This design comes from an exercise in tuning for a short achievable clock period and few clock cycles on the open sky130 flow, not from production work.
RTL that was checked went through simulation tests only; none was proved equivalent to the original.
The series may have gaps, and a smaller design here may also do less where the tests do not look.
No functional check of the RTL was part of runs 4 to 8 and 11 to 13.
Power and IR drop assume default switching activity.

[flow/design.v]
module mips(input  logic        clk, reset,
            output logic [31:0] pc,
            input  logic [31:0] instr,
            output logic        memwrite,
            output logic [31:0] aluout, writedata,
            input  logic [31:0] readdata);
  logic       regdst, regwrite, pcsrc, zero, AvsB;
  logic [1:0] memtoreg, alusrc, jump;
  logic [2:0] alucontrol;
   controller c(instr[31:26], instr[5:0],
                instr[28:26], zero, AvsB,
                memwrite, pcsrc, regdst, regwrite,
                memtoreg, alusrc, jump, alucontrol);
    datapath dp(clk, reset, pcsrc, regdst, regwrite, 
                memtoreg, alusrc, jump, alucontrol, 
                instr, readdata, pc, aluout, writedata, 
                zero, AvsB);
endmodule
module controller(input  logic [5:0] op, funct, 
                  input  logic [2:0] imFunct,
                  input  logic       zero, AvsB,
                  output logic       memwrite,
                  output logic       pcsrc, 
                  output logic       regdst, regwrite, 
                  output logic [1:0] memtoreg, alusrc, jump, 
                  output logic [2:0] alucontrol);
  logic [1:0] aluop, branch;
  maindec md(op, funct, memwrite, regdst, 
             regwrite, memtoreg, branch, 
             aluop, alusrc, jump);
  aludec ad(funct, aluop, imFunct, alucontrol);
  assign pcsrc = (branch[1] & AvsB) | (branch[0] & zero);
endmodule
module maindec(input  logic [5:0] op, funct, 
               output logic       memwrite,
               output logic       regdst, regwrite,
               output logic [1:0] memtoreg, branch,
               output logic [1:0] aluop, alusrc, jump);
  logic [12:0] controls;
  assign {regwrite, regdst, alusrc, branch, memwrite, 
          memtoreg, jump, aluop} = controls;
  always_comb
    case(op)
      6'b000000: begin
        if (funct == 5'b001000)
          controls <= 13'b0000000001000;  
        else
          controls <= 13'b1100000000010;  
      end
      6'b100011: controls <= 13'b1001000010000;  
      6'b101011: controls <= 13'b0001001000000;  
      6'b000100: controls <= 13'b0000010000001;  
      6'b001000: controls <= 13'b1001000000000;  
      6'b000010: controls <= 13'b0000000000100;  
      6'b000111: controls <= 13'b0000100000000;  
      6'b100001: controls <= 13'b1001000100000;  
      6'b001110: controls <= 13'b1010000000011;  
      6'b100100: controls <= 13'b1001000110000;  
      6'b001100: controls <= 13'b1010000000011;  
      default:   controls <= 13'bxxxxxxxxxxxxx;  
    endcase
endmodule
module aludec(input  logic [5:0] funct,
              input  logic [1:0] aluop, 
              input  logic [2:0] imFunct,
              output logic [2:0] alucontrol);
  always_comb
    case(aluop)
      2'b00: alucontrol <= 3'b010;  
      2'b01: alucontrol <= 3'b110;  
      2'b10: case(funct)            
            6'b100000: alucontrol <= 3'b010;  
            6'b100010: alucontrol <= 3'b110;  
            6'b100100: alucontrol <= 3'b000;  
            6'b100101: alucontrol <= 3'b001;  
            6'b101010: alucontrol <= 3'b111;  
            6'b000010: alucontrol <= 3'b011;  
            default:   alucontrol <= 3'bxxx;  
        endcase
      2'b11: case(imFunct)                  
            3'b100:  alucontrol <= 3'b000;  
            3'b110:  alucontrol <= 3'b101;  
            default: alucontrol <= 3'bxxx;  
        endcase
      default: alucontrol <= 3'bxxx;  
    endcase
endmodule
module datapath(input  logic         clk, reset,
                input  logic         pcsrc, regdst,
                input  logic         regwrite, 
                input  logic [1:0]   memtoreg, alusrc, jump, 
                input  logic [2:0]   alucontrol, 
                input  logic [31:0]  instr, readdata,
                output logic [31:0]  pc, 
                output logic [31:0]  aluout, writedata,
                output logic         zero, AvsB);
  logic [4:0]  writereg;
  logic [31:0] pcnext, pcnextbr, pcplus4, pcbranch;
  logic [31:0] signimm, signimmsh, zeroimm;
  logic [31:0] srca, srcb;
  logic [31:0] result, readHalf, readByte;
  logic [31:0] EMPTY;
  assign EMPTY = 32'b0;   
  flopr #(32) pcreg(clk, reset, pcnext, pc);
  adder       pcadd1(pc, 32'b100, pcplus4);
  sl2         immsh(signimm, signimmsh);
  adder       pcadd2(pcplus4, signimmsh, pcbranch);
  mux2 #(32)  pcbrmux(pcplus4, pcbranch, pcsrc, pcnextbr);
  mux4 #(32)  pcmux(pcnextbr, {pcplus4[31:28],instr[25:0],2'b00}, result, EMPTY, jump, pcnext);
  regfile   rf(clk, regwrite, instr[25:21], instr[20:16], writereg, result, srca, writedata);
  mux2 #(5) wrmux(instr[20:16], instr[15:11], regdst, writereg);
  assign readHalf = 32'(signed'(readdata[15:0]));
  assign readByte = {24'b000000000000000000000000, readdata[7:0]};
  mux4 #(32) resmux(aluout, readdata, readHalf, readByte, memtoreg, result);
  signext    se(instr[15:0], signimm);
  zeroext    ze(instr[15:0], zeroimm);
  mux4 #(32) srcbmux(writedata, signimm, zeroimm, EMPTY, alusrc, srcb);
  alu        alu(srca, srcb, alucontrol, instr[10:6], aluout, zero, AvsB);
endmodule
module regfile(input  logic clk,
               input  logic we3,
               input  logic [4:0] ra1, ra2, wa3, 
               input  logic [31:0] wd3, 
               output logic [31:0] rd1, rd2);
  logic [31:0] rf[31:0];
  always_ff @(posedge clk)
    if (we3) rf[wa3] <= wd3;
  assign rd1 = (ra1 != 0) ? rf[ra1] : 0;
  assign rd2 = (ra2 != 0) ? rf[ra2] : 0;
endmodule
module adder(input  logic [31:0] a, b, 
             output logic [31:0] y);
  assign y = a + b;
endmodule
module sl2(input  logic [31:0] a,
           output logic [31:0] y);
  assign y = {a[29:0], 2'b00};
endmodule
module signext(input  logic [15:0] a, 
               output logic [31:0] y);
  assign y = {{16{a[15]}}, a};
endmodule
module zeroext(input  logic [15:0] a, 
               output logic [31:0] y);
  assign y = {16'b0000000000000000, a};
endmodule
module flopr #(parameter WIDTH = 8) 
              (input  logic             clk, reset, 
               input  logic [WIDTH-1:0] d, 
               output logic [WIDTH-1:0] q);
  always_ff @(posedge clk, posedge reset)
    if (reset) q <= 0;
    else       q <= d;
endmodule
module mux2 #(parameter WIDTH = 8) 
             (input  logic [WIDTH-1:0] d0, d1,  
              input  logic             s, 
              output logic [WIDTH-1:0] y);
  assign y = s ? d1 : d0;
endmodule
module mux4 #(parameter WIDTH = 8) 
             (input  logic [WIDTH-1:0] d0, d1, d2, d3, 
              input  logic [1:0]       s, 
              output logic [WIDTH-1:0] y);
  always_comb
    case (s)
        2'b00: y <= d0;
        2'b01: y <= d1;
        2'b10: y <= d2;
        2'b11: y <= d3;
        default: y <= d0;
    endcase
endmodule
module alu(input  logic [31:0] a, b,
           input  logic [2:0]  alucontrol, 
           input  logic [4:0]  shamt,
           output logic [31:0] result, 
           output logic        zero, AvsB);
  logic [31:0] condinvb, sum;
  assign condinvb = alucontrol[2] ? ~b : b;
  assign sum = a + condinvb + alucontrol[2];
  always_comb
    casez (alucontrol)
      3'bz00: result <= a & condinvb;
      3'b001: result <= a | condinvb;
      3'bz10: result <= sum;
      3'b111: result <= sum[31];
      3'b101: result <= a ^ b;
      3'b011: result <= condinvb >> shamt;
    endcase
  assign zero = (result == 32'b0);
  assign AvsB = a > b;
endmodule
[flow/run.sh]
#!/bin/bash
# synth_recipe.tcl (not shown) runs the flow's synth.tcl, then flattens the netlist and writes it again
# the make line also repeats each setting of config.mk as NAME=value (left out here)
make -C /OpenROAD-flow-scripts/flow DESIGN_CONFIG=/design/flow/config.mk WORK_HOME=/design/flow/orfs CLKGATE_MAP_FILE= SYNTH_SCRIPT=/design/flow/synth_recipe.tcl finish
[flow/config.mk]
export PLATFORM = sky130hd
export DESIGN_NAME = mips
export DESIGN_NICKNAME = mips
export VERILOG_FILES = /design/flow/design.v
export SDC_FILE = /design/flow/constraint.sdc
export NUM_CORES = 4
export LEC_CHECK = 0
export CAP_MARGIN = 20
export CORE_MARGIN = 2
export CORE_UTILIZATION = 40
export SETUP_SLACK_MARGIN = 3
export SLEW_MARGIN = 20
[flow/constraint.sdc]
create_clock -name core_clock -period 9.0 [get_ports {clk}]
set_input_delay 1.8000 -clock core_clock [delete_from_list [all_inputs] [get_ports {clk}]]
set_output_delay 1.8000 -clock core_clock [all_outputs]
set_load 0.01 [all_outputs]
Figure 1. The routed nets (run 1).
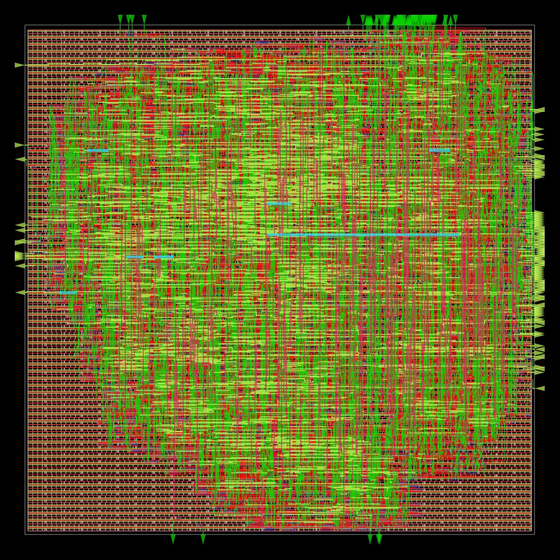
wire per inst: 36.77 microns
DRT met1 WL: 96,990 microns

Figure 2. Layout detail (run 1).
Window x 278 to 308, y 83 to 113 microns. Cells in gray, sequential cells in the stronger gray; small squares are vias.
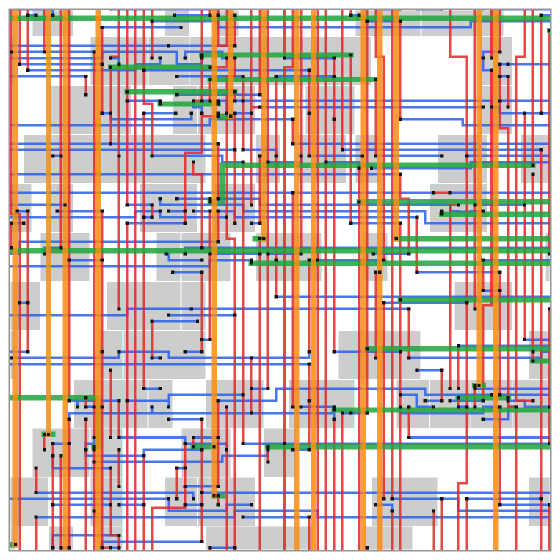
Orange is M4. Red is M2. Green is M3. Blue is M1.
Most frequent: buf_4 (8), inv_1 (7). Sequential cells in the window: 0. 53 logic cells have their middle in the window.

==> metrics.cfg, run 1 <==
[run_status]
status = complete, no violations

[global_routing]
grt_use_total_pct = 33.22
top_usage_layer = met2
grt_start_max_net_pins = 44
grt-ovfl-total = 0
use_met1_pct = 42.60
use_met3_pct = 7.969
grt_use_met2_pct = 51.45
antenna_found_initial = 10
grt_pass1_vias = 46517

[layout]
mostFrequentLayoutCell = edfxtp_1
utilization_pct = 54.52
nFillCells = 12017
layout_common_cells = edfxtp_1, buf_4, mux4_2
fin_area_sq_mm = 0.08060
layout-drive-gt1-share_pct = 40.84
area_growth_pct = 35.15
fin_cells = 7383

[power]
ir_drop_mv = 0.1539
sequentialPowerShare_pct = 34.2
clk-power_w = 0.00450
p_sw_share_pct = 34.42
total_power_w = 0.01913
clockPowerShare_pct = 23.5
seq_power_w = 0.00655
top_power_group = combinational logic
comb_power_share_pct = 42.3
power.density_mw_per_mm2 = 237.4
switching_power_w = 0.006586
power.leakage_nw = 29.90

[worst_setup_path]
path_depth = 24
crit_family = buffers and inverters
crit_chain = buf_12 > buf_16 > buf_12 > buf_16 > mux4_2 > mux2_2 > a22o_1 > nor3_4 > nor3_2 > ha_1 > inv_1 > nor2_1 > o21ai_1 > nand2b_1 > or4_4 > o31a_1 > buf_4 > buf_6 > buf_4 > o21ai_2 > mux2_4 > a211oi_4 > inv_1 > buf_2
reg2reg_depth = 43
cp_slowest_stage_delay_ps = 530
cp.required_ps = 7200
critPathKind = input pin to output pin
cp-start-kind = input pin
crit_path_max_fanout = 7
cp_slowest_cell = or4_4
r2r-start = dp.rf.rf[15][0]$_DFFE_PP_
regToRegSetupSlack_ps = 1720
path_buf_inv = 10
crit_path_start = instr[21]
r2r_end = dp.rf.rf[29][24]$_DFFE_PP_
cp-end-kind = output pin
worstPathArrival_ps = 6640

[synth]
synth_xor_area_share_pct = 1.689
synth_seq_cells = 1056
synth-compound-area-share_pct = 10.81
synthAdderAreaFrac_pct = 2.711
yosysSeqAreaShare_pct = 52.90
synth_cell_types = 106
synth_ff_type = edfxtp_1
syn_area_per_cell_sq_um = 13.98
synth_top_area_share_pct = 51.56
yosys_warnings = 6
synth_area_leaders = edfxtp_1, mux4_2, mux2i_1
synthSimpleGateAreaFrac_pct = 7.335
synthMuxAreaShare_pct = 21.31
synthCells = 4267
syn-cell-area_sq_mm = 0.05964
synth_top_cell_by_area = edfxtp_1

[routing]
route.met3.wl_microns = 35460
drt-total-wl_microns = 271500
dr.pass1.iters = 6
drtIter0Drc = 7335
met2_length_microns = 119500
ant_nets = 0

[placement]
dp.cells = 6838
place_ws_ps = -726.9
gp_congestion = 1.001

[floorplan]
die_height_microns = 390.1
core_sq_mm = 0.1478
initial_core_util_pct = 40.34
num_rows = 141

[timing]
postLayoutSetupSlackWorst_ps = 560.8
skew_ps = 86.03
rsz0062_at_grt = yes
post-route-period-util_pct = 93.77
fin_hold_ws_ps = 601.2
tightest_slew_ps = 1341
min_period_ps = 8439
final_max_slew_viol_count = 0

[cts]
cts_buffer_depth = 3
clock_latency_ps = 770
numClockSinks = 1056
cts_max_level = 3
cts_made_buffers = 110
cts_root_buffer = clkbuf_16

[run]
drv_cap = 0

[worst_hold_path]
hold_depth = 2
holdPathEnd = dp.pcreg.q[1]$_DFFE_PP0N_
min_path_type = register to register

Testbench counts for the RTL of run 1, summed over its fixed seeds: cycles 11,047.
Figure 3. Wires at chosen ports, followed through buffers (run 1).
Scale: 1 px per micron.
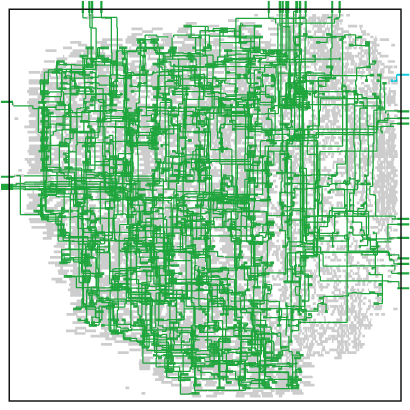
Green is instr, direction input, end cells 1,137, buffers 303, wire 43.3 mm. Cyan is reset, direction input, end cells 1, buffers 1, wire 17.2 microns.
PortBufs: 162
io pins: 163

-- run 1: timing repair --
item	4_1_cts	5_1_grt
pin swaps	118	145
resized for setup	440	483
gates cloned	16	54
setup endpoints to repair	1160	1350
setup buffers	126	145
-- run 1: final cells by class --
class | count | area, sq um | area share, %
multi-input cells | 2803 | 29120 | 36.13
well taps | 1930 | 2415 | 2.996
clock buffers | 134 | 2885 | 3.580
diodes | 3 | 7.507 | 0.009314
inverters | 106 | 397.9 | 0.4937
flip-flops and latches | 1056 | 31550 | 39.14
repair buffers | 1284 | 13630 | 16.91
clock inverters | 67 | 599.3 | 0.7436
-- run 1: synthesized netlist by cell type (36+ instances only) --
library cell,n
edfxtp_1,1024
buf_1,48
nor3_1,90
o21ai_0,65
xnor2_1,90
nor2_1,218
mux4_2,375
mux2_2,55
a22oi_1,178
nand2_1,193
ha_1,126
a31oi_1,36
clkbuf_1,175
a21oi_1,167
inv_1,104
a22o_1,47
o22ai_1,51
nand3_1,117
mux2i_1,363
-- run 1: sequential cells by signal, indices dropped and copies added, names as in the netlist --
name	count
dp.rf.rf	1024
dp.pcreg.q	32
## Run 2: files that changed since run 1, shown whole
removed: flow/run.sh
==> flow/design.v <==
module mips(input  logic        clk, reset,
            output logic [31:0] pc,
            input  logic [31:0] instr,
            output logic        memwrite,
            output logic [31:0] aluout, writedata,
            input  logic [31:0] readdata);
  localparam logic [5:0] OP_R    = 6'b000000;
  localparam logic [5:0] OP_J    = 6'b000010;
  localparam logic [5:0] OP_BEQ  = 6'b000100;
  localparam logic [5:0] OP_BGTZ = 6'b000111;
  localparam logic [5:0] OP_ADDI = 6'b001000;
  localparam logic [5:0] OP_ANDI = 6'b001100;
  localparam logic [5:0] OP_XORI = 6'b001110;
  localparam logic [5:0] OP_LH   = 6'b100001;
  localparam logic [5:0] OP_LW   = 6'b100011;
  localparam logic [5:0] OP_LHU  = 6'b100100;
  localparam logic [5:0] OP_SW   = 6'b101011;
  logic [31:0] pcF;
  logic        validD, predD;
  logic [31:0] irD, pc4D;
  logic        validE;
  logic        regwE, memwE, loadE, brEqE, brGtE, jrE, predE;
  logic        selAdd, selAnd, selOr, selXor, selSlt, selSrl, subE;
  logic [1:0]  ldtE;
  logic [4:0]  destE, shamtE;
  logic [31:0] opAE, opBE, sdE, altE;
  logic        fwdAE, fwdBE, fwdSE;
  logic        regwM, memwM;
  logic [1:0]  ldtM;      
  logic [4:0]  destM;
  logic [31:0] aluM, sdM;
  logic [31:0] rf [1:31];
  logic [31:0] resultM;
  always_comb
    case (ldtM)
      2'd1:    resultM = readdata;
      2'd2:    resultM = {{16{readdata[15]}}, readdata[15:0]};
      2'd3:    resultM = {24'b0, readdata[7:0]};
      default: resultM = aluM;
    endcase
  always_ff @(posedge clk)
    if (regwM) rf[destM] <= resultM;
  assign aluout    = aluM;
  assign writedata = sdM;
  assign memwrite  = memwM;
  logic [31:0] a, b, sd, binv, sum, alures;
  logic        taken, redirE;
  logic [31:0] tgtE;
  assign a  = fwdAE ? aluM : opAE;
  assign b  = fwdBE ? aluM : opBE;
  assign sd = fwdSE ? aluM : sdE;
  assign binv = subE ? ~b : b;
  assign sum  = a + binv + {31'b0, subE};
  assign alures = ({32{selAdd}} & sum)
                | ({32{selAnd}} & (a & b))
                | ({32{selOr}}  & (a | b))
                | ({32{selXor}} & (a ^ b))
                | ({32{selSlt}} & {31'b0, sum[31]})
                | ({32{selSrl}} & (b >> shamtE));
  assign taken  = (brEqE & (a == b)) | (brGtE & (a > b));
  assign redirE = validE & (jrE | ((brEqE | brGtE) & (taken != predE)));
  assign tgtE   = jrE ? (a + b) : altE;
  logic [5:0]  opD, fnD;
  logic [4:0]  rsD, rtD, rdD, destD;
  logic [31:0] seD, zeD, rsv, rtv;
  logic        isR, isJR, isLoad, isSW, isBEQ, isBGTZ, isADDI, isANDI, isXORI;
  logic        useRt, regwD, stall;
  assign opD = irD[31:26];
  assign fnD = irD[5:0];
  assign rsD = irD[25:21];
  assign rtD = irD[20:16];
  assign rdD = irD[15:11];
  assign seD = {{16{irD[15]}}, irD[15:0]};
  assign zeD = {16'b0, irD[15:0]};
  assign isR    = (opD == OP_R);
  assign isJR   = isR & (fnD == 6'b001000);
  assign isLoad = (opD == OP_LW) | (opD == OP_LH) | (opD == OP_LHU);
  assign isSW   = (opD == OP_SW);
  assign isBEQ  = (opD == OP_BEQ);
  assign isBGTZ = (opD == OP_BGTZ);
  assign isADDI = (opD == OP_ADDI);
  assign isANDI = (opD == OP_ANDI);
  assign isXORI = (opD == OP_XORI);
  assign useRt = isR | isBEQ | isBGTZ | isSW;
  assign destD = isR ? rdD : rtD;
  assign regwD = ((isR & ~isJR) | isLoad | isADDI | isANDI | isXORI) & (destD != 5'd0);
  assign rsv = (rsD == 5'd0) ? 32'b0 : (regwM & (destM == rsD)) ? resultM : rf[rsD];
  assign rtv = (rtD == 5'd0) ? 32'b0 : (regwM & (destM == rtD)) ? resultM : rf[rtD];
  logic hitA, hitB;
  assign hitA = validE & regwE & (destE == rsD);
  assign hitB = validE & regwE & (destE == rtD);
  assign stall = validD & validE & loadE & ((hitA & (opD != OP_J)) | (useRt & hitB));
  logic [31:0] brtgtD;
  assign brtgtD = pc4D + {seD[29:0], 2'b00};
  logic [31:0] pc4F, jtgtF, btgtF, seF;
  logic [5:0]  opF;
  logic        isJF, predF;
  assign opF   = instr[31:26];
  assign pc4F  = pcF + 32'd4;
  assign seF   = {{16{instr[15]}}, instr[15:0]};
  assign isJF  = (opF == OP_J);
  assign predF = ((opF == OP_BEQ)  & ((instr[25:21] == instr[20:16]) | instr[15])) |
                 ((opF == OP_BGTZ) & ((instr[20:16] == 5'd0) | instr[15]));
  assign jtgtF = {pc4F[31:28], instr[25:0], 2'b00};
  assign btgtF = pc4F + {seF[29:0], 2'b00};
  assign pc = pcF;
  always_ff @(posedge clk, posedge reset)
    if (reset)       pcF <= 32'b0;
    else if (redirE) pcF <= tgtE;
    else if (stall)  pcF <= pcF;
    else if (isJF)   pcF <= jtgtF;
    else if (predF)  pcF <= btgtF;
    else             pcF <= pc4F;
  always_ff @(posedge clk, posedge reset)
    if (reset)       validD <= 1'b0;
    else if (redirE) validD <= 1'b0;
    else if (!stall) validD <= 1'b1;
  always_ff @(posedge clk)
    if (!stall) begin
      irD   <= instr;
      pc4D  <= pc4F;
      predD <= predF;
    end
  logic killE;
  assign killE = redirE | stall | ~validD;
  always_ff @(posedge clk, posedge reset)
    if (reset) validE <= 1'b0;
    else       validE <= ~killE;
  always_ff @(posedge clk) begin
    regwE  <= regwD;
    memwE  <= isSW;
    loadE  <= isLoad;
    brEqE  <= isBEQ;
    brGtE  <= isBGTZ;
    jrE    <= isJR;
    predE  <= predD;
    ldtE   <= (opD == OP_LW) ? 2'd1 : (opD == OP_LH) ? 2'd2 : (opD == OP_LHU) ? 2'd3 : 2'd0;
    destE  <= destD;
    shamtE <= irD[10:6];
    subE   <= isBEQ | (isR & ((fnD == 6'b100010) | (fnD == 6'b101010)));
    selAdd <= isLoad | isSW | isADDI | (isR & ((fnD == 6'b100000) | (fnD == 6'b100010)));
    selAnd <= isANDI | (isR & (fnD == 6'b100100));
    selOr  <= isR & (fnD == 6'b100101);
    selXor <= isXORI;
    selSlt <= isR & (fnD == 6'b101010);
    selSrl <= isR & (fnD == 6'b000010);
    opAE   <= rsv;
    opBE   <= (isLoad | isSW | isADDI) ? seD : (isANDI | isXORI) ? zeD : rtv;
    sdE    <= rtv;
    fwdAE  <= hitA;
    fwdBE  <= hitB & (isR | isBEQ | isBGTZ);
    fwdSE  <= hitB;
    altE   <= predD ? pc4D : brtgtD;
  end
  always_ff @(posedge clk, posedge reset)
    if (reset) begin
      regwM <= 1'b0;
      memwM <= 1'b0;
    end else begin
      regwM <= validE & regwE;
      memwM <= validE & memwE;
    end
  always_ff @(posedge clk) begin
    ldtM  <= ldtE;
    destM <= destE;
    aluM  <= alures;
    sdM   <= sd;
  end
endmodule
==> flow/flow/run.sh <==
#!/bin/bash
set -euo pipefail
bash standard.sh finish SETUP_SLACK_MARGIN=6.6 > make_finish.log 2>&1
==> flow/standard.sh <==
#!/bin/bash
# synth_recipe.tcl (not shown) runs the flow's synth.tcl, then flattens the netlist and writes it again
# the make line also repeats each setting of config.mk as NAME=value (left out here)
make -C /OpenROAD-flow-scripts/flow DESIGN_CONFIG=/design/flow/config.mk WORK_HOME=/design/flow/orfs CLKGATE_MAP_FILE= SYNTH_SCRIPT=/design/flow/synth_recipe.tcl "${@:-finish}"
==> flow/config.mk <==
export PLATFORM = sky130hd
export DESIGN_NAME = mips
export DESIGN_NICKNAME = mips
export VERILOG_FILES = /design/flow/design.v
export SDC_FILE = /design/flow/constraint.sdc
export NUM_CORES = 4
export LEC_CHECK = 0
export CAP_MARGIN = 20
export CORE_MARGIN = 2
export CORE_UTILIZATION = 40
export SETUP_SLACK_MARGIN = 5
export SLEW_MARGIN = 20
Figure 4. Wires at chosen ports, followed through buffers (run 2).
Scale: 1 px per micron.
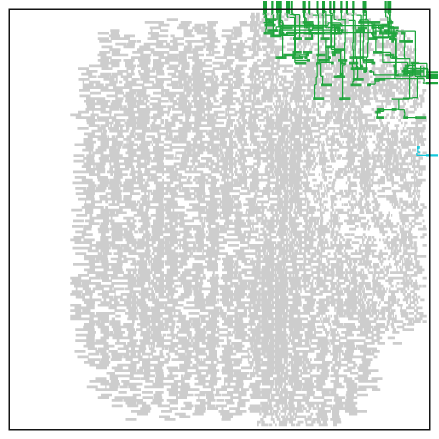
Green is instr, direction input, end cells 113, buffers 34, wire 2,890 microns. Cyan is reset, direction input, end cells 1, buffers 1, wire 20.8 microns.

==> run 2 against run 1 <==
Final area rose by 17%. Synthesized cell count up 14%. Clock power is 37% higher. Cell count rose by 10%. First-iteration DRC count fell by 6.8%. Via count rose by 7.7%. Combinational power shrank 23%. Clock skew is 42 ps lower. Maximum frequency grew 110%. Die area is 15% higher. Clock-buffer cell count increased by 52. Critical endpoint is now pcF[31]$_DFFE_PP0P_.
==> metrics.cfg, run 2 <==
[synth]
synthTopCellsByCount = edfxtp_1, mux4_2, a21oi_1
synth_ff_type = edfxtp_1
synth_top_area_share_pct = 46.07  ; -5.5 points
synthMuxAreaShare_pct = 22.41  ; +1.1 points
yosys_warnings = 1  ; -5
yosysSeqAreaShare_pct = 54.15  ; +1.2 points
synthCells = 4876  ; +14%
synthSimpleGateAreaFrac_pct = 5.616  ; -1.7 points
synth_top_cell_by_area = edfxtp_1
synth_area_leaders = edfxtp_1, mux4_2, dfxtp_1
synth_xor_area_share_pct = 2.339  ; +0.65 points
synth-compound-area-share_pct = 9.272  ; -1.5 points
synth.most_common_cell = edfxtp_1
syn_area_per_cell_sq_um = 14.13  ; +1.1%
synth_cell_types = 88  ; -17%

[routing]
drtIter0Drc = 6836  ; -6.8%
route.met3.wl_microns = 30610  ; -14%
met2_length_microns = 129000  ; +8.0%
ant_nets = 0  ; unchanged
post_drt_wl_per_cell_microns = 34.58  ; -6.0%

[placement]
place_ws_ps = 3687  ; +4414 ps
gp_congestion = 0.9345  ; -6.6%
dp.cells = 7106  ; +3.9%
io_buffers = 162  ; unchanged

[power]
power.density_mw_per_mm2 = 209.9  ; -12%
comb_power_share_pct = 31.6  ; -11 points
ir_drop_mv = 0.2073  ; +35%
p_sw_share_pct = 31.28  ; -3.1 points
total_power_w = 0.01977  ; +3.3%
seq_power_w = 0.00734  ; +12%
clk-power_w = 0.00618  ; +37%
sequentialPowerShare_pct = 37.1  ; +2.9 points
switching_power_w = 0.006184  ; -6.1%
power.leakage_nw = 33.89  ; +13%

[layout]
largest_reg_flops = 992  ; -3.1%
utilization_pct = 54.98  ; +0.46 points
regMostFlops = rf
fin_cells = 8140  ; +10%
fin_area_sq_mm = 0.09421  ; +17%

[cts]
cts_max_level = 4  ; +1
cts_buffer_depth = 3  ; unchanged
numClockSinks = 1326  ; +26%
cts_resized = 1565  ; +260%
postCtsSetupBuffers = 501  ; +300%
clock_latency_ps = 810  ; +40 ps
cts_made_buffers = 145  ; +32%

[worst_setup_path]
cp-end-kind = register
critPathKind = register to register
crit_chain = and3_4 > and3_4 > and4_4 > buf_12 > and3_1 > xor2_1 > ha_1 > a21oi_1 > o31ai_2 > nor2b_1 > a221o_1 > o22ai_4 > o21a_1 > o211ai_1 > xor2_1 > a211o_1
crit_family = compound AO/OA/AOI/OAI gates
cp_slowest_cell = xor2_1
worstPathArrival_ps = 4780  ; -1860 ps
cp_slowest_stage_delay_ps = 540  ; about the same
cp.required_ps = 9680  ; +2480 ps
crit_path_max_fanout = 5  ; -2
path_buf_inv = 1  ; -9

[timing]
skew_ps = 43.84  ; -42.19 ps
min_period_ps = 4102  ; -4337 ps
final_max_slew_viol_count = 0  ; unchanged
fin_hold_ws_ps = 326.4  ; -274.8 ps
rsz0062_at_grt = yes

[global_routing]
grt-ovfl-total = 0  ; unchanged
antenna_found_initial = 3  ; -7
grt_pass1_vias = 51016  ; +9.7%
use_met1_pct = 38.67  ; -3.9 points
use_met3_pct = 7.989  ; +0.020 points
top_usage_layer = met2

[run_status]
status = complete, no violations

[floorplan]
ios = 163  ; unchanged
initial_core_util_pct = 40.20  ; -0.14 points
num_rows = 152  ; +7.8%
core_sq_mm = 0.1714  ; +16%

[run]
drv_cap = 0  ; unchanged

Testbench counts for the RTL of run 2, summed over its fixed seeds: cycles 12,224.
Figure 5. Top view of the die (run 2).
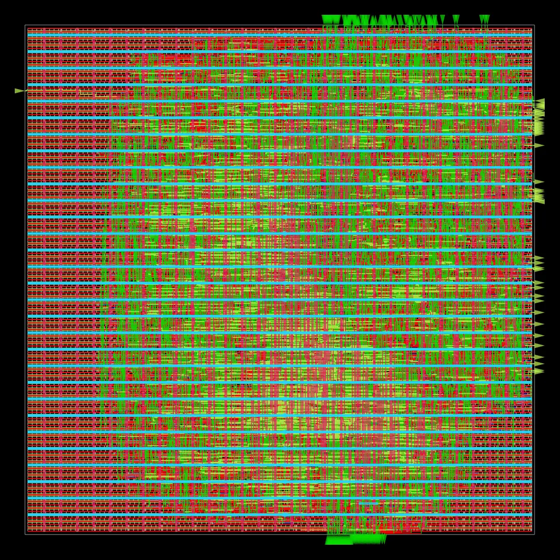
Die H: 419.0 microns
drt total wl: 281,400 microns

[run 2: final timing paths]
path	startpoint	endpoint	slack, ps	cells past startpoint
min in group asynchronous	reset	pcF[28]$_DFFE_PP0P_	1570	2
hold / removal	ldtE[0]$_SDFF_PP1_	ldtM[0]$_DFF_P_	330	0
setup reg to reg	pcF[5]$_DFFE_PP0P_	pcF[31]$_DFFE_PP0P_	4900	16
hold reg to reg	ldtE[0]$_SDFF_PP1_	ldtM[0]$_DFF_P_	330	0
setup / recovery	pcF[5]$_DFFE_PP0P_	pcF[31]$_DFFE_PP0P_	4900	16
max in group asynchronous	reset	pcF[9]$_DFFE_PP0P_	6760	2
[run 2: area by class of cell]
cell class,count,area [sq um],share of cell area (%)
sequential,1326,37530,39.84
multi-input combinational,3110,35990,38.20
timing repair buffer,1006,12420,13.19
clock buffer,186,4045,4.294
tap,2310,2890,3.068
clock inverter,72,818.3,0.8686
inverter,129,509.2,0.5405
antenna,1,2.502,0.002656
[run 2: cell families after synthesis]
group | count (synthesis)
flops | 1326
compound gates | 991
mux | 893
simple gates | 823
buf+inv | 470
fa+ha+maj | 189
xor+xnor | 184
--- run 3 (diff from run 2) ---
==> flow/run.sh (new file) <==
#!/bin/bash
# synth_recipe.tcl (not shown) runs the flow's synth.tcl, then flattens the netlist and writes it again
# the make line also repeats each setting of config.mk as NAME=value (left out here)
make -C /OpenROAD-flow-scripts/flow DESIGN_CONFIG=/design/flow/config.mk WORK_HOME=/design/flow/orfs CLKGATE_MAP_FILE= SYNTH_SCRIPT=/design/flow/synth_recipe.tcl finish
removed: flow/flow/run.sh
removed: flow/standard.sh
Figure 6. Layout detail (run 3).
Window x 299 to 329, y 90 to 120 microns. Cells in gray, sequential cells in the stronger gray; small squares are vias.
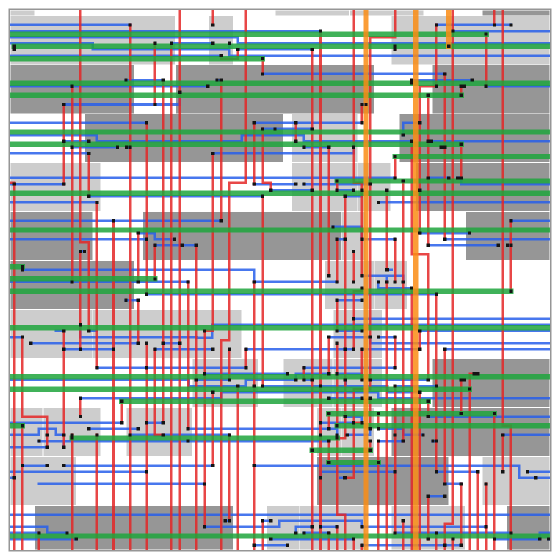
Orange is M4. Blue is M1. Red is M2. Green is M3.
Most frequent: edfxtp_1 (11), mux2i_1 (6), a211oi_1 (4). 36 logic cells have their middle in the window. Netlist names of flops here include rf (11), sdE (1). Sequential cells in the window: 12.

==> run 3 against run 2 <==
Global-route usage fell by 4.5 points. Register-to-register slack barely moved. Cell count fell by 7.2%. Utilization fell by 7.2 points. First-iteration DRC count fell by 22%. Sequential power rose by 2%. Flip-flop and latch count did not move. Critical path depth fell by 4. Routed wire length fell by 15%. Clock power fell by 5.7%. Via count fell by 10%. Maximum frequency fell by 0.26%. Critical endpoint unchanged. Largest cell class unchanged. Highest routed layer is now met4.
==> metrics.cfg, run 3 <==
[run_status]
status = complete, no violations

[placement]
io_buffers = 162  ; unchanged
gp_congestion = 0.9736  ; +4.2%
place_ws_ps = 3284  ; -402.8 ps
dp.cells = 7122  ; +0.23%

[worst_setup_path]
r2r_end = aluM[26]$_DFF_P_
reg2reg_depth = 15  ; -1
cp_slowest_stage_delay_ps = 530  ; about the same
worstPathArrival_ps = 4780  ; about the same
crit_family = compound AO/OA/AOI/OAI gates
regToRegSetupSlack_ps = 4910  ; about the same
cp_slowest_cell = clkdlybuf4s50_1
crit_path_max_fanout = 4  ; -1
crit_chain = clkdlybuf4s50_1 > ha_4 > a211o_1 > a2111oi_4 > o31ai_2 > nor2b_1 > a221o_1 > o22ai_4 > o21a_1 > o211ai_1 > xor2_1 > a211o_1
critPathKind = input pin to register
cp-end-kind = register
r2r-start = fwdBE$_DFF_P_
cp.required_ps = 9670  ; about the same
path_buf_inv = 1  ; unchanged

[routing]
drt-total-wl_microns = 239300  ; -15%
route.met3.wl_microns = 19780  ; -35%
drtIter0Drc = 5299  ; -22%
post_drt_wl_per_cell_microns = 31.68  ; -8.4%
ant_nets = 0  ; unchanged
met2_length_microns = 113800  ; -12%
dr.pass1.iters = 8

[layout]
largest_reg_flops = 992  ; unchanged
regMostFlops = rf
area_growth_pct = 18.84
fin_cells = 7553  ; -7.2%

[synth]
synthTopCellsByCount = edfxtp_1, mux4_2, a21oi_1
synth_top_area_share_pct = 46.07  ; unchanged
synth_xor_area_share_pct = 2.339  ; unchanged
syn_area_per_cell_sq_um = 14.13  ; unchanged
synthMuxAreaShare_pct = 22.41  ; unchanged
synth_ff_type = edfxtp_1
synthCells = 4876  ; unchanged
synth_edf_count = 1057
synth.most_common_cell = edfxtp_1
synth_cell_types = 88  ; unchanged
synth-compound-area-share_pct = 9.272  ; unchanged
synth_top_cell_by_area = edfxtp_1
yosys_warnings = 1  ; unchanged
synth_area_leaders = edfxtp_1, mux4_2, dfxtp_1
yosysSeqAreaShare_pct = 54.15  ; unchanged
synthSimpleGateAreaFrac_pct = 5.616  ; unchanged

[power]
ir_drop_mv = 0.2150  ; +3.7%
power.density_mw_per_mm2 = 219.8  ; +4.8%
power.leakage_nw = 28.32  ; -16%
total_power_w = 0.01800  ; -9.0%

[global_routing]
grt-ovfl-total = 0  ; unchanged
use_met3_pct = 4.912  ; -3.1 points
top_usage_layer = met2
grt_pass1_wl_microns = 334500
antenna_found_initial = 3  ; unchanged
grt_pass1_vias = 45982  ; -9.9%
use_met1_pct = 34.29  ; -4.4 points

[floorplan]
ios = 163  ; unchanged
initial_core_util_pct = 40.20  ; unchanged
num_rows = 152  ; unchanged
core_sq_mm = 0.1714  ; unchanged

[cts]
numClockSinks = 1326  ; unchanged
cts_max_level = 4  ; unchanged
cts_buffer_depth = 3  ; unchanged
clock_latency_ps = 800  ; about the same
postCtsSetupBuffers = 61  ; -88%
cts_made_buffers = 143  ; -1.4%

[worst_hold_path]
hold_depth = 0  ; unchanged
holdPathEnd = ldtM[1]$_DFF_P_
min-delay-start = ldtE[1]$_SDFF_PP0_

[timing]
skew_ps = 31.97  ; -11.88 ps
rsz0062_at_grt = yes
min_period_ps = 4113  ; +10.90 ps
fin_hold_ws_ps = 325.4  ; -0.9930 ps
final_max_slew_viol_count = 0  ; unchanged

[run]
drv_cap = 0  ; unchanged

Figure 7. Top view of the die (run 3).
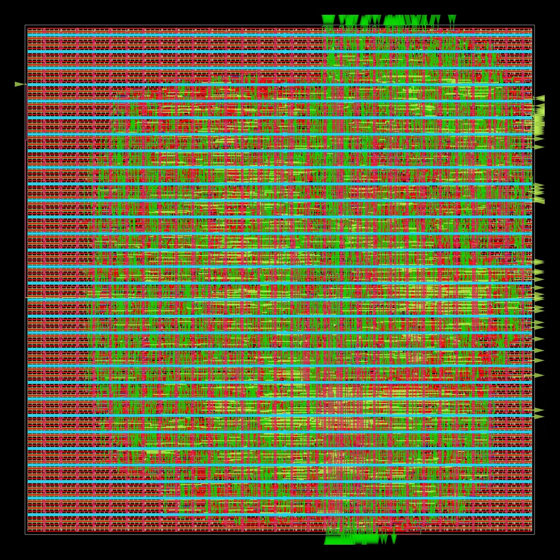
Die X: 419.0 microns
Final Instance Area: 0.08187 sq mm
post-layout util: 47.78%

## run 3: report_power, final
part	internal [W]	leakage [nW]	switching (W)
sequential	0.00705	12.2	0.000412
combinational	0.00205	13.9	0.00266
clock	0.00330	2.24	0.00252
## run 3: worst max-delay path by stage
stage          slack (ps)                   to  cells after the start     startpoint
3_5_place_dp         3280  pcF[10]$_DFFE_PP0P_                     13      instr[18]
6_report             4890  pcF[31]$_DFFE_PP0P_                     12      instr[13]
3_3_place_gp         3310  pcF[19]$_DFFE_PP0P_                     14      instr[18]
5_1_grt              4780     aluM[26]$_DFF_P_                     15  fwdBE$_DFF_P_
4_1_cts              4860     aluM[26]$_DFF_P_                     13  fwdBE$_DFF_P_
2_1_floorplan        4740  pcF[28]$_DFFE_PP0P_                     12       instr[0]
## run 3: final cells by class
type	instances	area (sq um)
multi-input combinational	3083	32300
sequential	1326	37370
fill	14651	89480
antenna	4	10.01
clock buffer	182	3849
clock inverter	81	734.5
inverter	129	490.5
tap	2310	2890
timing repair buffer	437	4230
timing repair inverter	1	5.005
--- run 4 (diff from run 3) ---
--- a/flow/design.v
+++ b/flow/design.v
@@ -50,16 +50,21 @@
   assign b  = fwdBE ? aluM : opBE;
   assign sd = fwdSE ? aluM : sdE;
   assign binv = subE ? ~b : b;
-  assign sum  = a + binv + {31'b0, subE};
+  ksadd #(32) u_alu_add(.a(a), .b(binv), .cin(subE), .s(sum));
   assign alures = ({32{selAdd}} & sum)
                 | ({32{selAnd}} & (a & b))
                 | ({32{selOr}}  & (a | b))
                 | ({32{selXor}} & (a ^ b))
                 | ({32{selSlt}} & {31'b0, sum[31]})
                 | ({32{selSrl}} & (b >> shamtE));
-  assign taken  = (brEqE & (a == b)) | (brGtE & (a > b));
+  logic [31:0] jrsum;
+  logic        a_gt_b, a_gt_b_n;
+  ksadd #(32) u_jr_add(.a(a), .b(b), .cin(1'b0), .s(jrsum));
+  kscarry #(32) u_gt(.a(b), .b(~a), .cin(1'b1), .cout(a_gt_b_n));
+  assign a_gt_b = ~a_gt_b_n;
+  assign taken  = (brEqE & (a == b)) | (brGtE & a_gt_b);
   assign redirE = validE & (jrE | ((brEqE | brGtE) & (taken != predE)));
-  assign tgtE   = jrE ? (a + b) : altE;
+  assign tgtE   = jrE ? jrsum : altE;
   logic [5:0]  opD, fnD;
   logic [4:0]  rsD, rtD, rdD, destD;
   logic [31:0] seD, zeD, rsv, rtv;
@@ -91,18 +96,28 @@
   assign hitB = validE & regwE & (destE == rtD);
   assign stall = validD & validE & loadE & ((hitA & (opD != OP_J)) | (useRt & hitB));
   logic [31:0] brtgtD;
-  assign brtgtD = pc4D + {seD[29:0], 2'b00};
+  ksadd #(30) u_brtgt(.a(pc4D[31:2]), .b(seD[29:0]), .cin(1'b0), .s(brtgtD[31:2]));
+  assign brtgtD[1:0] = pc4D[1:0];
   logic [31:0] pc4F, jtgtF, btgtF, seF;
   logic [5:0]  opF;
   logic        isJF, predF;
   assign opF   = instr[31:26];
-  assign pc4F  = pcF + 32'd4;
+  logic [29:0] pcinc;
+  ksinc #(30) u_pcinc(.a(pcF[31:2]), .s(pcinc));
+  assign pc4F = {pcinc, pcF[1:0]};
   assign seF   = {{16{instr[15]}}, instr[15:0]};
   assign isJF  = (opF == OP_J);
   assign predF = ((opF == OP_BEQ)  & ((instr[25:21] == instr[20:16]) | instr[15])) |
                  ((opF == OP_BGTZ) & ((instr[20:16] == 5'd0) | instr[15]));
   assign jtgtF = {pc4F[31:28], instr[25:0], 2'b00};
-  assign btgtF = pc4F + {seF[29:0], 2'b00};
+  logic [15:0] btlo;
+  logic        btc;
+  logic [13:0] bhi, bhim, bhip;
+  ksadd_co #(16) u_btlo(.a(pcF[17:2]), .b(instr[15:0]), .cin(1'b1), .s(btlo), .cout(btc));
+  ksinc #(14) u_bhip(.a(pcF[31:18]), .s(bhip));
+  ksdec #(14) u_bhim(.a(pcF[31:18]), .s(bhim));
+  assign bhi = (btc == instr[15]) ? pcF[31:18] : (btc ? bhip : bhim);
+  assign btgtF = {bhi, btlo, pcF[1:0]};
   assign pc = pcF;
   always_ff @(posedge clk, posedge reset)
     if (reset)       pcF <= 32'b0;
@@ -167,3 +182,80 @@
     sdM   <= sd;
   end
 endmodule
+module ksadd #(parameter W = 32)
+              (input  logic [W-1:0] a, b,
+               input  logic         cin,
+               output logic [W-1:0] s);
+  logic [W-1:0] c;
+  logic         co;
+  kscarries #(W) u(.a(a), .b(b), .cin(cin), .c(c), .cout(co));
+  assign s = a ^ b ^ c;
+endmodule
+module ksadd_co #(parameter W = 32)
+                 (input  logic [W-1:0] a, b,
+                  input  logic         cin,
+                  output logic [W-1:0] s,
+                  output logic         cout);
+  logic [W-1:0] c;
+  kscarries #(W) u(.a(a), .b(b), .cin(cin), .c(c), .cout(cout));
+  assign s = a ^ b ^ c;
+endmodule
+module kscarry #(parameter W = 32)
+                (input  logic [W-1:0] a, b,
+                 input  logic         cin,
+                 output logic         cout);
+  logic [W-1:0] c;
+  kscarries #(W) u(.a(a), .b(b), .cin(cin), .c(c), .cout(cout));
+endmodule
+module kscarries #(parameter W = 32)
+                  (input  logic [W-1:0] a, b,
+                   input  logic         cin,
+                   output logic [W-1:0] c,
+                   output logic         cout);
+  localparam int L = $clog2(W + 1);
+  logic [W:0] g [0:L];
+  logic [W:0] p [0:L];
+  assign g[0][0] = cin;
+  assign p[0][0] = 1'b0;
+  assign g[0][W:1] = a & b;
+  assign p[0][W:1] = a ^ b;
+  for (genvar k = 0; k < L; k++) begin : lvl
+    for (genvar i = 0; i <= W; i++) begin : bit_
+      if (i >= (1 << k)) begin : m
+        assign g[k+1][i] = g[k][i] | (p[k][i] & g[k][i - (1 << k)]);
+        assign p[k+1][i] = p[k][i] & p[k][i - (1 << k)];
+      end else begin : t
+        assign g[k+1][i] = g[k][i];
+        assign p[k+1][i] = p[k][i];
+      end
+    end
+  end
+  assign c    = g[L][W-1:0];
+  assign cout = g[L][W];
+endmodule
+module ksinc #(parameter W = 30)
+              (input  logic [W-1:0] a,
+               output logic [W-1:0] s);
+  logic [W-1:0] c;
+  for (genvar i = 0; i < W; i++) begin : b_
+    if (i == 0) begin : z
+      assign c[i] = 1'b1;
+    end else begin : n
+      assign c[i] = &a[i-1:0];
+    end
+  end
+  assign s = a ^ c;
+endmodule
+module ksdec #(parameter W = 30)
+              (input  logic [W-1:0] a,
+               output logic [W-1:0] s);
+  logic [W-1:0] c;
+  for (genvar i = 0; i < W; i++) begin : b_
+    if (i == 0) begin : z
+      assign c[i] = 1'b1;
+    end else begin : n
+      assign c[i] = ~|a[i-1:0];
+    end
+  end
+  assign s = a ^ c;
+endmodule
==> flow/flow/run.sh (new file) <==
#!/bin/bash
set -euo pipefail
bash standard.sh finish SETUP_SLACK_MARGIN=6.6 > make_finish.log 2>&1
==> flow/standard.sh (new file) <==
#!/bin/bash
# synth_recipe.tcl (not shown) runs the flow's synth.tcl, then flattens the netlist and writes it again
# the make line also repeats each setting of config.mk as NAME=value (left out here)
make -C /OpenROAD-flow-scripts/flow DESIGN_CONFIG=/design/flow/config.mk WORK_HOME=/design/flow/orfs CLKGATE_MAP_FILE= SYNTH_SCRIPT=/design/flow/synth_recipe.tcl "${@:-finish}"
removed: flow/run.sh
Figure 8. Top view of the die (run 4).
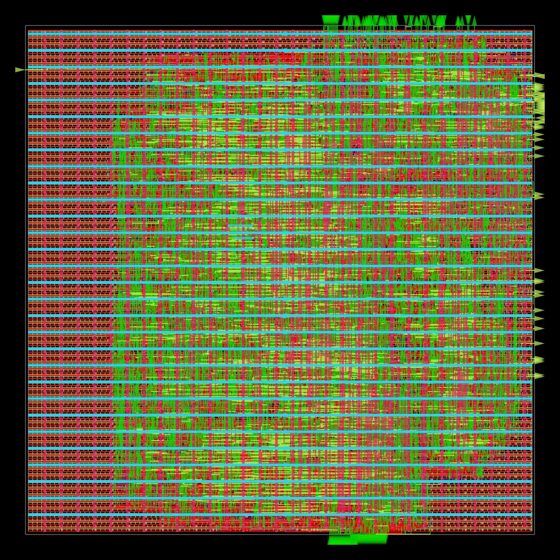
Final Instance Area: 0.09196 sq mm
Finished Layout Cells: 7,966
post-layout util: 54.20%
drt total wl: 278,800 microns
Die X: 417.5 microns

==> run 4 against run 3 <==
Via count is 11% higher. Critical path type is now register to register. First-iteration DRC count rose by 36%. Sequential power shrank 1%. Global-route usage up 4.1 points. Sequential share of layout area decreased by 4.8 points. Synthesized cell count is 0.49% lower. Critical path depth increased by 3. Routed wire length up 17%. Setup slack worse by 270 ps. Area after synthesis decreased by 0.72%.
==> metrics.cfg, run 4 <==
[worst_setup_path]
critPathKind = register to register
r2r-start = fwdBE$_DFF_P_
endpoint = pcF[30]$_DFFE_PP0P_
cp-end-kind = register
r2r_end = pcF[30]$_DFFE_PP0P_
worstPathArrival_ps = 5100  ; +320 ps
crit_path_max_fanout = 6  ; +2
crit_path_start = fwdBE$_DFF_P_
reg2reg_depth = 15  ; unchanged

[layout]
seq_cells = 1326  ; unchanged
n_antenna_cell = 2  ; -2
area_growth_pct = 34.45
multi_input_area_share_pct = 37.75  ; -1.7 points
seq_area_sq_mm = 0.03754  ; +0.46%
multi_input_area_sq_mm = 0.03472  ; +7.5%
clock_cell_area_share_pct = 4.845  ; -0.75 points
nFillCells = 13248  ; -9.6%
n_all_buffers = 936  ; +110%
largest_class = registers
largest_reg_flops = 992  ; unchanged
regMostFlops = rf
inverters = 168  ; +29%
clkbuf_count = 182  ; unchanged
buffer_area_share_pct = 12.65  ; +7.5 points

[power]
sequentialPowerShare_pct = 39.1  ; -2.4 points
clockPowerShare_pct = 30.4  ; -2.0 points
power.leakage_nw = 33.17  ; +17%
p_sw_share_pct = 31.77  ; +0.66 points
total_power_w = 0.01883  ; +4.6%
ir_drop_mv = 0.1834  ; -15%
top_power_group = sequential cells
p_comb_w = 0.00574  ; +22%
power.density_mw_per_mm2 = 204.8  ; -6.9%
p_int_w = 0.01285  ; +3.6%
clk-power_w = 0.00573  ; -2%

[placement]
io_buffers = 162  ; unchanged
gp_congestion = 0.9638  ; -1.0%
dp.cells = 6988  ; -1.9%
place_ws_ps = 3261  ; -23.68 ps

[synth]
syn_area_per_cell_sq_um = 14.10  ; -0.22%
synth.most_common_cell = edfxtp_1
synthTopCellsByCount = edfxtp_1, mux4_2, nor2_1
synth_top_cell_by_area = edfxtp_1
synth_cell_types = 78  ; -11%
yosys_warnings = 10  ; +9
synthCells = 4852  ; -0.49%
synth_xor_area_share_pct = 2.356  ; +0.017 points
synth_area_leaders = edfxtp_1, mux4_2, dfxtp_1
synth-compound-area-share_pct = 8.908  ; -0.36 points
synthSimpleGateAreaFrac_pct = 5.532  ; -0.084 points
synth_edf_count = 1057  ; unchanged

[global_routing]
grt_pass1_wl_microns = 378900  ; +13%
grt_pass1_vias = 49745  ; +8.2%
grt-ovfl-total = 0  ; unchanged
antenna_found_initial = 6  ; +3

[floorplan]
n_tap_cell = 2218  ; -4.0%
ios = 163  ; unchanged
initial_core_util_pct = 40.32  ; +0.11 points
num_rows = 151  ; -0.66%
core_sq_mm = 0.1697  ; -0.99%

[routing]
drtIter0Drc = 7205  ; +36%
ant_nets = 0  ; unchanged
dr.pass1.iters = 8  ; unchanged
post_drt_wl_per_cell_microns = 35.00  ; +10%

[timing]
rsz0062_at_grt = yes
min_period_ps = 4386  ; +273.6 ps
final_max_slew_viol_count = 0  ; unchanged

[cts]
cts_buffer_depth = 3  ; unchanged
cts_max_level = 4  ; unchanged
cts.clk_slew.worst_paths_ps = 60
clock_latency_ps = 810  ; about the same

[run]
drv_cap = 0  ; unchanged

[worst_hold_path]
hold_depth = 0  ; unchanged
holdPathEnd = ldtM[1]$_DFF_P_
min-delay-start = ldtE[1]$_SDFF_PP0_

[run_status]
status = complete, no violations

Figure 9. Layout detail (run 4).
Window x 298 to 328, y 89 to 119 microns. Cells in gray, sequential cells in the stronger gray; small squares are vias.
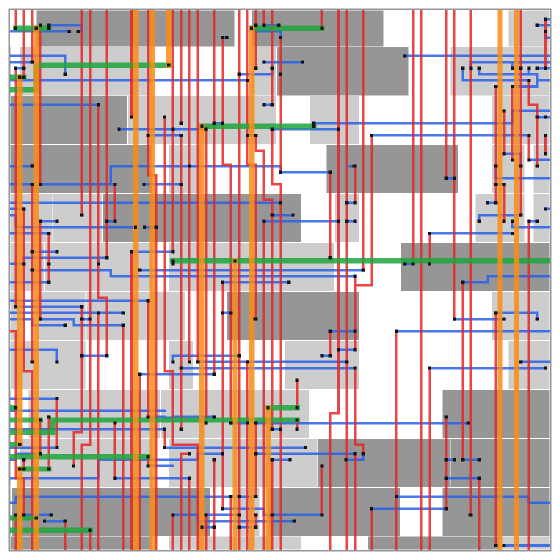

-- run 4: through the flow --
step / utilization (%) / instance area, sq um / hold WS (ps)
3_3_place_gp: 43.44 / 73690 / 313.9
3_5_place_dp: 43.44 / 73700 / 314.9
5_1_grt: 54.20 / 91960 / 332.0
6_report: 54.20 / 91960 / 326.8
4_1_cts: 51.85 / 87960 / 327.7
2_1_floorplan: - / 69950 / 309.6
-- run 4: per-layer routing --
layer	track usage [%]	up-vias	routed length (microns)
met2	49.35	3728	130000
li1	-	20870	-
met5	0	-	32
met3	7.039	973	29480
met4	19.49	4	22440
met1	37.52	26510	96850
-- run 4: repair_timing --
action / in CTS / in global routing
resized for setup: 1387 / 474
hold buffers: 0 / 0
pin swaps: 136 / 182
setup buffers: 404 / 187
gates cloned: 109 / 19
setup endpoints to repair: 1941 / 735
-- run 4: critical path: stages (launching register included) --
cell	delay (ps)
dfxtp_4	440
buf_12	170
buf_6	120
mux2i_4	270
ha_4	250
or4_4	500
or4_4	620
or2_1	260
o21a_1	210
o211ai_4	210
buf_12	150
and2_4	210
inv_12	50
a31o_4	260
or4_4	490
o221ai_2	70
--- run 5 (diff from run 4) ---
--- a/flow/design.v
+++ b/flow/design.v
@@ -24,7 +24,6 @@
   logic [1:0]  ldtE;
   logic [4:0]  destE, shamtE;
   logic [31:0] opAE, opBE, sdE, altE;
-  logic        fwdAE, fwdBE, fwdSE;
   logic        regwM, memwM;
   logic [1:0]  ldtM;      
   logic [4:0]  destM;
@@ -46,9 +45,9 @@
   logic [31:0] a, b, sd, binv, sum, alures;
   logic        taken, redirE;
   logic [31:0] tgtE;
-  assign a  = fwdAE ? aluM : opAE;
-  assign b  = fwdBE ? aluM : opBE;
-  assign sd = fwdSE ? aluM : sdE;
+  assign a  = opAE;
+  assign b  = opBE;
+  assign sd = sdE;
   assign binv = subE ? ~b : b;
   ksadd #(32) u_alu_add(.a(a), .b(binv), .cin(subE), .s(sum));
   assign alures = ({32{selAdd}} & sum)
@@ -92,9 +91,12 @@
   assign rsv = (rsD == 5'd0) ? 32'b0 : (regwM & (destM == rsD)) ? resultM : rf[rsD];
   assign rtv = (rtD == 5'd0) ? 32'b0 : (regwM & (destM == rtD)) ? resultM : rf[rtD];
   logic hitA, hitB;
-  assign hitA = validE & regwE & (destE == rsD);
-  assign hitB = validE & regwE & (destE == rtD);
-  assign stall = validD & validE & loadE & ((hitA & (opD != OP_J)) | (useRt & hitB));
+  logic matchA, matchB;
+  assign matchA = validE & regwE & (destE == rsD);
+  assign matchB = validE & regwE & (destE == rtD);
+  assign hitA   = matchA & ~loadE;
+  assign hitB   = matchB & ~loadE;
+  assign stall = validD & loadE & ((matchA & (opD != OP_J)) | (useRt & matchB));
   logic [31:0] brtgtD;
   ksadd #(30) u_brtgt(.a(pc4D[31:2]), .b(seD[29:0]), .cin(1'b0), .s(brtgtD[31:2]));
   assign brtgtD[1:0] = pc4D[1:0];
@@ -159,12 +161,10 @@
     selXor <= isXORI;
     selSlt <= isR & (fnD == 6'b101010);
     selSrl <= isR & (fnD == 6'b000010);
-    opAE   <= rsv;
-    opBE   <= (isLoad | isSW | isADDI) ? seD : (isANDI | isXORI) ? zeD : rtv;
-    sdE    <= rtv;
-    fwdAE  <= hitA;
-    fwdBE  <= hitB & (isR | isBEQ | isBGTZ);
-    fwdSE  <= hitB;
+    opAE   <= hitA ? alures : rsv;
+    opBE   <= (isLoad | isSW | isADDI) ? seD : (isANDI | isXORI) ? zeD :
+              hitB ? alures : rtv;
+    sdE    <= hitB ? alures : rtv;
     altE   <= predD ? pc4D : brtgtD;
   end
   always_ff @(posedge clk, posedge reset)
==> flow/flow/run.sh (replaced) <==
#!/bin/bash
# Standard ORFS layout (standard.sh) with these changes to how it is
# made (constraints unchanged):
#  - ports are buffered with buf_4 instead of the default delay buffer, and
#    the resizer may change a cell's footprint.
set -euo pipefail
bash standard.sh finish SETUP_SLACK_MARGIN=6.6 MATCH_CELL_FOOTPRINT=0 \
  "BUFFER_PORTS_ARGS=-buffer_cell sky130_fd_sc_hd__buf_4" > make_finish.log 2>&1
Figure 10. Top view of the die (run 5).
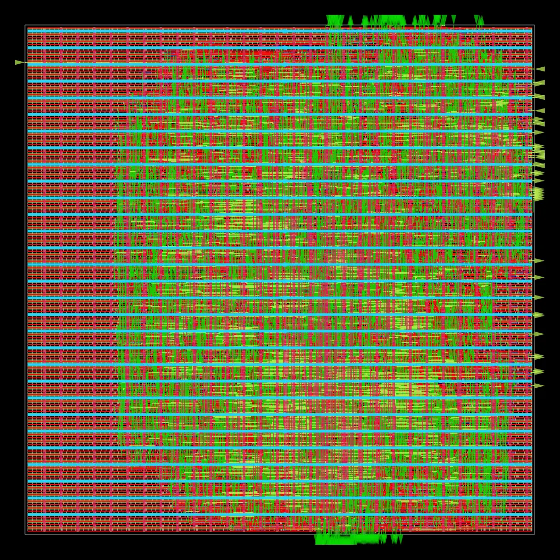
Die X: 415.7 microns
die area: 0.1728 sq mm
Rows: 151
drt total wl: 256,200 microns
Final Instance Area: 0.08879 sq mm

==> run 5 against run 4 <==
Still clean on timing, DRC and antenna. Routed wire length shrank 8.1%. Register-to-register slack better by 610 ps. Synthesized cell count decreased by 3.2%. Clock-buffer cell count fell by 4. Flip-flop and latch count up 2. First-iteration DRC count is 15% lower. Sequential power grew 0.8%. Die area down 0.85%. Sequential share of layout area grew 1.7 points. Non-clock buffer count is 71 lower. Final area decreased by 3.5%. Cell count is 2.8% lower. Largest power group unchanged. Highest routed layer is now met4.
==> metrics.cfg, run 5 <==
[run_status]
status = complete, no violations

[worst_setup_path]
path_buf_inv = 4  ; unchanged
path_depth = 16  ; +1
critPathKind = input pin to register
crit_path_start = instr[0]
crit_family = compound AO/OA/AOI/OAI gates
r2r_end = sdE[30]$_DFF_P_
cp_slowest_stage_delay_ps = 290  ; -330 ps
cp_slowest_cell = o211ai_1
reg2reg_depth = 14  ; -1
crit_chain = buf_4 > inv_1 > ha_4 > o211ai_1 > a21oi_2 > o21ai_2 > o2111ai_2 > a31o_4 > buf_4 > buf_8 > nor2_1 > a221oi_1 > a211oi_2 > xor2_1 > nand2_1 > o211ai_1
worstPathArrival_ps = 4520  ; -580 ps
crit_path_max_fanout = 10  ; +4
r2r-start = subE$_DFF_P_

[global_routing]
grt_pass1_wl_microns = 349800  ; -7.7%
grt-ovfl-total = 0  ; unchanged
antenna_found_initial = 6  ; unchanged

[floorplan]
initial_core_util_pct = 40.15  ; -0.17 points
n_tap_cell = 2218  ; unchanged
core_sq_mm = 0.1689  ; -0.45%
ios = 163  ; unchanged

[cts]
postCtsHoldBufs = 0  ; unchanged
clock_latency_ps = 810  ; about the same
cts.clk_slew.worst_paths_ps = 60  ; about the same

[layout]
n_all_buffers = 865  ; -7.6%
multi_input_area_sq_mm = 0.03320  ; -4.4%
utilization_pct = 52.57  ; -1.6 points
area_growth_pct = 30.94
nFillCells = 13530  ; +2.1%
buffer_area_share_pct = 10.93  ; -1.7 points
seq_cells = 1328  ; +0.15%
n_antenna_cell = 9  ; +7
clkbuf_count = 178  ; -2.2%
regMostFlops = rf
inverters = 183  ; +8.9%
seq_area_sq_mm = 0.03774  ; +0.54%
clock_cell_area_share_pct = 5.119  ; +0.27 points
largest_reg_flops = 992  ; unchanged
multi_input_area_share_pct = 37.39  ; -0.36 points
largest_class = registers

[run]
drv_cap = 0  ; unchanged

[power]
clockPowerShare_pct = 31.4  ; +1.0 points
total_power_w = 0.01859  ; -1.3%
p_comb_w = 0.00535  ; -6.8%
power.leakage_nw = 31.87  ; -3.9%
clk-power_w = 0.00583  ; +2%
sequentialPowerShare_pct = 39.9  ; +0.8 points
ir_drop_mv = 0.1783  ; -2.8%
power.density_mw_per_mm2 = 209.4  ; +2.3%
p_int_w = 0.01286  ; about the same

[synth]
synthCells = 4699  ; -3.2%
synthTopCellsByCount = edfxtp_1, mux4_2, nor2_1
syn_area_per_cell_sq_um = 14.43  ; +2.4%
synth_top_cell_by_area = edfxtp_1
synth_area_leaders = edfxtp_1, mux4_2, dfxtp_1

[placement]
placed_cell_area_sq_mm = 0.07254  ; -1.6%
io_buffers = 162  ; unchanged
place_ws_ps = 3883  ; +622.8 ps
dp.cells = 6846  ; -2.0%

[timing]
rsz0062_at_grt = yes
min_period_ps = 3824  ; -562.2 ps

[worst_hold_path]
min-delay-start = sdE[10]$_DFF_P_
hold_depth = 0  ; unchanged

[routing]
route.met3.wl_microns = 22700  ; -23%

Figure 11. Wires at chosen ports, followed through buffers (run 5).
Scale: 1 px per micron.
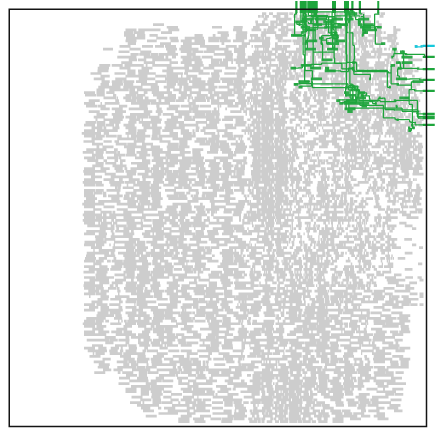

[run 5: changes by cell type in the layout (fill, tap and decap cells not counted), moves of 33 or more]
cell	delta
o21ai_0	-51
clkbuf_16	+33
a211oi_1	+71
mux2_2	-59
mux4_2	+55
dfxtp_1	-63
mux2i_4	-43
o221ai_1	-33
dfxtp_2	+34
buf_16	-65
clkdlybuf4s50_1	-39
buf_6	+76
[run 5: logic make-up (layout without fill, tap and decap cells)]
family                     Yosys count  count (layout)  synth area share, %
and+or+nand+nor                    762             763                5.059
DFF                               1328            1328                55.07
muxes                              791             791                22.03
other                                0               9                    0
AOI/OAI and AO/OA                  949             968                9.146
buffers and inverters              504            1300                2.941
xor gates and xnor gates           183             183                2.364
adders and majority gates          182             182                3.380
[run 5: layer usage]
| metal | track usage (%) | vias up |
|---|---|---|
| li1 | - | 20140 |
| met4 | 15.88 | 0 |
| met5 | 0 | - |
| met3 | 5.134 | 730 |
| met2 | 46.33 | 2883 |
| met1 | 35.62 | 25367 |
[run 5: timing repair]
item	in CTS	in global routing
pin swaps	181	184
gates resized for setup	959	337
endpoints found under the setup margin	1856	1189
setup buffers	345	200
cloned	69	21
--- run 6 (diff from run 5) ---
--- a/flow/flow/run.sh
+++ b/flow/flow/run.sh
@@ -5,4 +5,4 @@
 #    the resizer may change a cell's footprint.
 set -euo pipefail
 bash standard.sh finish SETUP_SLACK_MARGIN=6.6 MATCH_CELL_FOOTPRINT=0 \
-  "BUFFER_PORTS_ARGS=-buffer_cell sky130_fd_sc_hd__buf_4" > make_finish.log 2>&1
+  "BUFFER_PORTS_ARGS=-buffer_cell sky130_fd_sc_hd__buf_4" CTS_CLUSTER_SIZE=30 CTS_CLUSTER_DIAMETER=80 > make_finish.log 2>&1
Figure 12. Signal wires on met4 (run 6).
Scale: 1 px per micron. Supply wires on this layer in gray. Cells faint in the background.
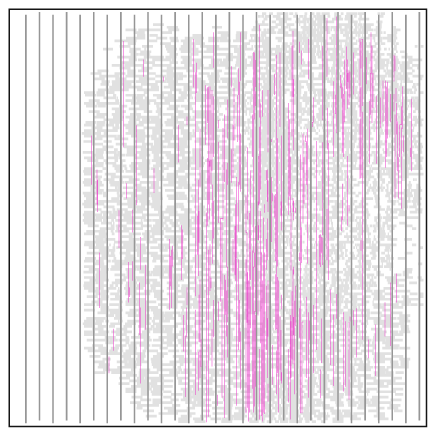
The layer holds 6.6% of the routed length. The longest straight run is 274 microns. The wires run mostly vertical. 199 nets have wire on it. The layer carries 16,500 microns of wire.
via count: 48,333
drt total wl: 251,800 microns

==> run 6 against run 5 <==
Die area is the same. Final area shrank 3.7%. Clock-buffer cell count shrank 109. Setup slack lost 47 ps. First-iteration DRC count grew 2.5%. Global-route usage shrank 0.33 points. Non-clock buffer count shrank 41. Area after synthesis is the same.
==> metrics.cfg, run 6 <==
[run_status]
status = complete, no violations

[global_routing]
antenna_found_initial = 5  ; -1
grt_use_met2_pct = 46.31  ; about the same
top_usage_layer = met2
grt_pass1_wl_microns = 347400  ; -0.70%

[power]
sequentialPowerShare_pct = 45.8  ; +5.9 points
clockPowerShare_pct = 21.3  ; -10 points
power.density_mw_per_mm2 = 189.1  ; -9.7%
power.leakage_nw = 30.17  ; -5.3%

[worst_setup_path]
r2r-start = subE$_DFF_P_
r2r_end = opBE[0]$_DFF_P_
cp_slowest_cell = a2111oi_2
crit_chain = buf_8 > ha_4 > a21o_1 > a21o_1 > a221oi_4 > o2111ai_2 > a31o_4 > buf_4 > xnor2_4 > a21oi_4 > buf_6 > nor2_1 > a2111oi_2 > a21o_1
crit_path_start = instr[7]
cp_slowest_stage_delay_ps = 380  ; +90 ps
worstPathArrival_ps = 4560  ; +40 ps

[layout]
largest_reg_flops = 992  ; unchanged
multi_input_area_sq_mm = 0.03322  ; about the same
area_growth_pct = 26.07
seq_area_sq_mm = 0.03774  ; about the same
nFillCells = 13873  ; +2.5%
regMostFlops = rf

[synth]
synth_top_cell_by_area = edfxtp_1
synth_area_leaders = edfxtp_1, mux4_2, dfxtp_1
synthCells = 4699  ; unchanged
synthTopCellsByCount = edfxtp_1, mux4_2, nor2_1

[floorplan]
core_sq_mm = 0.1689  ; unchanged
num_rows = 151  ; unchanged
die_area_sq_mm = 0.1728  ; unchanged
ios = 163  ; unchanged

[cts]
postCtsHoldBufs = 0  ; unchanged
cts.clk_slew.worst_paths_ps = 110  ; +50 ps

[worst_hold_path]
min-delay-start = sdE[13]$_DFF_P_

[placement]
dp.cells = 6846  ; unchanged
placed_cell_area_sq_mm = 0.07254  ; unchanged
place_ws_ps = 3883  ; unchanged
io_buffers = 162  ; unchanged

[routing]
route.met3.wl_microns = 21640  ; -4.7%

[timing]
min_period_ps = 3871  ; +46.77 ps

Figure 13. Met2 routing (run 6).
Scale: 1 px per micron. Cells faint in the background.
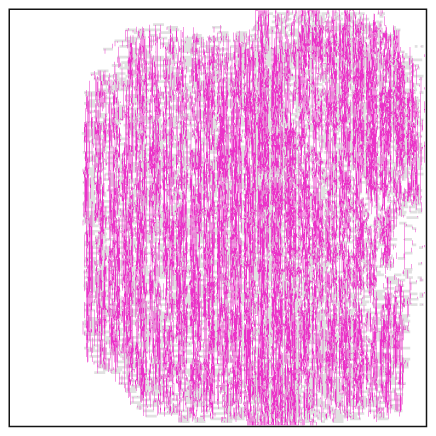
The layer carries 120 mm of wire. The longest straight run is 206 microns. The layer holds 48% of the routed length. 4,935 nets have wire on it.

[run 6: critical path, delay by kind of cell]
family                     cells  cell delay, ps
and+or+nand+nor                1              50
adders and majority gates      1             240
AOI/OAI and AO/OA              8            1900
buffers and inverters          3             410
xor gates and xnor gates       1             160
[run 6: final cells by class]
| type | count | share of cell area, % |
|---|---|---|
| clock buffers | 69 | 1.807 |
| well taps | 2218 | 3.246 |
| repair inverters | 6 | 0.09074 |
| clock inverters | 32 | 0.4742 |
| inverters | 178 | 0.8518 |
| diodes | 3 | 0.008781 |
| repair buffers | 824 | 10.53 |
| multi-input cells | 2887 | 38.85 |
| flip-flops and latches | 1328 | 44.14 |
[run 6: cell families (layout without fill, tap and decap cells)]
kind of cell | Yosys count | after routing | share of synthesized area (%)
DFF | 1328 | 1328 | 55.07
AOI/OAI and AO/OA | 949 | 968 | 9.146
muxes | 791 | 791 | 22.03
and+or+nand+nor | 762 | 763 | 5.059
buffers and inverters | 504 | 1109 | 2.941
xor gates and xnor gates | 183 | 183 | 2.364
adders and majority gates | 182 | 182 | 3.380
other | 0 | 3 | 0
--- run 7 (diff from run 6) ---
--- a/flow/design.v
+++ b/flow/design.v
@@ -42,14 +42,13 @@
   assign aluout    = aluM;
   assign writedata = sdM;
   assign memwrite  = memwM;
-  logic [31:0] a, b, sd, binv, sum, alures;
+  logic [31:0] a, b, sd, sum, alures;
   logic        taken, redirE;
   logic [31:0] tgtE;
   assign a  = opAE;
   assign b  = opBE;
   assign sd = sdE;
-  assign binv = subE ? ~b : b;
-  ksadd #(32) u_alu_add(.a(a), .b(binv), .cin(subE), .s(sum));
+  ksadd #(32) u_alu_add(.a(a), .b(b), .cin(subE), .s(sum));
   assign alures = ({32{selAdd}} & sum)
                 | ({32{selAnd}} & (a & b))
                 | ({32{selOr}}  & (a | b))
@@ -86,6 +85,8 @@
   assign isANDI = (opD == OP_ANDI);
   assign isXORI = (opD == OP_XORI);
   assign useRt = isR | isBEQ | isBGTZ | isSW;
+  logic invD;
+  assign invD = isR & ((fnD == 6'b100010) | (fnD == 6'b101010));
   assign destD = isR ? rdD : rtD;
   assign regwD = ((isR & ~isJR) | isLoad | isADDI | isANDI | isXORI) & (destD != 5'd0);
   assign rsv = (rsD == 5'd0) ? 32'b0 : (regwM & (destM == rsD)) ? resultM : rf[rsD];
@@ -100,25 +101,27 @@
   logic [31:0] brtgtD;
   ksadd #(30) u_brtgt(.a(pc4D[31:2]), .b(seD[29:0]), .cin(1'b0), .s(brtgtD[31:2]));
   assign brtgtD[1:0] = pc4D[1:0];
-  logic [31:0] pc4F, jtgtF, btgtF, seF;
+  logic [31:0] pc4F, jtgtF, btgtF;
   logic [5:0]  opF;
   logic        isJF, predF;
   assign opF   = instr[31:26];
   logic [29:0] pcinc;
   ksinc #(30) u_pcinc(.a(pcF[31:2]), .s(pcinc));
   assign pc4F = {pcinc, pcF[1:0]};
-  assign seF   = {{16{instr[15]}}, instr[15:0]};
   assign isJF  = (opF == OP_J);
-  assign predF = ((opF == OP_BEQ)  & ((instr[25:21] == instr[20:16]) | instr[15])) |
-                 ((opF == OP_BGTZ) & ((instr[20:16] == 5'd0) | instr[15]));
+  logic shortF;
+  assign shortF = (instr[15:7] == 9'h000) | (instr[15:7] == 9'h1FF);
+  assign predF = shortF &
+                 (((opF == OP_BEQ)  & ((instr[25:21] == instr[20:16]) | instr[15])) |
+                  ((opF == OP_BGTZ) & ((instr[20:16] == 5'd0) | instr[15])));
   assign jtgtF = {pc4F[31:28], instr[25:0], 2'b00};
-  logic [15:0] btlo;
+  logic [7:0]  btlo;
   logic        btc;
-  logic [13:0] bhi, bhim, bhip;
-  ksadd_co #(16) u_btlo(.a(pcF[17:2]), .b(instr[15:0]), .cin(1'b1), .s(btlo), .cout(btc));
-  ksinc #(14) u_bhip(.a(pcF[31:18]), .s(bhip));
-  ksdec #(14) u_bhim(.a(pcF[31:18]), .s(bhim));
-  assign bhi = (btc == instr[15]) ? pcF[31:18] : (btc ? bhip : bhim);
+  logic [21:0] bhi, bhim, bhip;
+  ksadd_co #(8) u_btlo(.a(pcF[9:2]), .b(instr[7:0]), .cin(1'b1), .s(btlo), .cout(btc));
+  ksinc #(22) u_bhip(.a(pcF[31:10]), .s(bhip));
+  ksdec #(22) u_bhim(.a(pcF[31:10]), .s(bhim));
+  assign bhi = (btc == instr[7]) ? pcF[31:10] : (btc ? bhip : bhim);
   assign btgtF = {bhi, btlo, pcF[1:0]};
   assign pc = pcF;
   always_ff @(posedge clk, posedge reset)
@@ -154,7 +157,7 @@
     ldtE   <= (opD == OP_LW) ? 2'd1 : (opD == OP_LH) ? 2'd2 : (opD == OP_LHU) ? 2'd3 : 2'd0;
     destE  <= destD;
     shamtE <= irD[10:6];
-    subE   <= isBEQ | (isR & ((fnD == 6'b100010) | (fnD == 6'b101010)));
+    subE   <= invD;
     selAdd <= isLoad | isSW | isADDI | (isR & ((fnD == 6'b100000) | (fnD == 6'b100010)));
     selAnd <= isANDI | (isR & (fnD == 6'b100100));
     selOr  <= isR & (fnD == 6'b100101);
@@ -163,7 +166,7 @@
     selSrl <= isR & (fnD == 6'b000010);
     opAE   <= hitA ? alures : rsv;
     opBE   <= (isLoad | isSW | isADDI) ? seD : (isANDI | isXORI) ? zeD :
-              hitB ? alures : rtv;
+              {32{invD}} ^ (hitB ? alures : rtv);
     sdE    <= hitB ? alures : rtv;
     altE   <= predD ? pc4D : brtgtD;
   end
==> flow/flow/run.sh (replaced) <==
#!/bin/bash
# Standard ORFS layout (standard.sh) with these changes to how it is
# made (constraints unchanged):
#  - ports are buffered with buf_4 instead of the default delay buffer, and
#    the resizer may change a cell's footprint.
set -euo pipefail
bash standard.sh finish SETUP_SLACK_MARGIN=6.6 MATCH_CELL_FOOTPRINT=0 \
  "BUFFER_PORTS_ARGS=-buffer_cell sky130_fd_sc_hd__buf_4" CTS_CLUSTER_SIZE=20 CTS_CLUSTER_DIAMETER=60 > make_finish.log 2>&1
Figure 14. Met2 routing (run 7).
Scale: 1 px per micron. Cells faint in the background.
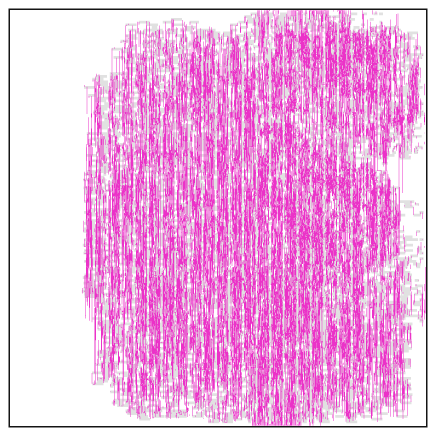
The longest straight run is 141 microns. The layer carries 128 mm of wire. The wires run mostly vertical. The layer holds 45% of the routed length.
via count: 51,512
drt total wl: 280,800 microns
met2 usage: 49.28%

==> run 7 against run 6 <==
Worst hold slack got worse by 4.9 ps. Largest cell class unchanged. Maximum frequency rose by 9.2%. Sequential power decreased by 2%. Cell count grew 3.1%. Still clean. Clock-buffer cell count up 48.
==> metrics.cfg, run 7 <==
[layout]
multi_input_area_sq_mm = 0.03381  ; +1.8%
clkbuf_count = 117  ; +70%
regMostFlops = rf
largest_class = registers
seq_area_sq_mm = 0.03770  ; about the same
largest_reg_flops = 992  ; unchanged
multi_input_area_share_pct = 37.56  ; -1.3 points
mostFrequentLayoutCell = edfxtp_1
seq_cells = 1328  ; unchanged
area_growth_pct = 32.62
clock_cell_area_share_pct = 4.248  ; +2.0 points
multi_input_cells = 2921  ; +1.2%
inverters = 138  ; -25%
n_all_buffers = 971  ; +18%
n_antenna_cell = 5  ; +2

[floorplan]
initial_core_util_pct = 40.19
die_area_sq_mm = 0.1730  ; +0.10%
die_w_microns = 415.9
ios = 163  ; unchanged
n_tap_cell = 2218  ; unchanged
core_sq_mm = 0.1689  ; unchanged
num_rows = 151  ; unchanged

[worst_setup_path]
crit_chain = buf_12 > inv_8 > ha_4 > o211ai_1 > nand3_1 > a221o_2 > buf_6 > and3_4 > or2_4 > mux2i_2 > o31a_1 > o2111ai_2 > o21a_1
path_buf_inv = 3  ; unchanged
reg2reg_depth = 14
r2r-start = opAE[23]$_DFF_P_
worstPathArrival_ps = 4200  ; -360 ps
r2r_end = pcF[3]$_DFFE_PP0P_
cp_slowest_cell = a221o_2
cp_slowest_stage_delay_ps = 490  ; +110 ps
crit_family = compound AO/OA/AOI/OAI gates
crit_path_start = instr[0]
path_depth = 13  ; -1

[power]
power.leakage_nw = 31.54  ; +4.5%
clockPowerShare_pct = 29.7  ; +8.4 points
power.density_mw_per_mm2 = 195.2  ; +3.2%
p_int_w = 0.01194
sequentialPowerShare_pct = 41.4  ; -4.4 points

[timing]
postLayoutSetupSlackWorst_ps = 5456
rsz0062_at_grt = yes
skew_ps = 40.32
min_period_ps = 3544  ; -327.0 ps

[synth]
yosys_warnings = 10
synth_top_area_share_pct = 46.76
synthCells = 4710  ; +0.23%
synth_top_cell_by_area = edfxtp_1
synthTopCellsByCount = edfxtp_1, mux4_2, a21oi_1
synth_area_leaders = edfxtp_1, mux4_2, dfxtp_1
synth_cell_types = 93

[cts]
postCtsSetupBuffers = 485
postCtsHoldBufs = 0  ; unchanged
cts.clk_slew.worst_paths_ps = 70  ; -40 ps

[placement]
place_ws_ps = 4400  ; +516.6 ps
dp.cells = 6839  ; -0.10%
place_hpwl_microns = 143700
placed_cell_area_sq_mm = 0.07235  ; -0.27%
io_buffers = 162  ; unchanged

[global_routing]
antenna_found_initial = 11  ; +6
grt_pass1_wl_microns = 385700  ; +11%
grt_start_max_net_pins = 64

[run_status]
status = complete, no violations

Figure 15. Signal wires on met4 (run 7).
Scale: 1 px per micron. Supply wires on this layer in gray. Cells faint in the background.
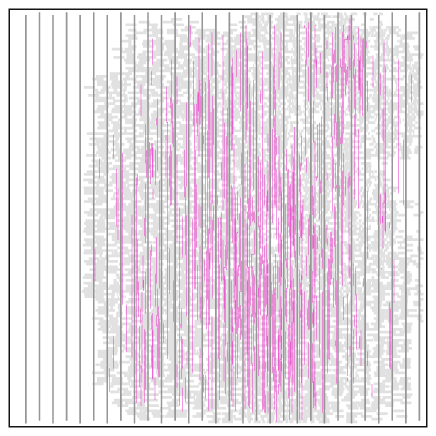

==> run 7: metal layers <==
layer / up-vias / part of all wire, % / global-route usage (%)
met5: - / 0.021 / 0
met4: 8 / 8.5 / 21.17
met3: 979 / 11 / 7.561
met2: 3872 / 45 / 49.28
met1: 26303 / 35 / 39.10
li1: 20350 / - / -
==> run 7: kinds of logic after synthesis <==
family	count (synthesis)	share of synthesized area, %
flops	1328	55.02
compound gates	993	9.320
simple gates	809	5.530
mux	798	22.31
buf+inv	485	3.176
xor+xnor	155	2.000
fa+ha+maj	142	2.651
==> run 7: worst min path at each step <==
stage / startpoint / slack [ps] / cells after the start / endpoint
6_report: sdE[12]$_DFF_P_ / 330 / 0 / sdM[12]$_DFF_P_
5_1_grt: sdE[12]$_DFF_P_ / 330 / 0 / sdM[12]$_DFF_P_
4_1_cts: sdE[12]$_DFF_P_ / 330 / 0 / sdM[12]$_DFF_P_
3_5_place_dp: sdE[12]$_DFF_P_ / 310 / 0 / sdM[12]$_DFF_P_
3_3_place_gp: sdE[15]$_DFF_P_ / 310 / 0 / sdM[15]$_DFF_P_
2_1_floorplan: ldtE[0]$_SDFF_PP1_ / 310 / 0 / ldtM[0]$_DFF_P_
--- run 8 (diff from run 7) ---
--- a/flow/config.mk
+++ b/flow/config.mk
@@ -10,3 +10,5 @@
 export CORE_UTILIZATION = 40
 export SETUP_SLACK_MARGIN = 5
 export SLEW_MARGIN = 20
+export SYNTH_HIERARCHICAL = 1
+export SYNTH_MINIMUM_KEEP_SIZE = 0
Figure 16. Layout detail (run 8).
Window x 305 to 335, y 92 to 122 microns. Cells in gray, sequential cells in the stronger gray; small squares are vias.
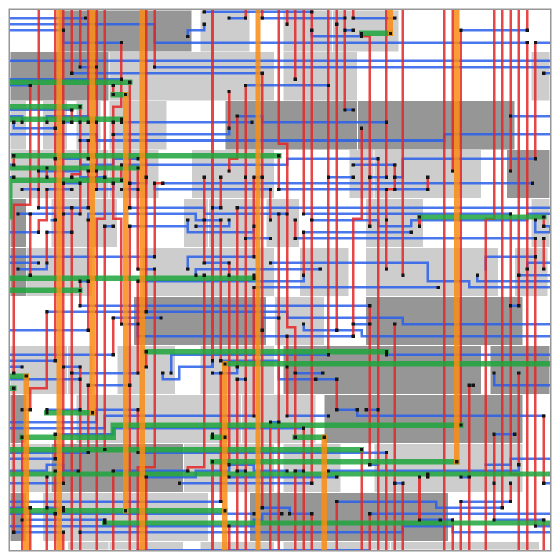
Green is M3. Orange is M4. Blue is M1. Red is M2.
Sequential cells in the window: 10. Netlist names of flops here include opBE (5), rf (3), opAE (2). 47 logic cells have their middle in the window. Most frequent: mux2i_1 (5), dfxtp_1 (4), buf_4 (4).

==> run 8 against run 7 <==
Die area is 4.9% higher. Global-route usage shrank 2.5 points. Final area decreased by 1.5%. Via count fell by 2.0%. Clock power rose by 3%. Register-to-register slack got worse by 250 ps. Power increased by 0.12%. Sequential power is 0.8% higher. Synthesized cell count is 0.83% higher. Flip-flop and latch count did not move. Non-clock buffer count down 258. Routed wire length fell by 3.0%. Largest power group unchanged. Highest routed layer unchanged.
==> metrics.cfg, run 8 <==
[worst_hold_path]
hold_depth = 0  ; unchanged
min_path_type = register to register
holdPathEnd = sdM[6]$_DFF_P_
min-delay-start = sdE[6]$_DFF_P_

[placement]
place_ws_ps = 4441  ; +41.39 ps
gp_congestion = 0.9145
io_buffers = 162  ; unchanged
place_hpwl_microns = 151600  ; +5.5%
placed_cell_area_sq_mm = 0.07622  ; +5.4%
dp.cells = 7065  ; +3.3%

[worst_setup_path]
reg2reg_depth = 13  ; -1
crit_path_start = opBE[2]$_DFF_P_
cp_slowest_cell = a2111o_1
worstPathArrival_ps = 4250  ; +50 ps
regToRegSetupSlack_ps = 5380
r2r-start = opBE[2]$_DFF_P_
crit_chain = ha_4 > a21o_1 > a21oi_2 > a21bo_4 > a2111o_1 > a21oi_4 > a221o_1 > xor3_1 > a22o_1 > a211oi_4 > o221ai_1 > o31a_1 > mux2i_1
critPathKind = register to register
cp-start-kind = register
cp_slowest_stage_delay_ps = 460  ; -30 ps
r2r_end = opBE[30]$_DFF_P_
path_buf_inv = 0  ; -3
crit_family = compound AO/OA/AOI/OAI gates
cp-end-kind = register

[power]
sequentialPowerShare_pct = 41.7  ; +0.3 points
seq_power_w = 0.00733
power.density_mw_per_mm2 = 198.5  ; +1.7%
clockPowerShare_pct = 30.5  ; +0.8 points
power.leakage_nw = 32.43  ; +2.8%
p_int_w = 0.01208  ; +1.2%
comb_power_share_pct = 27.8
top_power_group = sequential cells
p_sw_share_pct = 31.33
ir_drop_mv = 0.1827
clk-power_w = 0.00537
total_power_w = 0.01759

[global_routing]
antenna_found_initial = 9  ; -2
use_met1_pct = 36.65  ; -2.5 points
grt_use_total_pct = 29.08
grt_pass1_wl_microns = 373200  ; -3.2%
grt_start_max_net_pins = 59  ; -7.8%
use_met3_pct = 5.396  ; -2.2 points
grt_pass1_vias = 48595
top_usage_layer = met2
grt-ovfl-total = 0

[layout]
nets = 5590
area_growth_pct = 24.39
n_all_buffers = 713  ; -27%
inverters = 179  ; +30%
n_antenna_cell = 7  ; +2
mostFrequentLayoutCell = edfxtp_1
multi_input_cells = 2980  ; +2.0%
fin_cells = 7757
layout_common_cells = edfxtp_1, mux4_2, buf_4
seq_cells = 1328  ; unchanged
fin_area_sq_mm = 0.08864
layout-drive-gt1-share_pct = 40.76
sh_seq_area_pct = 42.58
largest_reg_flops = 992  ; unchanged
largest_class = registers
multi_input_area_sq_mm = 0.03522  ; +4.2%
multi_input_area_share_pct = 39.74  ; +2.2 points
nFillCells = 14631
clock_cell_area_share_pct = 4.541  ; +0.29 points
buffer_area_share_pct = 8.909
clkbuf_count = 121  ; +3.4%
regMostFlops = rf
seq_area_sq_mm = 0.03774  ; +0.11%

[cts]
numClockSinks = 1328
cts.clk_slew.worst_paths_ps = 80  ; about the same
postCtsHoldBufs = 0  ; unchanged
cts_root_buffer = clkbuf_16
cts_buffer_depth = 3
postCtsSetupBuffers = 274  ; -44%
cts_tree = done
cts_max_level = 3

[routing]
via_per_inst = 6.509
ant_nets = 0
drtIter0Drc = 6713
drc = 0

[floorplan]
core_sq_mm = 0.1765  ; +4.5%
die_w_microns = 426.1  ; +2.4%
ios = 163  ; unchanged
num_rows = 154  ; +2.0%
die_area_sq_mm = 0.1815  ; +4.9%
n_tap_cell = 2340  ; +5.5%
die_height_microns = 426.1
initial_core_util_pct = 40.37  ; +0.18 points

[timing]
setup_viol = 0
max_slew_margin_pct = 28.60
hold_viol_final = 0
tns_ps = 0
fmax_mhz = 276.2
skew_ps = 62.58  ; +22.26 ps
fin_hold_ws_ps = 326.6
post-route-period-util_pct = 40.23
min_period_ps = 3620  ; +76.67 ps
tightest_slew_ps = 1071
rsz0062_at_grt = yes
postLayoutSetupSlackWorst_ps = 5380  ; -76.67 ps

[synth]
yosys_warnings = 16  ; +6
synthCells = 4749  ; +0.83%

[run]
drv_cap = 0

[run_status]
status = complete, no violations

Figure 17. Met2 routing (run 8).
Scale: 1 px per micron. Cells faint in the background.
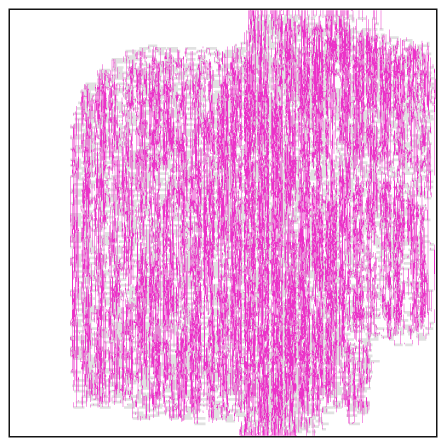
met2 usage: 46.96%
via count: 50,487
drt total wl: 272,200 microns

-- run 8: cell count changes in the layout (fill, tap and decap cells not counted), sizes merged, moves of 28 or more --
| cell | before | now |
|---|---|---|
| ha | 139 | 210 |
| xor3 | 0 | 102 |
| mux2i | 184 | 219 |
| inv | 164 | 203 |
| a211oi | 187 | 99 |
| mux2 | 47 | 96 |
| nor2 | 269 | 241 |
| o21ai | 249 | 148 |
| buf | 915 | 678 |
| a21oi | 273 | 207 |
| a21o | 30 | 59 |
| xnor2 | 102 | 55 |
| nand2 | 266 | 231 |
-- run 8: worst max path at each step --
stage                                     end  slack (ps)  cells after the start
after global routing         opBE[30]$_DFF_P_        5320                     13
after floorplan           pcF[28]$_DFFE_PP0P_        5250                     11
after CTS                    opBE[30]$_DFF_P_        5360                     13
final                        opBE[30]$_DFF_P_        5380                     13
after detailed placement  pcF[20]$_DFFE_PP0P_        4440                     10
after global placement    pcF[17]$_DFFE_PP0P_        4520                     10
-- run 8: per-layer routing --
metal | part of all wire [%] | wire [microns]
met5 | 0.017 | 46
met4 | 7.3 | 19900
met3 | 10 | 27720
met2 | 47 | 127300
met1 | 36 | 97290
--- run 9 (diff from run 8) ---
--- a/flow/design.v
+++ b/flow/design.v
@@ -215,7 +215,7 @@
                    input  logic         cin,
                    output logic [W-1:0] c,
                    output logic         cout);
-  localparam int L = $clog2(W + 1);
+  localparam int L = (W < 2) ? 1 : (W < 4) ? 2 : (W < 8) ? 3 : (W < 16) ? 4 : (W < 32) ? 5 : 6;
   logic [W:0] g [0:L];
   logic [W:0] p [0:L];
   assign g[0][0] = cin;
--- a/flow/config.mk
+++ b/flow/config.mk
@@ -10,5 +10,3 @@
 export CORE_UTILIZATION = 40
 export SETUP_SLACK_MARGIN = 5
 export SLEW_MARGIN = 20
-export SYNTH_HIERARCHICAL = 1
-export SYNTH_MINIMUM_KEEP_SIZE = 0
Figure 18. Layout detail (run 9).
Window x 297 to 327, y 89 to 119 microns. Cells in gray, sequential cells in the stronger gray; small squares are vias.
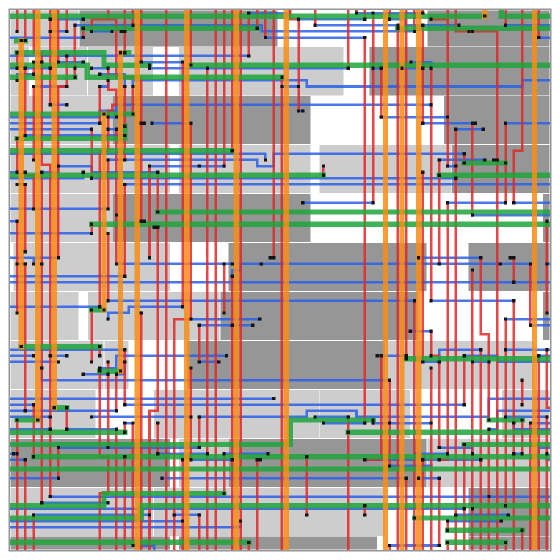
Green is M3. Blue is M1. Orange is M4. Red is M2.
Sequential cells in the window: 11. Netlist names of flops here include rf (11). Most frequent: edfxtp_1 (11), buf_12 (7), clkbuf_16 (5). 36 logic cells have their middle in the window.

==> run 9 against run 8 <==
Synthesized cell count is 0.82% lower. Critical endpoint is now pcF[19]$_DFFE_PP0P_. Still clean. Non-clock buffer count is 258 higher. Die area is 4.7% lower. Via count is 2.0% higher. Largest power group unchanged. Critical path depth stayed put.
==> metrics.cfg, run 9 <==
[synth]
yosys_warnings = 10  ; -6

[placement]
place_hpwl_microns = 143700  ; -5.2%
dp.cells = 6839  ; -3.2%
placed_cell_area_sq_mm = 0.07235  ; -5.1%

[floorplan]
die_w_microns = 415.9  ; -2.4%
core_sq_mm = 0.1689  ; -4.3%
num_rows = 151  ; -1.9%
ios = 163  ; unchanged

[layout]
nFillCells = 13512  ; -7.6%
clock_cell_area_share_pct = 4.248  ; -0.29 points
seq_area_sq_mm = 0.03770  ; -0.11%
multi_input_area_share_pct = 37.56  ; -2.2 points
largest_class = registers
area_growth_pct = 32.62
largest_reg_flops = 992  ; unchanged
inverters = 138  ; -23%
clkbuf_count = 117  ; -3.3%
fin_cells = 7779  ; +0.28%

[timing]
tns_ps = 0  ; unchanged
fin_hold_ws_ps = 325.8  ; -0.8550 ps
rsz0062_at_grt = yes
setup_viol = 0  ; unchanged
fmax_mhz = 282.2  ; +2.2%

[cts]
postCtsSetupBuffers = 485  ; +77%
cts_max_level = 3  ; unchanged
cts_buffer_depth = 3  ; unchanged
cts.clk_slew.worst_paths_ps = 70  ; about the same
cts_tree = done
postCtsHoldBufs = 0  ; unchanged

[worst_hold_path]
min_path_type = register to register
holdPathEnd = sdM[12]$_DFF_P_
min-delay-start = sdE[12]$_DFF_P_

[worst_setup_path]
cp-start-kind = input pin
path_depth = 13  ; unchanged
regToRegSetupSlack_ps = 5630  ; +250 ps
r2r_end = pcF[3]$_DFFE_PP0P_
cp_slowest_cell = a221o_2
cp-end-kind = register

[power]
power.leakage_nw = 31.54  ; -2.7%

[run_status]
status = complete, no violations

[global_routing]
grt_start_max_net_pins = 64  ; +8.5%

[run]
drv_cap = 0  ; unchanged

[routing]
via_per_inst = 6.622  ; +1.7%

Testbench counts for the RTL of run 9, summed over its fixed seeds: cycles 12,224.
Figure 19. The routed nets (run 9).
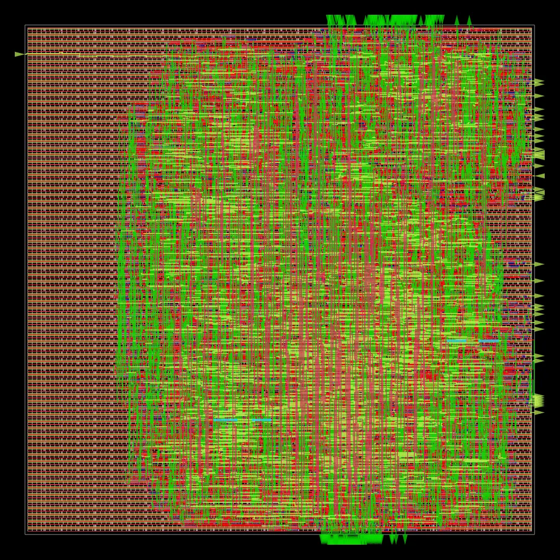
drt total wl: 280,800 microns
via count: 51,512

## run 9: changes by cell type in the layout (fill, tap and decap cells not counted), sizes merged, moves of 29 or more
| cell | delta |
|---|---|
| a211oi | +88 |
| a21o | -29 |
| a21oi | +66 |
| buf | +237 |
| ha | -71 |
| inv | -39 |
| mux2 | -49 |
| mux2i | -35 |
| nand2 | +35 |
| o21ai | +101 |
| xnor2 | +47 |
| xor3 | -102 |
## run 9: layer usage
| metal | GRT usage [%] | wire length (microns) | share of wire, % | up-vias |
|---|---|---|---|---|
| li1 | - | - | - | 20350 |
| met1 | 39.10 | 97150 | 35 | 26303 |
| met2 | 49.28 | 127500 | 45 | 3872 |
| met3 | 7.561 | 32150 | 11 | 979 |
| met4 | 21.17 | 23850 | 8.5 | 8 |
| met5 | 0 | 59 | 0.021 | - |
## run 9: report_power, final
group / leakage [nW] / switching, W / internal (W)
sequential: 12.2 / 0.000265 / 0.00701
combinational: 17.5 / 0.00277 / 0.00232
clock: 1.85 / 0.00260 / 0.00261
total: 31.5 / 0.00563 / 0.0119
--- run 10 (diff from run 9) ---
--- a/flow/design.v
+++ b/flow/design.v
@@ -16,7 +16,7 @@
   localparam logic [5:0] OP_LHU  = 6'b100100;
   localparam logic [5:0] OP_SW   = 6'b101011;
   logic [31:0] pcF;
-  logic        validD, predD;
+  logic        validD, predD, fixD;
   logic [31:0] irD, pc4D;
   logic        validE;
   logic        regwE, memwE, loadE, brEqE, brGtE, jrE, predE;
@@ -98,6 +98,8 @@
   assign hitA   = matchA & ~loadE;
   assign hitB   = matchB & ~loadE;
   assign stall = validD & loadE & ((matchA & (opD != OP_J)) | (useRt & matchB));
+  logic        redirD;
+  assign redirD = validD & fixD & ~stall;
   logic [31:0] brtgtD;
   ksadd #(30) u_brtgt(.a(pc4D[31:2]), .b(seD[29:0]), .cin(1'b0), .s(brtgtD[31:2]));
   assign brtgtD[1:0] = pc4D[1:0];
@@ -109,37 +111,33 @@
   ksinc #(30) u_pcinc(.a(pcF[31:2]), .s(pcinc));
   assign pc4F = {pcinc, pcF[1:0]};
   assign isJF  = (opF == OP_J);
-  logic shortF;
-  assign shortF = (instr[15:7] == 9'h000) | (instr[15:7] == 9'h1FF);
-  assign predF = shortF &
-                 (((opF == OP_BEQ)  & ((instr[25:21] == instr[20:16]) | instr[15])) |
-                  ((opF == OP_BGTZ) & ((instr[20:16] == 5'd0) | instr[15])));
+  assign predF = ((opF == OP_BEQ)  & ((instr[25:21] == instr[20:16]) | instr[15])) |
+                 ((opF == OP_BGTZ) & ((instr[20:16] == 5'd0) | instr[15]));
   assign jtgtF = {pc4F[31:28], instr[25:0], 2'b00};
   logic [7:0]  btlo;
-  logic        btc;
-  logic [21:0] bhi, bhim, bhip;
+  logic        btc, fixF;
   ksadd_co #(8) u_btlo(.a(pcF[9:2]), .b(instr[7:0]), .cin(1'b1), .s(btlo), .cout(btc));
-  ksinc #(22) u_bhip(.a(pcF[31:10]), .s(bhip));
-  ksdec #(22) u_bhim(.a(pcF[31:10]), .s(bhim));
-  assign bhi = (btc == instr[7]) ? pcF[31:10] : (btc ? bhip : bhim);
-  assign btgtF = {bhi, btlo, pcF[1:0]};
+  assign btgtF = {pcF[31:10], btlo, pcF[1:0]};
+  assign fixF  = (btc != instr[7]) | (instr[15:8] != {8{instr[7]}});
   assign pc = pcF;
   always_ff @(posedge clk, posedge reset)
     if (reset)       pcF <= 32'b0;
     else if (redirE) pcF <= tgtE;
     else if (stall)  pcF <= pcF;
+    else if (redirD) pcF <= brtgtD;
     else if (isJF)   pcF <= jtgtF;
     else if (predF)  pcF <= btgtF;
     else             pcF <= pc4F;
   always_ff @(posedge clk, posedge reset)
     if (reset)       validD <= 1'b0;
     else if (redirE) validD <= 1'b0;
-    else if (!stall) validD <= 1'b1;
+    else if (!stall) validD <= ~redirD;
   always_ff @(posedge clk)
     if (!stall) begin
       irD   <= instr;
       pc4D  <= pc4F;
       predD <= predF;
+      fixD  <= predF & fixF;
     end
   logic killE;
   assign killE = redirE | stall | ~validD;
Figure 20. The routed nets (run 10).
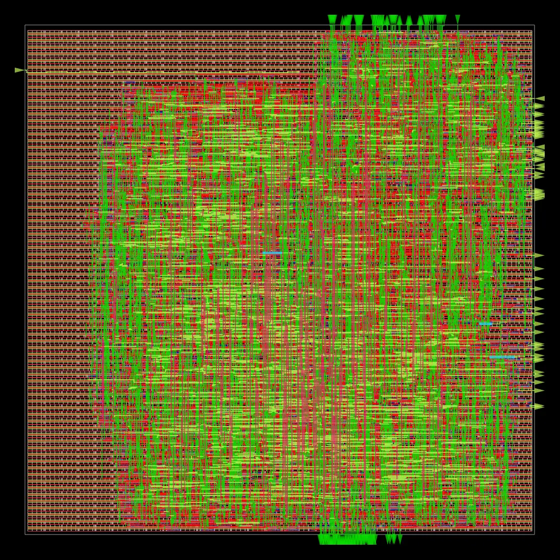
WL met3: 28,520 microns
wire per inst: 35.85 microns
via count: 49,458

==> run 10 against run 9 <==
Setup slack improved by 290 ps. Critical path depth did not move. Routed wire length fell by 2.4%. Non-clock buffer count fell by 53. Area after synthesis fell by 0.35%. Cell count fell by 1.7%. Final area fell by 1.3%. Combinational power rose by 9.6%. Register-to-register slack improved by 120 ps.
==> metrics.cfg, run 10 <==
[global_routing]
grt_use_total_pct = 30.95
grt_start_max_net_pins = 65  ; +1.6%
grt_pass1_wl_microns = 375700

[layout]
inverters = 136  ; -1.4%
nFillCells = 13465  ; -0.35%
largest_class = registers
clock_cell_area_share_pct = 4.255  ; +0.0073 points
fin_cells = 7644  ; -1.7%
multi_input_area_share_pct = 37.71  ; +0.15 points
area_growth_pct = 31.29
clkbuf_count = 120  ; +2.6%
seq_area_sq_mm = 0.03771  ; about the same
largest_reg_flops = 992  ; unchanged

[placement]
dp.cells = 6754  ; -1.2%
placed_cell_area_sq_mm = 0.07202  ; -0.45%
io_buffers = 162
place_hpwl_microns = 147600  ; +2.7%

[floorplan]
initial_core_util_pct = 40.36
die_w_microns = 415.2  ; -0.18%
ios = 163  ; unchanged
num_rows = 150  ; -0.66%
core_sq_mm = 0.1676  ; -0.77%

[worst_setup_path]
endpoint = pcF[0]$_DFFE_PP0P_
path_depth = 13  ; unchanged
path_buf_inv = 3
critPathKind = register to register
r2r_end = pcF[0]$_DFFE_PP0P_
cp-end-kind = register
cp_slowest_cell = or4_4
crit_family = simple AND/OR/NAND/NOR gates
crit_path_max_fanout = 8
cp-start-kind = register
regToRegSetupSlack_ps = 5750  ; +120 ps

[timing]
hold_viol_final = 0
setup_viol = 0  ; unchanged
fin_hold_ws_ps = 329.9  ; +4.107 ps
fmax_mhz = 307.6  ; +9.0%
rsz0062_at_grt = yes
tns_ps = 0  ; unchanged

[worst_hold_path]
min-delay-start = sdE[10]$_DFF_P_
holdPathEnd = sdM[10]$_DFF_P_
min_path_type = register to register

[synth]
synthSimpleGateAreaFrac_pct = 5.670
synth_top_family_by_area = multiplexers
synthAdderAreaFrac_pct = 2.660
synth_area_leaders = edfxtp_1, mux4_2, dfxtp_1
synth_ff_type = edfxtp_1
yosys_warnings = 10  ; unchanged
yosysSeqAreaShare_pct = 55.26

[cts]
cts.clk_slew.worst_paths_ps = 80  ; about the same
clock_latency_ps = 790
cts_tree = done
postCtsHoldBufs = 0  ; unchanged
postCtsSetupBuffers = 430  ; -11%
cts_max_level = 3  ; unchanged
cts_buffer_depth = 3  ; unchanged

[run]
drv_cap = 0  ; unchanged

[power]
power.leakage_nw = 31.18  ; -1.2%
total_power_w = 0.01811

[routing]
via_per_inst = 6.470  ; -2.3%
drtIter0Drc = 6806

[run_status]
status = complete, no violations

Testbench counts for the RTL of run 10, summed over its fixed seeds: cycles 12,233.
Figure 21. Met2 routing (run 10).
Scale: 1 px per micron. Cells faint in the background.
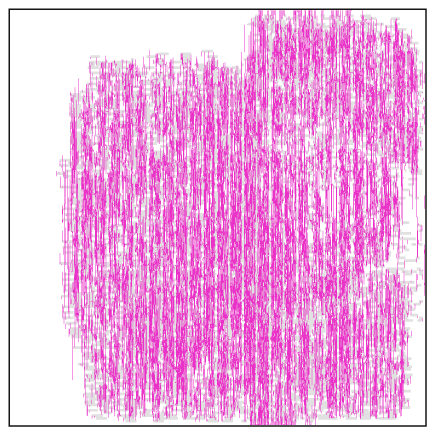
4,963 nets have wire on it. The layer holds 46% of the routed length.
drt total wl: 274,000 microns
met2 usage: 48.41%

## run 10: changes by cell type in the layout (fill, tap and decap cells not counted), moves of 14 or more
cell      delta
a211oi_1    -41
a211oi_2    +16
a21oi_2     +19
a31oi_1     -15
buf_12      -24
buf_4       -18
mux2_4      -14
nand2_1     +18
nor2_1      -21
xnor2_1     -20
## run 10: worst register-to-register path: stages, from the launching register on
cell and delay, ps:
dfxtp_4 380, inv_2 50, ha_4 240, or4_4 530, nor4b_4 360, nand3_1 150, a31o_1 220, nand4_1 150
mux2i_1 210, and3_4 270, buf_12 160, clkbuf_16 210, a211oi_2 60, a31oi_2 170
## run 10: layer usage
| metal | GRT usage, % | vias up | part of all wire, % |
|---|---|---|---|
| li1 | - | 19904 | - |
| met1 | 39.87 | 25604 | 36 |
| met2 | 48.41 | 3244 | 46 |
| met3 | 6.245 | 700 | 10 |
| met4 | 18.71 | 6 | 7.0 |
| met5 | 0 | - | 0.015 |
## run 10: power by group
part	leakage [nW]	internal, W	switching, W	total [W]
sequential	12.3	0.00708	0.000333	0.00741
clock	1.80	0.00256	0.00256	0.00512
combinational	17.1	0.00255	0.00303	0.00558
total	31.2	0.0122	0.00593	0.0181
--- run 11 (diff from run 10) ---
--- a/flow/design.v
+++ b/flow/design.v
@@ -19,15 +19,19 @@
   logic        validD, predD, fixD;
   logic [31:0] irD, pc4D;
   logic        validE;
-  logic        regwE, memwE, loadE, brEqE, brGtE, jrE, predE;
+  logic        regwE, memwE, loadE, brEqE, brGtE, jrE, predE, xE;
   logic        selAdd, selAnd, selOr, selXor, selSlt, selSrl, subE;
   logic [1:0]  ldtE;
   logic [4:0]  destE, shamtE;
   logic [31:0] opAE, opBE, sdE, altE;
+  logic        constE;    
+  logic [31:0] cvalE;
   logic        regwM, memwM;
   logic [1:0]  ldtM;      
   logic [4:0]  destM;
   logic [31:0] aluM, sdM;
+  logic        brGtM, jrM, gtM, predM;
+  logic [31:0] altM, jrsumM;
   logic [31:0] rf [1:31];
   logic [31:0] resultM;
   always_comb
@@ -60,9 +64,13 @@
   ksadd #(32) u_jr_add(.a(a), .b(b), .cin(1'b0), .s(jrsum));
   kscarry #(32) u_gt(.a(b), .b(~a), .cin(1'b1), .cout(a_gt_b_n));
   assign a_gt_b = ~a_gt_b_n;
-  assign taken  = (brEqE & (a == b)) | (brGtE & a_gt_b);
-  assign redirE = validE & (jrE | ((brEqE | brGtE) & (taken != predE)));
-  assign tgtE   = jrE ? jrsum : altE;
+  assign taken  = (a == b);
+  assign redirE = validE & brEqE & (taken ^ xE) & ~redirM;
+  assign tgtE   = altE;
+  logic        redirM;
+  logic [31:0] tgtM;
+  assign redirM = brGtM & (gtM ^ predM) | jrM;
+  assign tgtM   = jrM ? jrsumM : altM;
   logic [5:0]  opD, fnD;
   logic [4:0]  rsD, rtD, rdD, destD;
   logic [31:0] seD, zeD, rsv, rtv;
@@ -98,8 +106,34 @@
   assign hitA   = matchA & ~loadE;
   assign hitB   = matchB & ~loadE;
   assign stall = validD & loadE & ((matchA & (opD != OP_J)) | (useRt & matchB));
+  logic        eA, eB, mA, mB, zA, zB;
+  logic        cA, cB, aA, aB;        
+  logic        jrFast;
+  logic [31:0] ceam, jrtgtD, dtgt;
+  assign zA = (rsD == 5'd0);
+  assign zB = (rtD == 5'd0);
+  assign eA = validE & regwE & (destE == rsD);
+  assign eB = validE & regwE & (destE == rtD);
+  assign mA = regwM & (destM == rsD);
+  assign mB = regwM & (destM == rtD);
+  assign cA = ~zA & eA & constE;
+  assign cB = ~zB & eB & constE;
+  assign aA = ~zA & ~eA & mA & (ldtM == 2'd0);
+  assign aB = ~zB & ~eB & mB & (ldtM == 2'd0);
+  assign jrFast = isJR & (zA | cA | aA) & (zB | cB | aB);
+  ksadd #(32) u_ceam(.a(cvalE), .b(aluM), .cin(1'b0), .s(ceam));
+  always_comb
+    case ({cA, aA, cB, aB})
+      4'b1000, 4'b0010: jrtgtD = cvalE;
+      4'b0100, 4'b0001: jrtgtD = aluM;
+      4'b1001, 4'b0110: jrtgtD = ceam;
+      4'b1010:          jrtgtD = {cvalE[30:0], 1'b0};
+      4'b0101:          jrtgtD = {aluM[30:0], 1'b0};
+      default:          jrtgtD = 32'b0;
+    endcase
   logic        redirD;
-  assign redirD = validD & fixD & ~stall;
+  assign redirD = validD & (fixD | jrFast) & ~stall;
+  assign dtgt   = fixD ? brtgtD : jrtgtD;
   logic [31:0] brtgtD;
   ksadd #(30) u_brtgt(.a(pc4D[31:2]), .b(seD[29:0]), .cin(1'b0), .s(brtgtD[31:2]));
   assign brtgtD[1:0] = pc4D[1:0];
@@ -122,15 +156,16 @@
   assign pc = pcF;
   always_ff @(posedge clk, posedge reset)
     if (reset)       pcF <= 32'b0;
+    else if (redirM) pcF <= tgtM;
     else if (redirE) pcF <= tgtE;
     else if (stall)  pcF <= pcF;
-    else if (redirD) pcF <= brtgtD;
+    else if (redirD) pcF <= dtgt;
     else if (isJF)   pcF <= jtgtF;
     else if (predF)  pcF <= btgtF;
     else             pcF <= pc4F;
   always_ff @(posedge clk, posedge reset)
     if (reset)       validD <= 1'b0;
-    else if (redirE) validD <= 1'b0;
+    else if (redirM | redirE) validD <= 1'b0;
     else if (!stall) validD <= ~redirD;
   always_ff @(posedge clk)
     if (!stall) begin
@@ -140,7 +175,7 @@
       fixD  <= predF & fixF;
     end
   logic killE;
-  assign killE = redirE | stall | ~validD;
+  assign killE = redirM | redirE | stall | ~validD;
   always_ff @(posedge clk, posedge reset)
     if (reset) validE <= 1'b0;
     else       validE <= ~killE;
@@ -148,9 +183,12 @@
     regwE  <= regwD;
     memwE  <= isSW;
     loadE  <= isLoad;
-    brEqE  <= isBEQ;
-    brGtE  <= isBGTZ;
-    jrE    <= isJR;
+    brEqE  <= isBEQ | (isBGTZ & (rtD == 5'd0));
+    brGtE  <= isBGTZ & (rtD != 5'd0);
+    xE     <= isBEQ ? predD : ~predD;
+    jrE    <= isJR & ~jrFast;
+    constE <= (isADDI | isANDI | isXORI) & (rsD == 5'd0);
+    cvalE  <= isADDI ? seD : isXORI ? zeD : 32'b0;
     predE  <= predD;
     ldtE   <= (opD == OP_LW) ? 2'd1 : (opD == OP_LH) ? 2'd2 : (opD == OP_LHU) ? 2'd3 : 2'd0;
     destE  <= destD;
@@ -172,15 +210,23 @@
     if (reset) begin
       regwM <= 1'b0;
       memwM <= 1'b0;
+      brGtM <= 1'b0;
+      jrM   <= 1'b0;
     end else begin
-      regwM <= validE & regwE;
-      memwM <= validE & memwE;
+      regwM <= validE & regwE & ~redirM;
+      memwM <= validE & memwE & ~redirM;
+      brGtM <= validE & brGtE & ~redirM;
+      jrM   <= validE & jrE & ~redirM;
     end
   always_ff @(posedge clk) begin
     ldtM  <= ldtE;
     destM <= destE;
     aluM  <= alures;
     sdM   <= sd;
+    gtM    <= a_gt_b;
+    predM  <= predE;
+    altM   <= altE;
+    jrsumM <= jrsum;
   end
 endmodule
 module ksadd #(parameter W = 32)
Figure 22. Layout detail (run 11).
Window x 307 to 337, y 92 to 122 microns. Cells in gray, sequential cells in the stronger gray; small squares are vias.
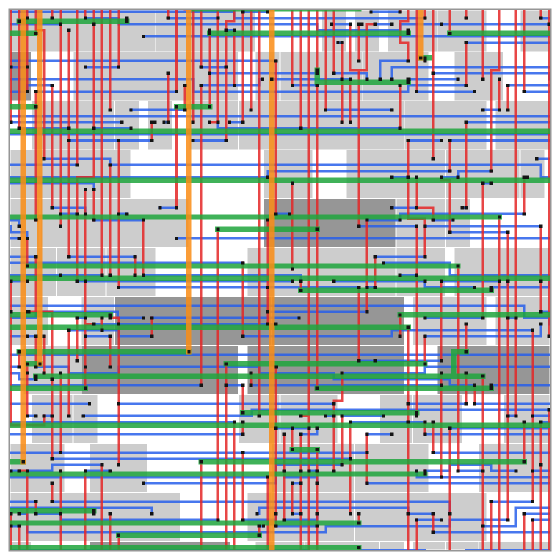
Red is M2. Orange is M4. Green is M3. Blue is M1.
Most frequent: inv_1 (9), buf_4 (9). Sequential cells in the window: 6. Netlist names of flops here include opBE (4). 59 logic cells have their middle in the window.

==> run 11 against run 10 <==
Utilization about the same. Maximum frequency down 5.4%. Critical path type is now input pin to register. Flip-flop and latch count up 87. Clock power up 8.6%. Routed wire length up 12%. Clock skew down 28 ps. Sequential power up 8.9%.
==> metrics.cfg, run 11 <==
[synth]
synth_top_family_by_area = multiplexers
synth_area_leaders = edfxtp_1, mux4_2, dfxtp_1
synthAdderAreaFrac_pct = 3.042  ; +0.38 points
synthSimpleGateAreaFrac_pct = 6.224  ; +0.55 points
yosys_warnings = 10  ; unchanged
yosysSeqAreaShare_pct = 54.11  ; -1.1 points
synth_ff_type = edfxtp_1

[cts]
cts_tree = done
cts.clk_slew.worst_paths_ps = 80  ; about the same
postCtsHoldBufs = 0  ; unchanged
cts_buffer_depth = 3  ; unchanged
cts_max_level = 3  ; unchanged
clock_latency_ps = 780  ; about the same

[power]
total_power_w = 0.01934  ; +6.8%
p_sw_share_pct = 32.78  ; +0.057 points
power.leakage_nw = 34.21  ; +9.7%
switching_power_w = 0.006341  ; +7.0%
top_power_group = sequential cells
comb_power_share_pct = 29.5  ; -1.3 points
sequentialPowerShare_pct = 41.7  ; +0.8 points
clockPowerShare_pct = 28.8  ; +0.5 points
clk-power_w = 0.00556  ; +8.6%
seq_power_w = 0.00807  ; +8.9%

[global_routing]
grt_pass1_wl_microns = 413800  ; +10%
grt_use_total_pct = 31.98  ; +1.0 points

[worst_hold_path]
min_path_type = register to register
min-delay-start = sdE[5]$_DFF_P_

[worst_setup_path]
regToRegSetupSlack_ps = 5580  ; -170 ps
critPathKind = input pin to register
r2r_end = pcF[15]$_DFFE_PP0P_

[placement]
place_hpwl_microns = 166500  ; +13%
placed_cell_area_sq_mm = 0.07685  ; +6.7%
dp.cells = 7469  ; +11%

[routing]
drtIter0Drc = 8396  ; +23%
via_per_inst = 6.553  ; +1.3%
post_drt_wl_per_cell_microns = 36.20  ; +0.99%

[run_status]
status = complete, no violations

[timing]
fin_hold_ws_ps = 316.4  ; -13.52 ps
setup_viol = 0  ; unchanged
fmax_mhz = 291.0  ; -5.4%
hold_viol_final = 0  ; unchanged
tns_ps = 0  ; unchanged

[floorplan]
core_sq_mm = 0.1802  ; +7.5%
ios = 163  ; unchanged

[layout]
fin_cells = 8442  ; +10%
area_growth_pct = 32.11

Figure 23. Met2 routing (run 11).
Scale: 1 px per micron. Cells faint in the background.
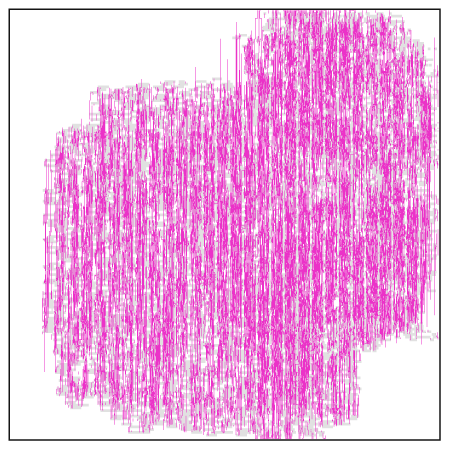
drt total wl: 305,600 microns
via count: 55,321
met2 usage: 48.60%

-- run 11: final cells by class --
cell class | instances | area [sq um]
repair buffers | 1005 | 10920
repair inverters | 1 | 7.507
diodes | 11 | 27.53
multi-input cells | 3267 | 37350
clock buffers | 130 | 3029
fillers | 14327 | 84620
inverters | 162 | 676.9
flip-flops and latches | 1416 | 39500
well taps | 2370 | 2965
clock inverters | 80 | 1061
-- run 11: what timing repair did --
item                       in CTS  in global routing
cloned                         63                  9
buffers inserted              556                123
setup endpoints to repair    1354                958
pin swaps                     337                223
resized for setup            1376                369
-- run 11: layer usage --
metal  part of all wire [%]  track usage, %
met1                     35           39.72
met2                     45           48.60
met3                     11           7.749
met4                    9.2           23.79
met5                 0.0043               0
-- run 11: critical path: stages --
cell      delay, ps
buf_8           100
xor2_1          150
nor3_1          190
a31oi_1         130
or3_4           400
buf_4           150
buf_6           130
a221o_4         460
a22o_1          210
a222oi_1        230
a31oi_1         120
-- run 11: cell families after synthesis --
logic type | after synthesis
compound gates | 1120
xor+xnor | 165
fa+ha+maj | 174
buf+inv | 511
flops | 1416
mux | 826
simple gates | 969
--- run 12 (diff from run 11) ---
--- a/flow/config.mk
+++ b/flow/config.mk
@@ -7,6 +7,7 @@
 export LEC_CHECK = 0
 export CAP_MARGIN = 20
 export CORE_MARGIN = 2
-export CORE_UTILIZATION = 40
+export CORE_UTILIZATION = 60
+export PLACE_DENSITY = 0.7
 export SETUP_SLACK_MARGIN = 5
 export SLEW_MARGIN = 20
Figure 24. The routed nets (run 12).
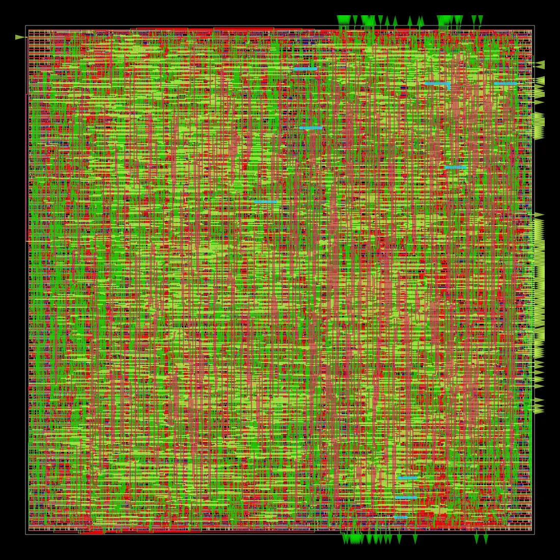
DRT met1 WL: 95,890 microns
via count: 57,899
met2 wire len: 130,800 microns
total track usage: 46.72%
Highest Signal Layer: met5

==> run 12 against run 11 <==
Cell count fell by 8.6%. Setup slack got worse by 210 ps. Flip-flop and latch count did not move. Global-route usage rose by 15 points. Power barely moved. First-iteration DRC count rose by 18%. Synthesized cell count did not move. Routed wire length fell by 2.0%. Critical endpoint is now pcF[18]$_DFFE_PP0P_. Largest cell class unchanged. Largest power group unchanged. Highest routed layer unchanged.
==> metrics.cfg, run 12 <==
[synth]
yosysSeqAreaShare_pct = 54.11  ; unchanged
synth_ff_type = edfxtp_1
synthSimpleGateAreaFrac_pct = 6.224  ; unchanged
synth_top_family_by_area = multiplexers
synthAdderAreaFrac_pct = 3.042  ; unchanged
synth_top_area_share_pct = 43.94
synth_area_leaders = edfxtp_1, mux4_2, dfxtp_1
yosys_warnings = 10  ; unchanged

[layout]
area_growth_pct = 30.81
nFillCells = 6628  ; -54%
fin_cells = 7717  ; -8.6%
clock_cell_area_share_pct = 4.258  ; -0.024 points
seq_area_sq_mm = 0.03951  ; about the same
multi_input_area_sq_mm = 0.03719  ; -0.41%
buffer_area_share_pct = 11.79  ; +0.36 points
multi_input_area_share_pct = 39.32  ; +0.23 points
largest_class = registers
clkbuf_count = 132  ; +1.5%
inverters = 163  ; unchanged
multi_input_cells = 3275  ; +0.24%
sh_seq_area_pct = 41.77  ; +0.42 points
n_antenna_cell = 8  ; -3

[run_status]
status = complete, no violations

[timing]
tns_ps = 0  ; unchanged
min_period_ps = 3643
final_max_slew_viol_count = 0
postLayoutSetupSlackWorst_ps = 5357
rsz0062_at_grt = yes
fmax_mhz = 274.5  ; -5.7%
hold_viol_final = 0  ; unchanged
setup_viol = 0  ; unchanged
post-route-period-util_pct = 40.48

[worst_setup_path]
crit_chain = buf_6 > xor2_1 > nor3_1 > a31oi_1 > or3_4 > a221o_4 > buf_6 > and2_4 > a2111oi_2 > o21ai_1 > o21ai_1 > a21oi_1
regToRegSetupSlack_ps = 5530  ; -50 ps
r2r_end = pcF[20]$_DFFE_PP0P_
critPathKind = input pin to register
cp_slowest_stage_delay_ps = 430  ; -30 ps
cp_slowest_cell = a221o_4

[power]
total_power_w = 0.01934  ; about the same
power.leakage_nw = 34.20  ; about the same

[cts]
postCtsHoldBufs = 0  ; unchanged
postCtsSetupBuffers = 530  ; -4.7%
cts_buffer_depth = 3  ; unchanged
cts_tree = done
cts_max_level = 3  ; unchanged
cts.clk_slew.worst_paths_ps = 70  ; about the same
clock_latency_ps = 800  ; +20 ps
cts_resized = 1319  ; -4.1%

[placement]
placed_cell_area_sq_mm = 0.07575  ; -1.4%
dp.cells = 6696  ; -10%

[routing]
drtIter0Drc = 9922  ; +18%
post_drt_wl_per_cell_microns = 38.80  ; +7.2%
via_per_inst = 7.503  ; +14%

[floorplan]
n_tap_cell = 1612  ; -32%
die_w_microns = 351.2
ios = 163  ; unchanged
core_sq_mm = 0.1198  ; -33%

[worst_hold_path]
min-delay-start = sdE[11]$_DFF_P_
min_path_type = register to register

[global_routing]
grt_pass1_wl_microns = 401400  ; -3.0%

Figure 25. Met2 routing (run 12).
Scale: 1.5 px per micron. Cells faint in the background.
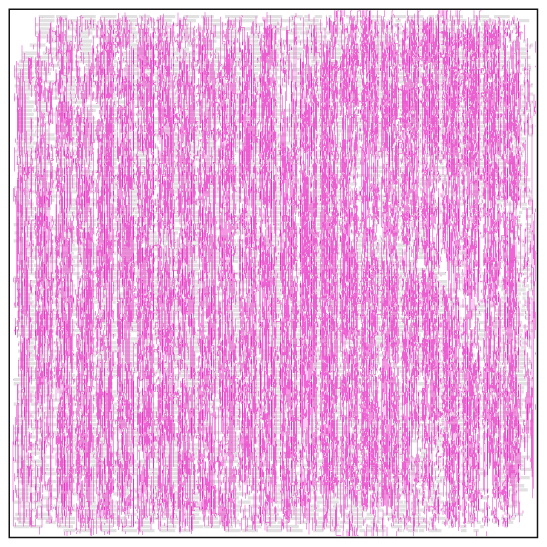
The longest straight run is 147 microns. The wires run mostly vertical.
drt total wl: 299,400 microns
met2 usage: 69.82%

[run 12: cell types whose count changed in the layout (fill, tap and decap cells not counted), moves of 9 or more]
cell,delta
nand2_4,-9
ha_2,-9
mux2i_4,+13
ha_1,+17
buf_6,-10
mux2i_1,-19
buf_4,+31
o21ai_4,+9
[run 12: critical path, delay by kind of cell]
kind | cells | cell delay, ps
and+or+nand+nor | 3 | 780
xor gates and xnor gates | 1 | 150
buffers and inverters | 2 | 250
AOI/OAI and AO/OA | 6 | 1290
[run 12: layer usage]
metal	wire length [microns]	global-route usage (%)	vias up	part of all wire [%]
met1	95890	57.83	28621	32
met3	43530	14.88	1637	15
met5	118	0	-	0.039
met2	130800	69.82	5385	44
met4	29100	33.49	18	9.7
li1	-	-	22238	-
[run 12: per-stage QoR]
step                      hold WS [ps]  utilization (%)
after global routing             331.8            78.94
after global placement           309.5            63.22
final                            328.5            78.95
after detailed placement         313.2            63.22
after floorplan                  309.6                -
after CTS                        328.4            76.07
[run 12: power breakdown]
part	internal (W)	leakage, nW	total (W)	switching (W)
registers	0.00762	13.0	0.00817	0.000551
logic	0.00257	19.2	0.00569	0.00311
clock network	0.00280	1.96	0.00548	0.00269
total	0.0130	34.2	0.0193	0.00635
==> run 13: too many edits to list; what changed since run 12 <==
flow/design.v: 308 -> 241 lines; modules unchanged: 0
  mips: edited, 231 -> 236 lines
  pcsel: new, 5 lines
  removed: ksadd, ksadd_co, kscarry, kscarries, ksinc, ksdec
==> module pcsel as of run 13 <==
module pcsel(input  logic [31:0] base, jtgt, btgt,
             input  logic        selj, selb,
             output logic [31:0] y);
  assign y = selj ? jtgt : selb ? btgt : base;
endmodule
--- a/flow/config.mk
+++ b/flow/config.mk
@@ -8,6 +8,7 @@
 export CAP_MARGIN = 20
 export CORE_MARGIN = 2
-export CORE_UTILIZATION = 60
-export PLACE_DENSITY = 0.7
+export CORE_UTILIZATION = 40
 export SETUP_SLACK_MARGIN = 5
 export SLEW_MARGIN = 20
+export SYNTH_HIERARCHICAL = 1
+export SYNTH_MINIMUM_KEEP_SIZE = 0
Figure 26. Top view of the die (run 13).
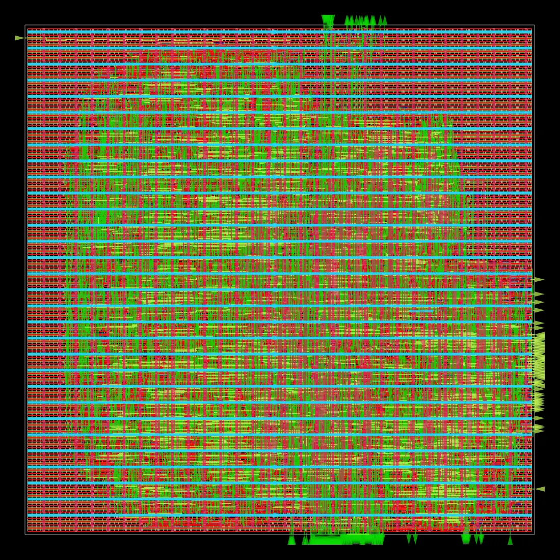
die area: 0.1851 sq mm
Final Instance Area: 0.09695 sq mm
drt total wl: 296,600 microns
Finished Layout Cells: 8,567
Die H: 430.2 microns

==> run 13 against run 12 <==
Combinational power is 11% higher. Global-route usage is 16 points lower. Maximum frequency is 4.5% higher. Critical path depth is 4 higher. Setup slack better by 160 ps. Die area is 50% higher. Synthesized cell count is 0.25% higher. Utilization is 25 points lower. Routed wire length is 0.96% lower. Flip-flop and latch count stayed put. Highest routed layer unchanged.
==> metrics.cfg, run 13 <==
[layout]
nets = 6331
clkbuf_count = 125  ; -5.3%
n_all_buffers = 1151
seq_area_sq_mm = 0.03953  ; about the same
inverters = 152  ; -6.7%
buffer_area_share_pct = 12.85  ; +1.1 points
n_antenna_cell = 4  ; -4
clock_cell_area_share_pct = 4.271  ; +0.013 points
sh_seq_area_pct = 40.77  ; -1.0 points
layout_common_cells = edfxtp_1, buf_4, mux4_2
nFillCells = 14257  ; +120%
largest_reg_flops = 992
multi_input_cells = 3256  ; -0.58%
utilization_pct = 53.70  ; -25 points
area_growth_pct = 33.43
regMostFlops = rf
multi_input_area_share_pct = 38.38  ; -0.94 points
multi_input_area_sq_mm = 0.03721  ; about the same
largest_class = registers
layout-drive-gt1-share_pct = 48.31

[timing]
post-route-period-util_pct = 38.73  ; -1.7 points
rsz0062_at_grt = yes
tightest_slew_ps = 1137
min_period_ps = 3486  ; -156.8 ps
fin_hold_ws_ps = 316.8  ; -11.72 ps
tns_ps = 0  ; unchanged
max_slew_margin_pct = 23.64
setup_viol = 0  ; unchanged
final_max_slew_viol_count = 0  ; unchanged
fmax_mhz = 286.9  ; +4.5%
hold_viol_final = 0  ; unchanged
postLayoutSetupSlackWorst_ps = 5514  ; +156.8 ps

[power]
p_int_w = 0.01344  ; +3.5%
switching_power_w = 0.006741  ; +6.1%
top_power_group = sequential cells
sequentialPowerShare_pct = 40.8  ; -1.4 points
ir_drop_mv = 0.1726
clockPowerShare_pct = 27.9  ; -0.5 points
comb_power_share_pct = 31.3  ; +1.9 points
p_comb_w = 0.00632  ; +11%
power.leakage_nw = 34.53  ; +0.96%
p_sw_share_pct = 33.40  ; +0.55 points
seq_power_w = 0.00823  ; +0.7%
power.density_mw_per_mm2 = 208.2
clk-power_w = 0.00563  ; +3%

[global_routing]
grt-ovfl-total = 0
grt_start_max_net_pins = 65
top_usage_layer = met2
use_met1_pct = 38.13  ; -20 points
grt_use_total_pct = 30.34  ; -16 points
grt_pass1_vias = 52968
grt_pass1_wl_microns = 399100  ; -0.59%
grt_use_met2_pct = 48.64  ; -21 points
use_met3_pct = 5.061  ; -9.8 points

[synth]
synth_top_family_by_area = multiplexers
synth_ff_type = edfxtp_1
synthCells = 5194
async_flop_share_pct = 2.684
yosys_warnings = 7  ; -3
synthSimpleGateAreaFrac_pct = 5.763  ; -0.46 points
synth_top_area_share_pct = 43.72  ; -0.21 points
synth-compound-area-share_pct = 10.31
synthMuxAreaShare_pct = 21.49
synthAdderAreaFrac_pct = 2.979  ; -0.063 points
yosysSeqAreaShare_pct = 53.85  ; -0.26 points
synth_cell_types = 105
synth_edf_count = 1058
syn-cell-area_sq_mm = 0.07266
synth_xor_area_share_pct = 2.218
synth_area_leaders = edfxtp_1, mux4_2, dfxtp_1

[cts]
cts_max_level = 3  ; unchanged
postCtsHoldBufs = 0  ; unchanged
cts_root_buffer = clkbuf_16
postCtsSetupBuffers = 520  ; -1.9%
cts_buffer_depth = 3  ; unchanged
cts_tree = done
cts.clk_slew.worst_paths_ps = 70  ; about the same
cts_resized = 1312  ; -0.53%
clock_latency_ps = 820  ; +20 ps

[run]
drv_cap = 0

[placement]
io_buffers = 162
dp.cells = 7464  ; +11%

[routing]
met2_length_microns = 137100  ; +4.8%
route.met3.wl_microns = 28820  ; -34%
ant_nets = 0
top_layer = met5
via_per_inst = 6.479  ; -14%
wl_met1_microns = 105400  ; +9.9%
post_drt_wl_per_cell_microns = 34.62  ; -11%
drtIter0Drc = 7186  ; -28%

[floorplan]
ios = 163  ; unchanged
n_tap_cell = 2370  ; +47%
initial_core_util_pct = 40.24
core_sq_mm = 0.1805  ; +51%
die_w_microns = 430.2  ; +23%

[worst_hold_path]
min_path_type = register to register

[worst_setup_path]
cp-end-kind = register
critPathKind = register to register
crit_path_max_fanout = 4

[run_status]
status = complete, no violations

Figure 27. Signal wires on met4 (run 13).
Scale: 1 px per micron. Supply wires on this layer in gray. Cells faint in the background.
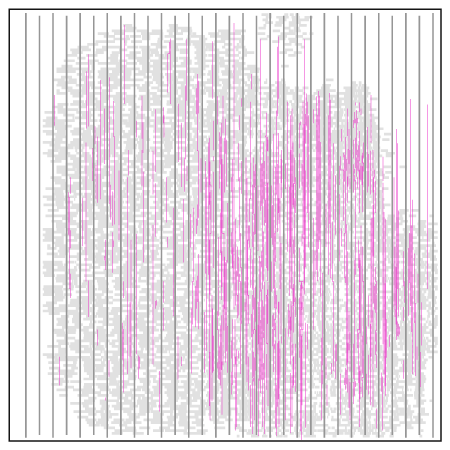
via count: 55,509

==> run 13: worst paths after layout <==
kind	cells after the start	end	start	slack (ps)
min in group asynchronous	2	pcF[24]$_DFF_PP0_	reset	1010
worst max-delay path	16	pcF[19]$_DFF_PP0_	irD[1]$_DFFE_PN_	5510
worst max register to register	16	pcF[19]$_DFF_PP0_	irD[1]$_DFFE_PN_	5510
worst min register to register	0	sdM[20]$_DFF_P_	sdE[20]$_DFF_P_	320
max in group asynchronous	3	pcF[6]$_DFF_PP0_	reset	7460
worst min-delay path	0	sdM[20]$_DFF_P_	sdE[20]$_DFF_P_	320
==> run 13: critical path: stages, from the launching register on <==
cell and delay [ps]:
edfxtp_1 480, buf_6 170, ha_4 220, a211oi_4 220, nor4_1 60, or2_1 310
o21ai_4 310, buf_6 140, o21ai_2 70, a221o_1 350, a21oi_2 150, xor2_1 80
buf_4 150, or2_4 230, a21oi_4 190, mux2i_1 110, o21ai_1 150
==> run 13: per-stage QoR <==
stage / total power, W / area [sq um]
after floorplan: 0.01061 / 73510
after global placement: 0.01212 / 76950
after detailed placement: 0.01213 / 76950
after CTS: 0.01925 / 92140
after global routing: 0.02070 / 96950
final: 0.02018 / 96950

## afterwards: timing with drivers on the ports
The results above use ideal ports. As a check the final layouts listed here were re-extracted and re-timed, cells and wires unchanged. Step 1 (the two cells are an assumption about what drives the block):
set clk [get_ports {clk}]
set_driving_cell -lib_cell sky130_fd_sc_hd__clkbuf_16 $clk
set_driving_cell -lib_cell sky130_fd_sc_hd__buf_2 [delete_from_list [all_inputs] $clk]
Step 2 also shifts input and output timing later by t, the mid clock arrival at the registers, as if the neighbouring blocks saw the same clock. a / b / c = no drivers / after step 1 / after step 2; a / b = the first two.
run	t (ns)	slack for setup (ns)	worst setup path after step 2
run 1	0.810	0.561 / 0.280 / -0.263	input to register
run 2	0.877	4.898 / 4.898 / 4.212	input to register
run 3	0.868	4.887 / 4.871 / 4.078	input to register
run 4	0.891	4.614 / 4.614 / 3.913	input to register
run 5	0.887	5.176 / 5.221 / 4.345	input to register
run 6	0.834	5.129 / 5.180 / 4.347	input to register
run 7	0.853	5.456 / 5.458 / 4.605	input to register
run 8	0.817	5.380 / 5.380 / 4.854	input to register
run 9	0.853	5.456 / 5.458 / 4.605	input to register
run 10	0.839	5.749 / 5.749 / 5.013	input to register
run 11	0.849	5.564 / 5.583 / 4.752	input to register
run 12	0.853	5.357 / 5.396 / 4.543	input to register
run 13	0.881	5.514 / 5.514 / 4.940	input to register
Met with ideal ports but missed after step 2: setup timing in run 1.
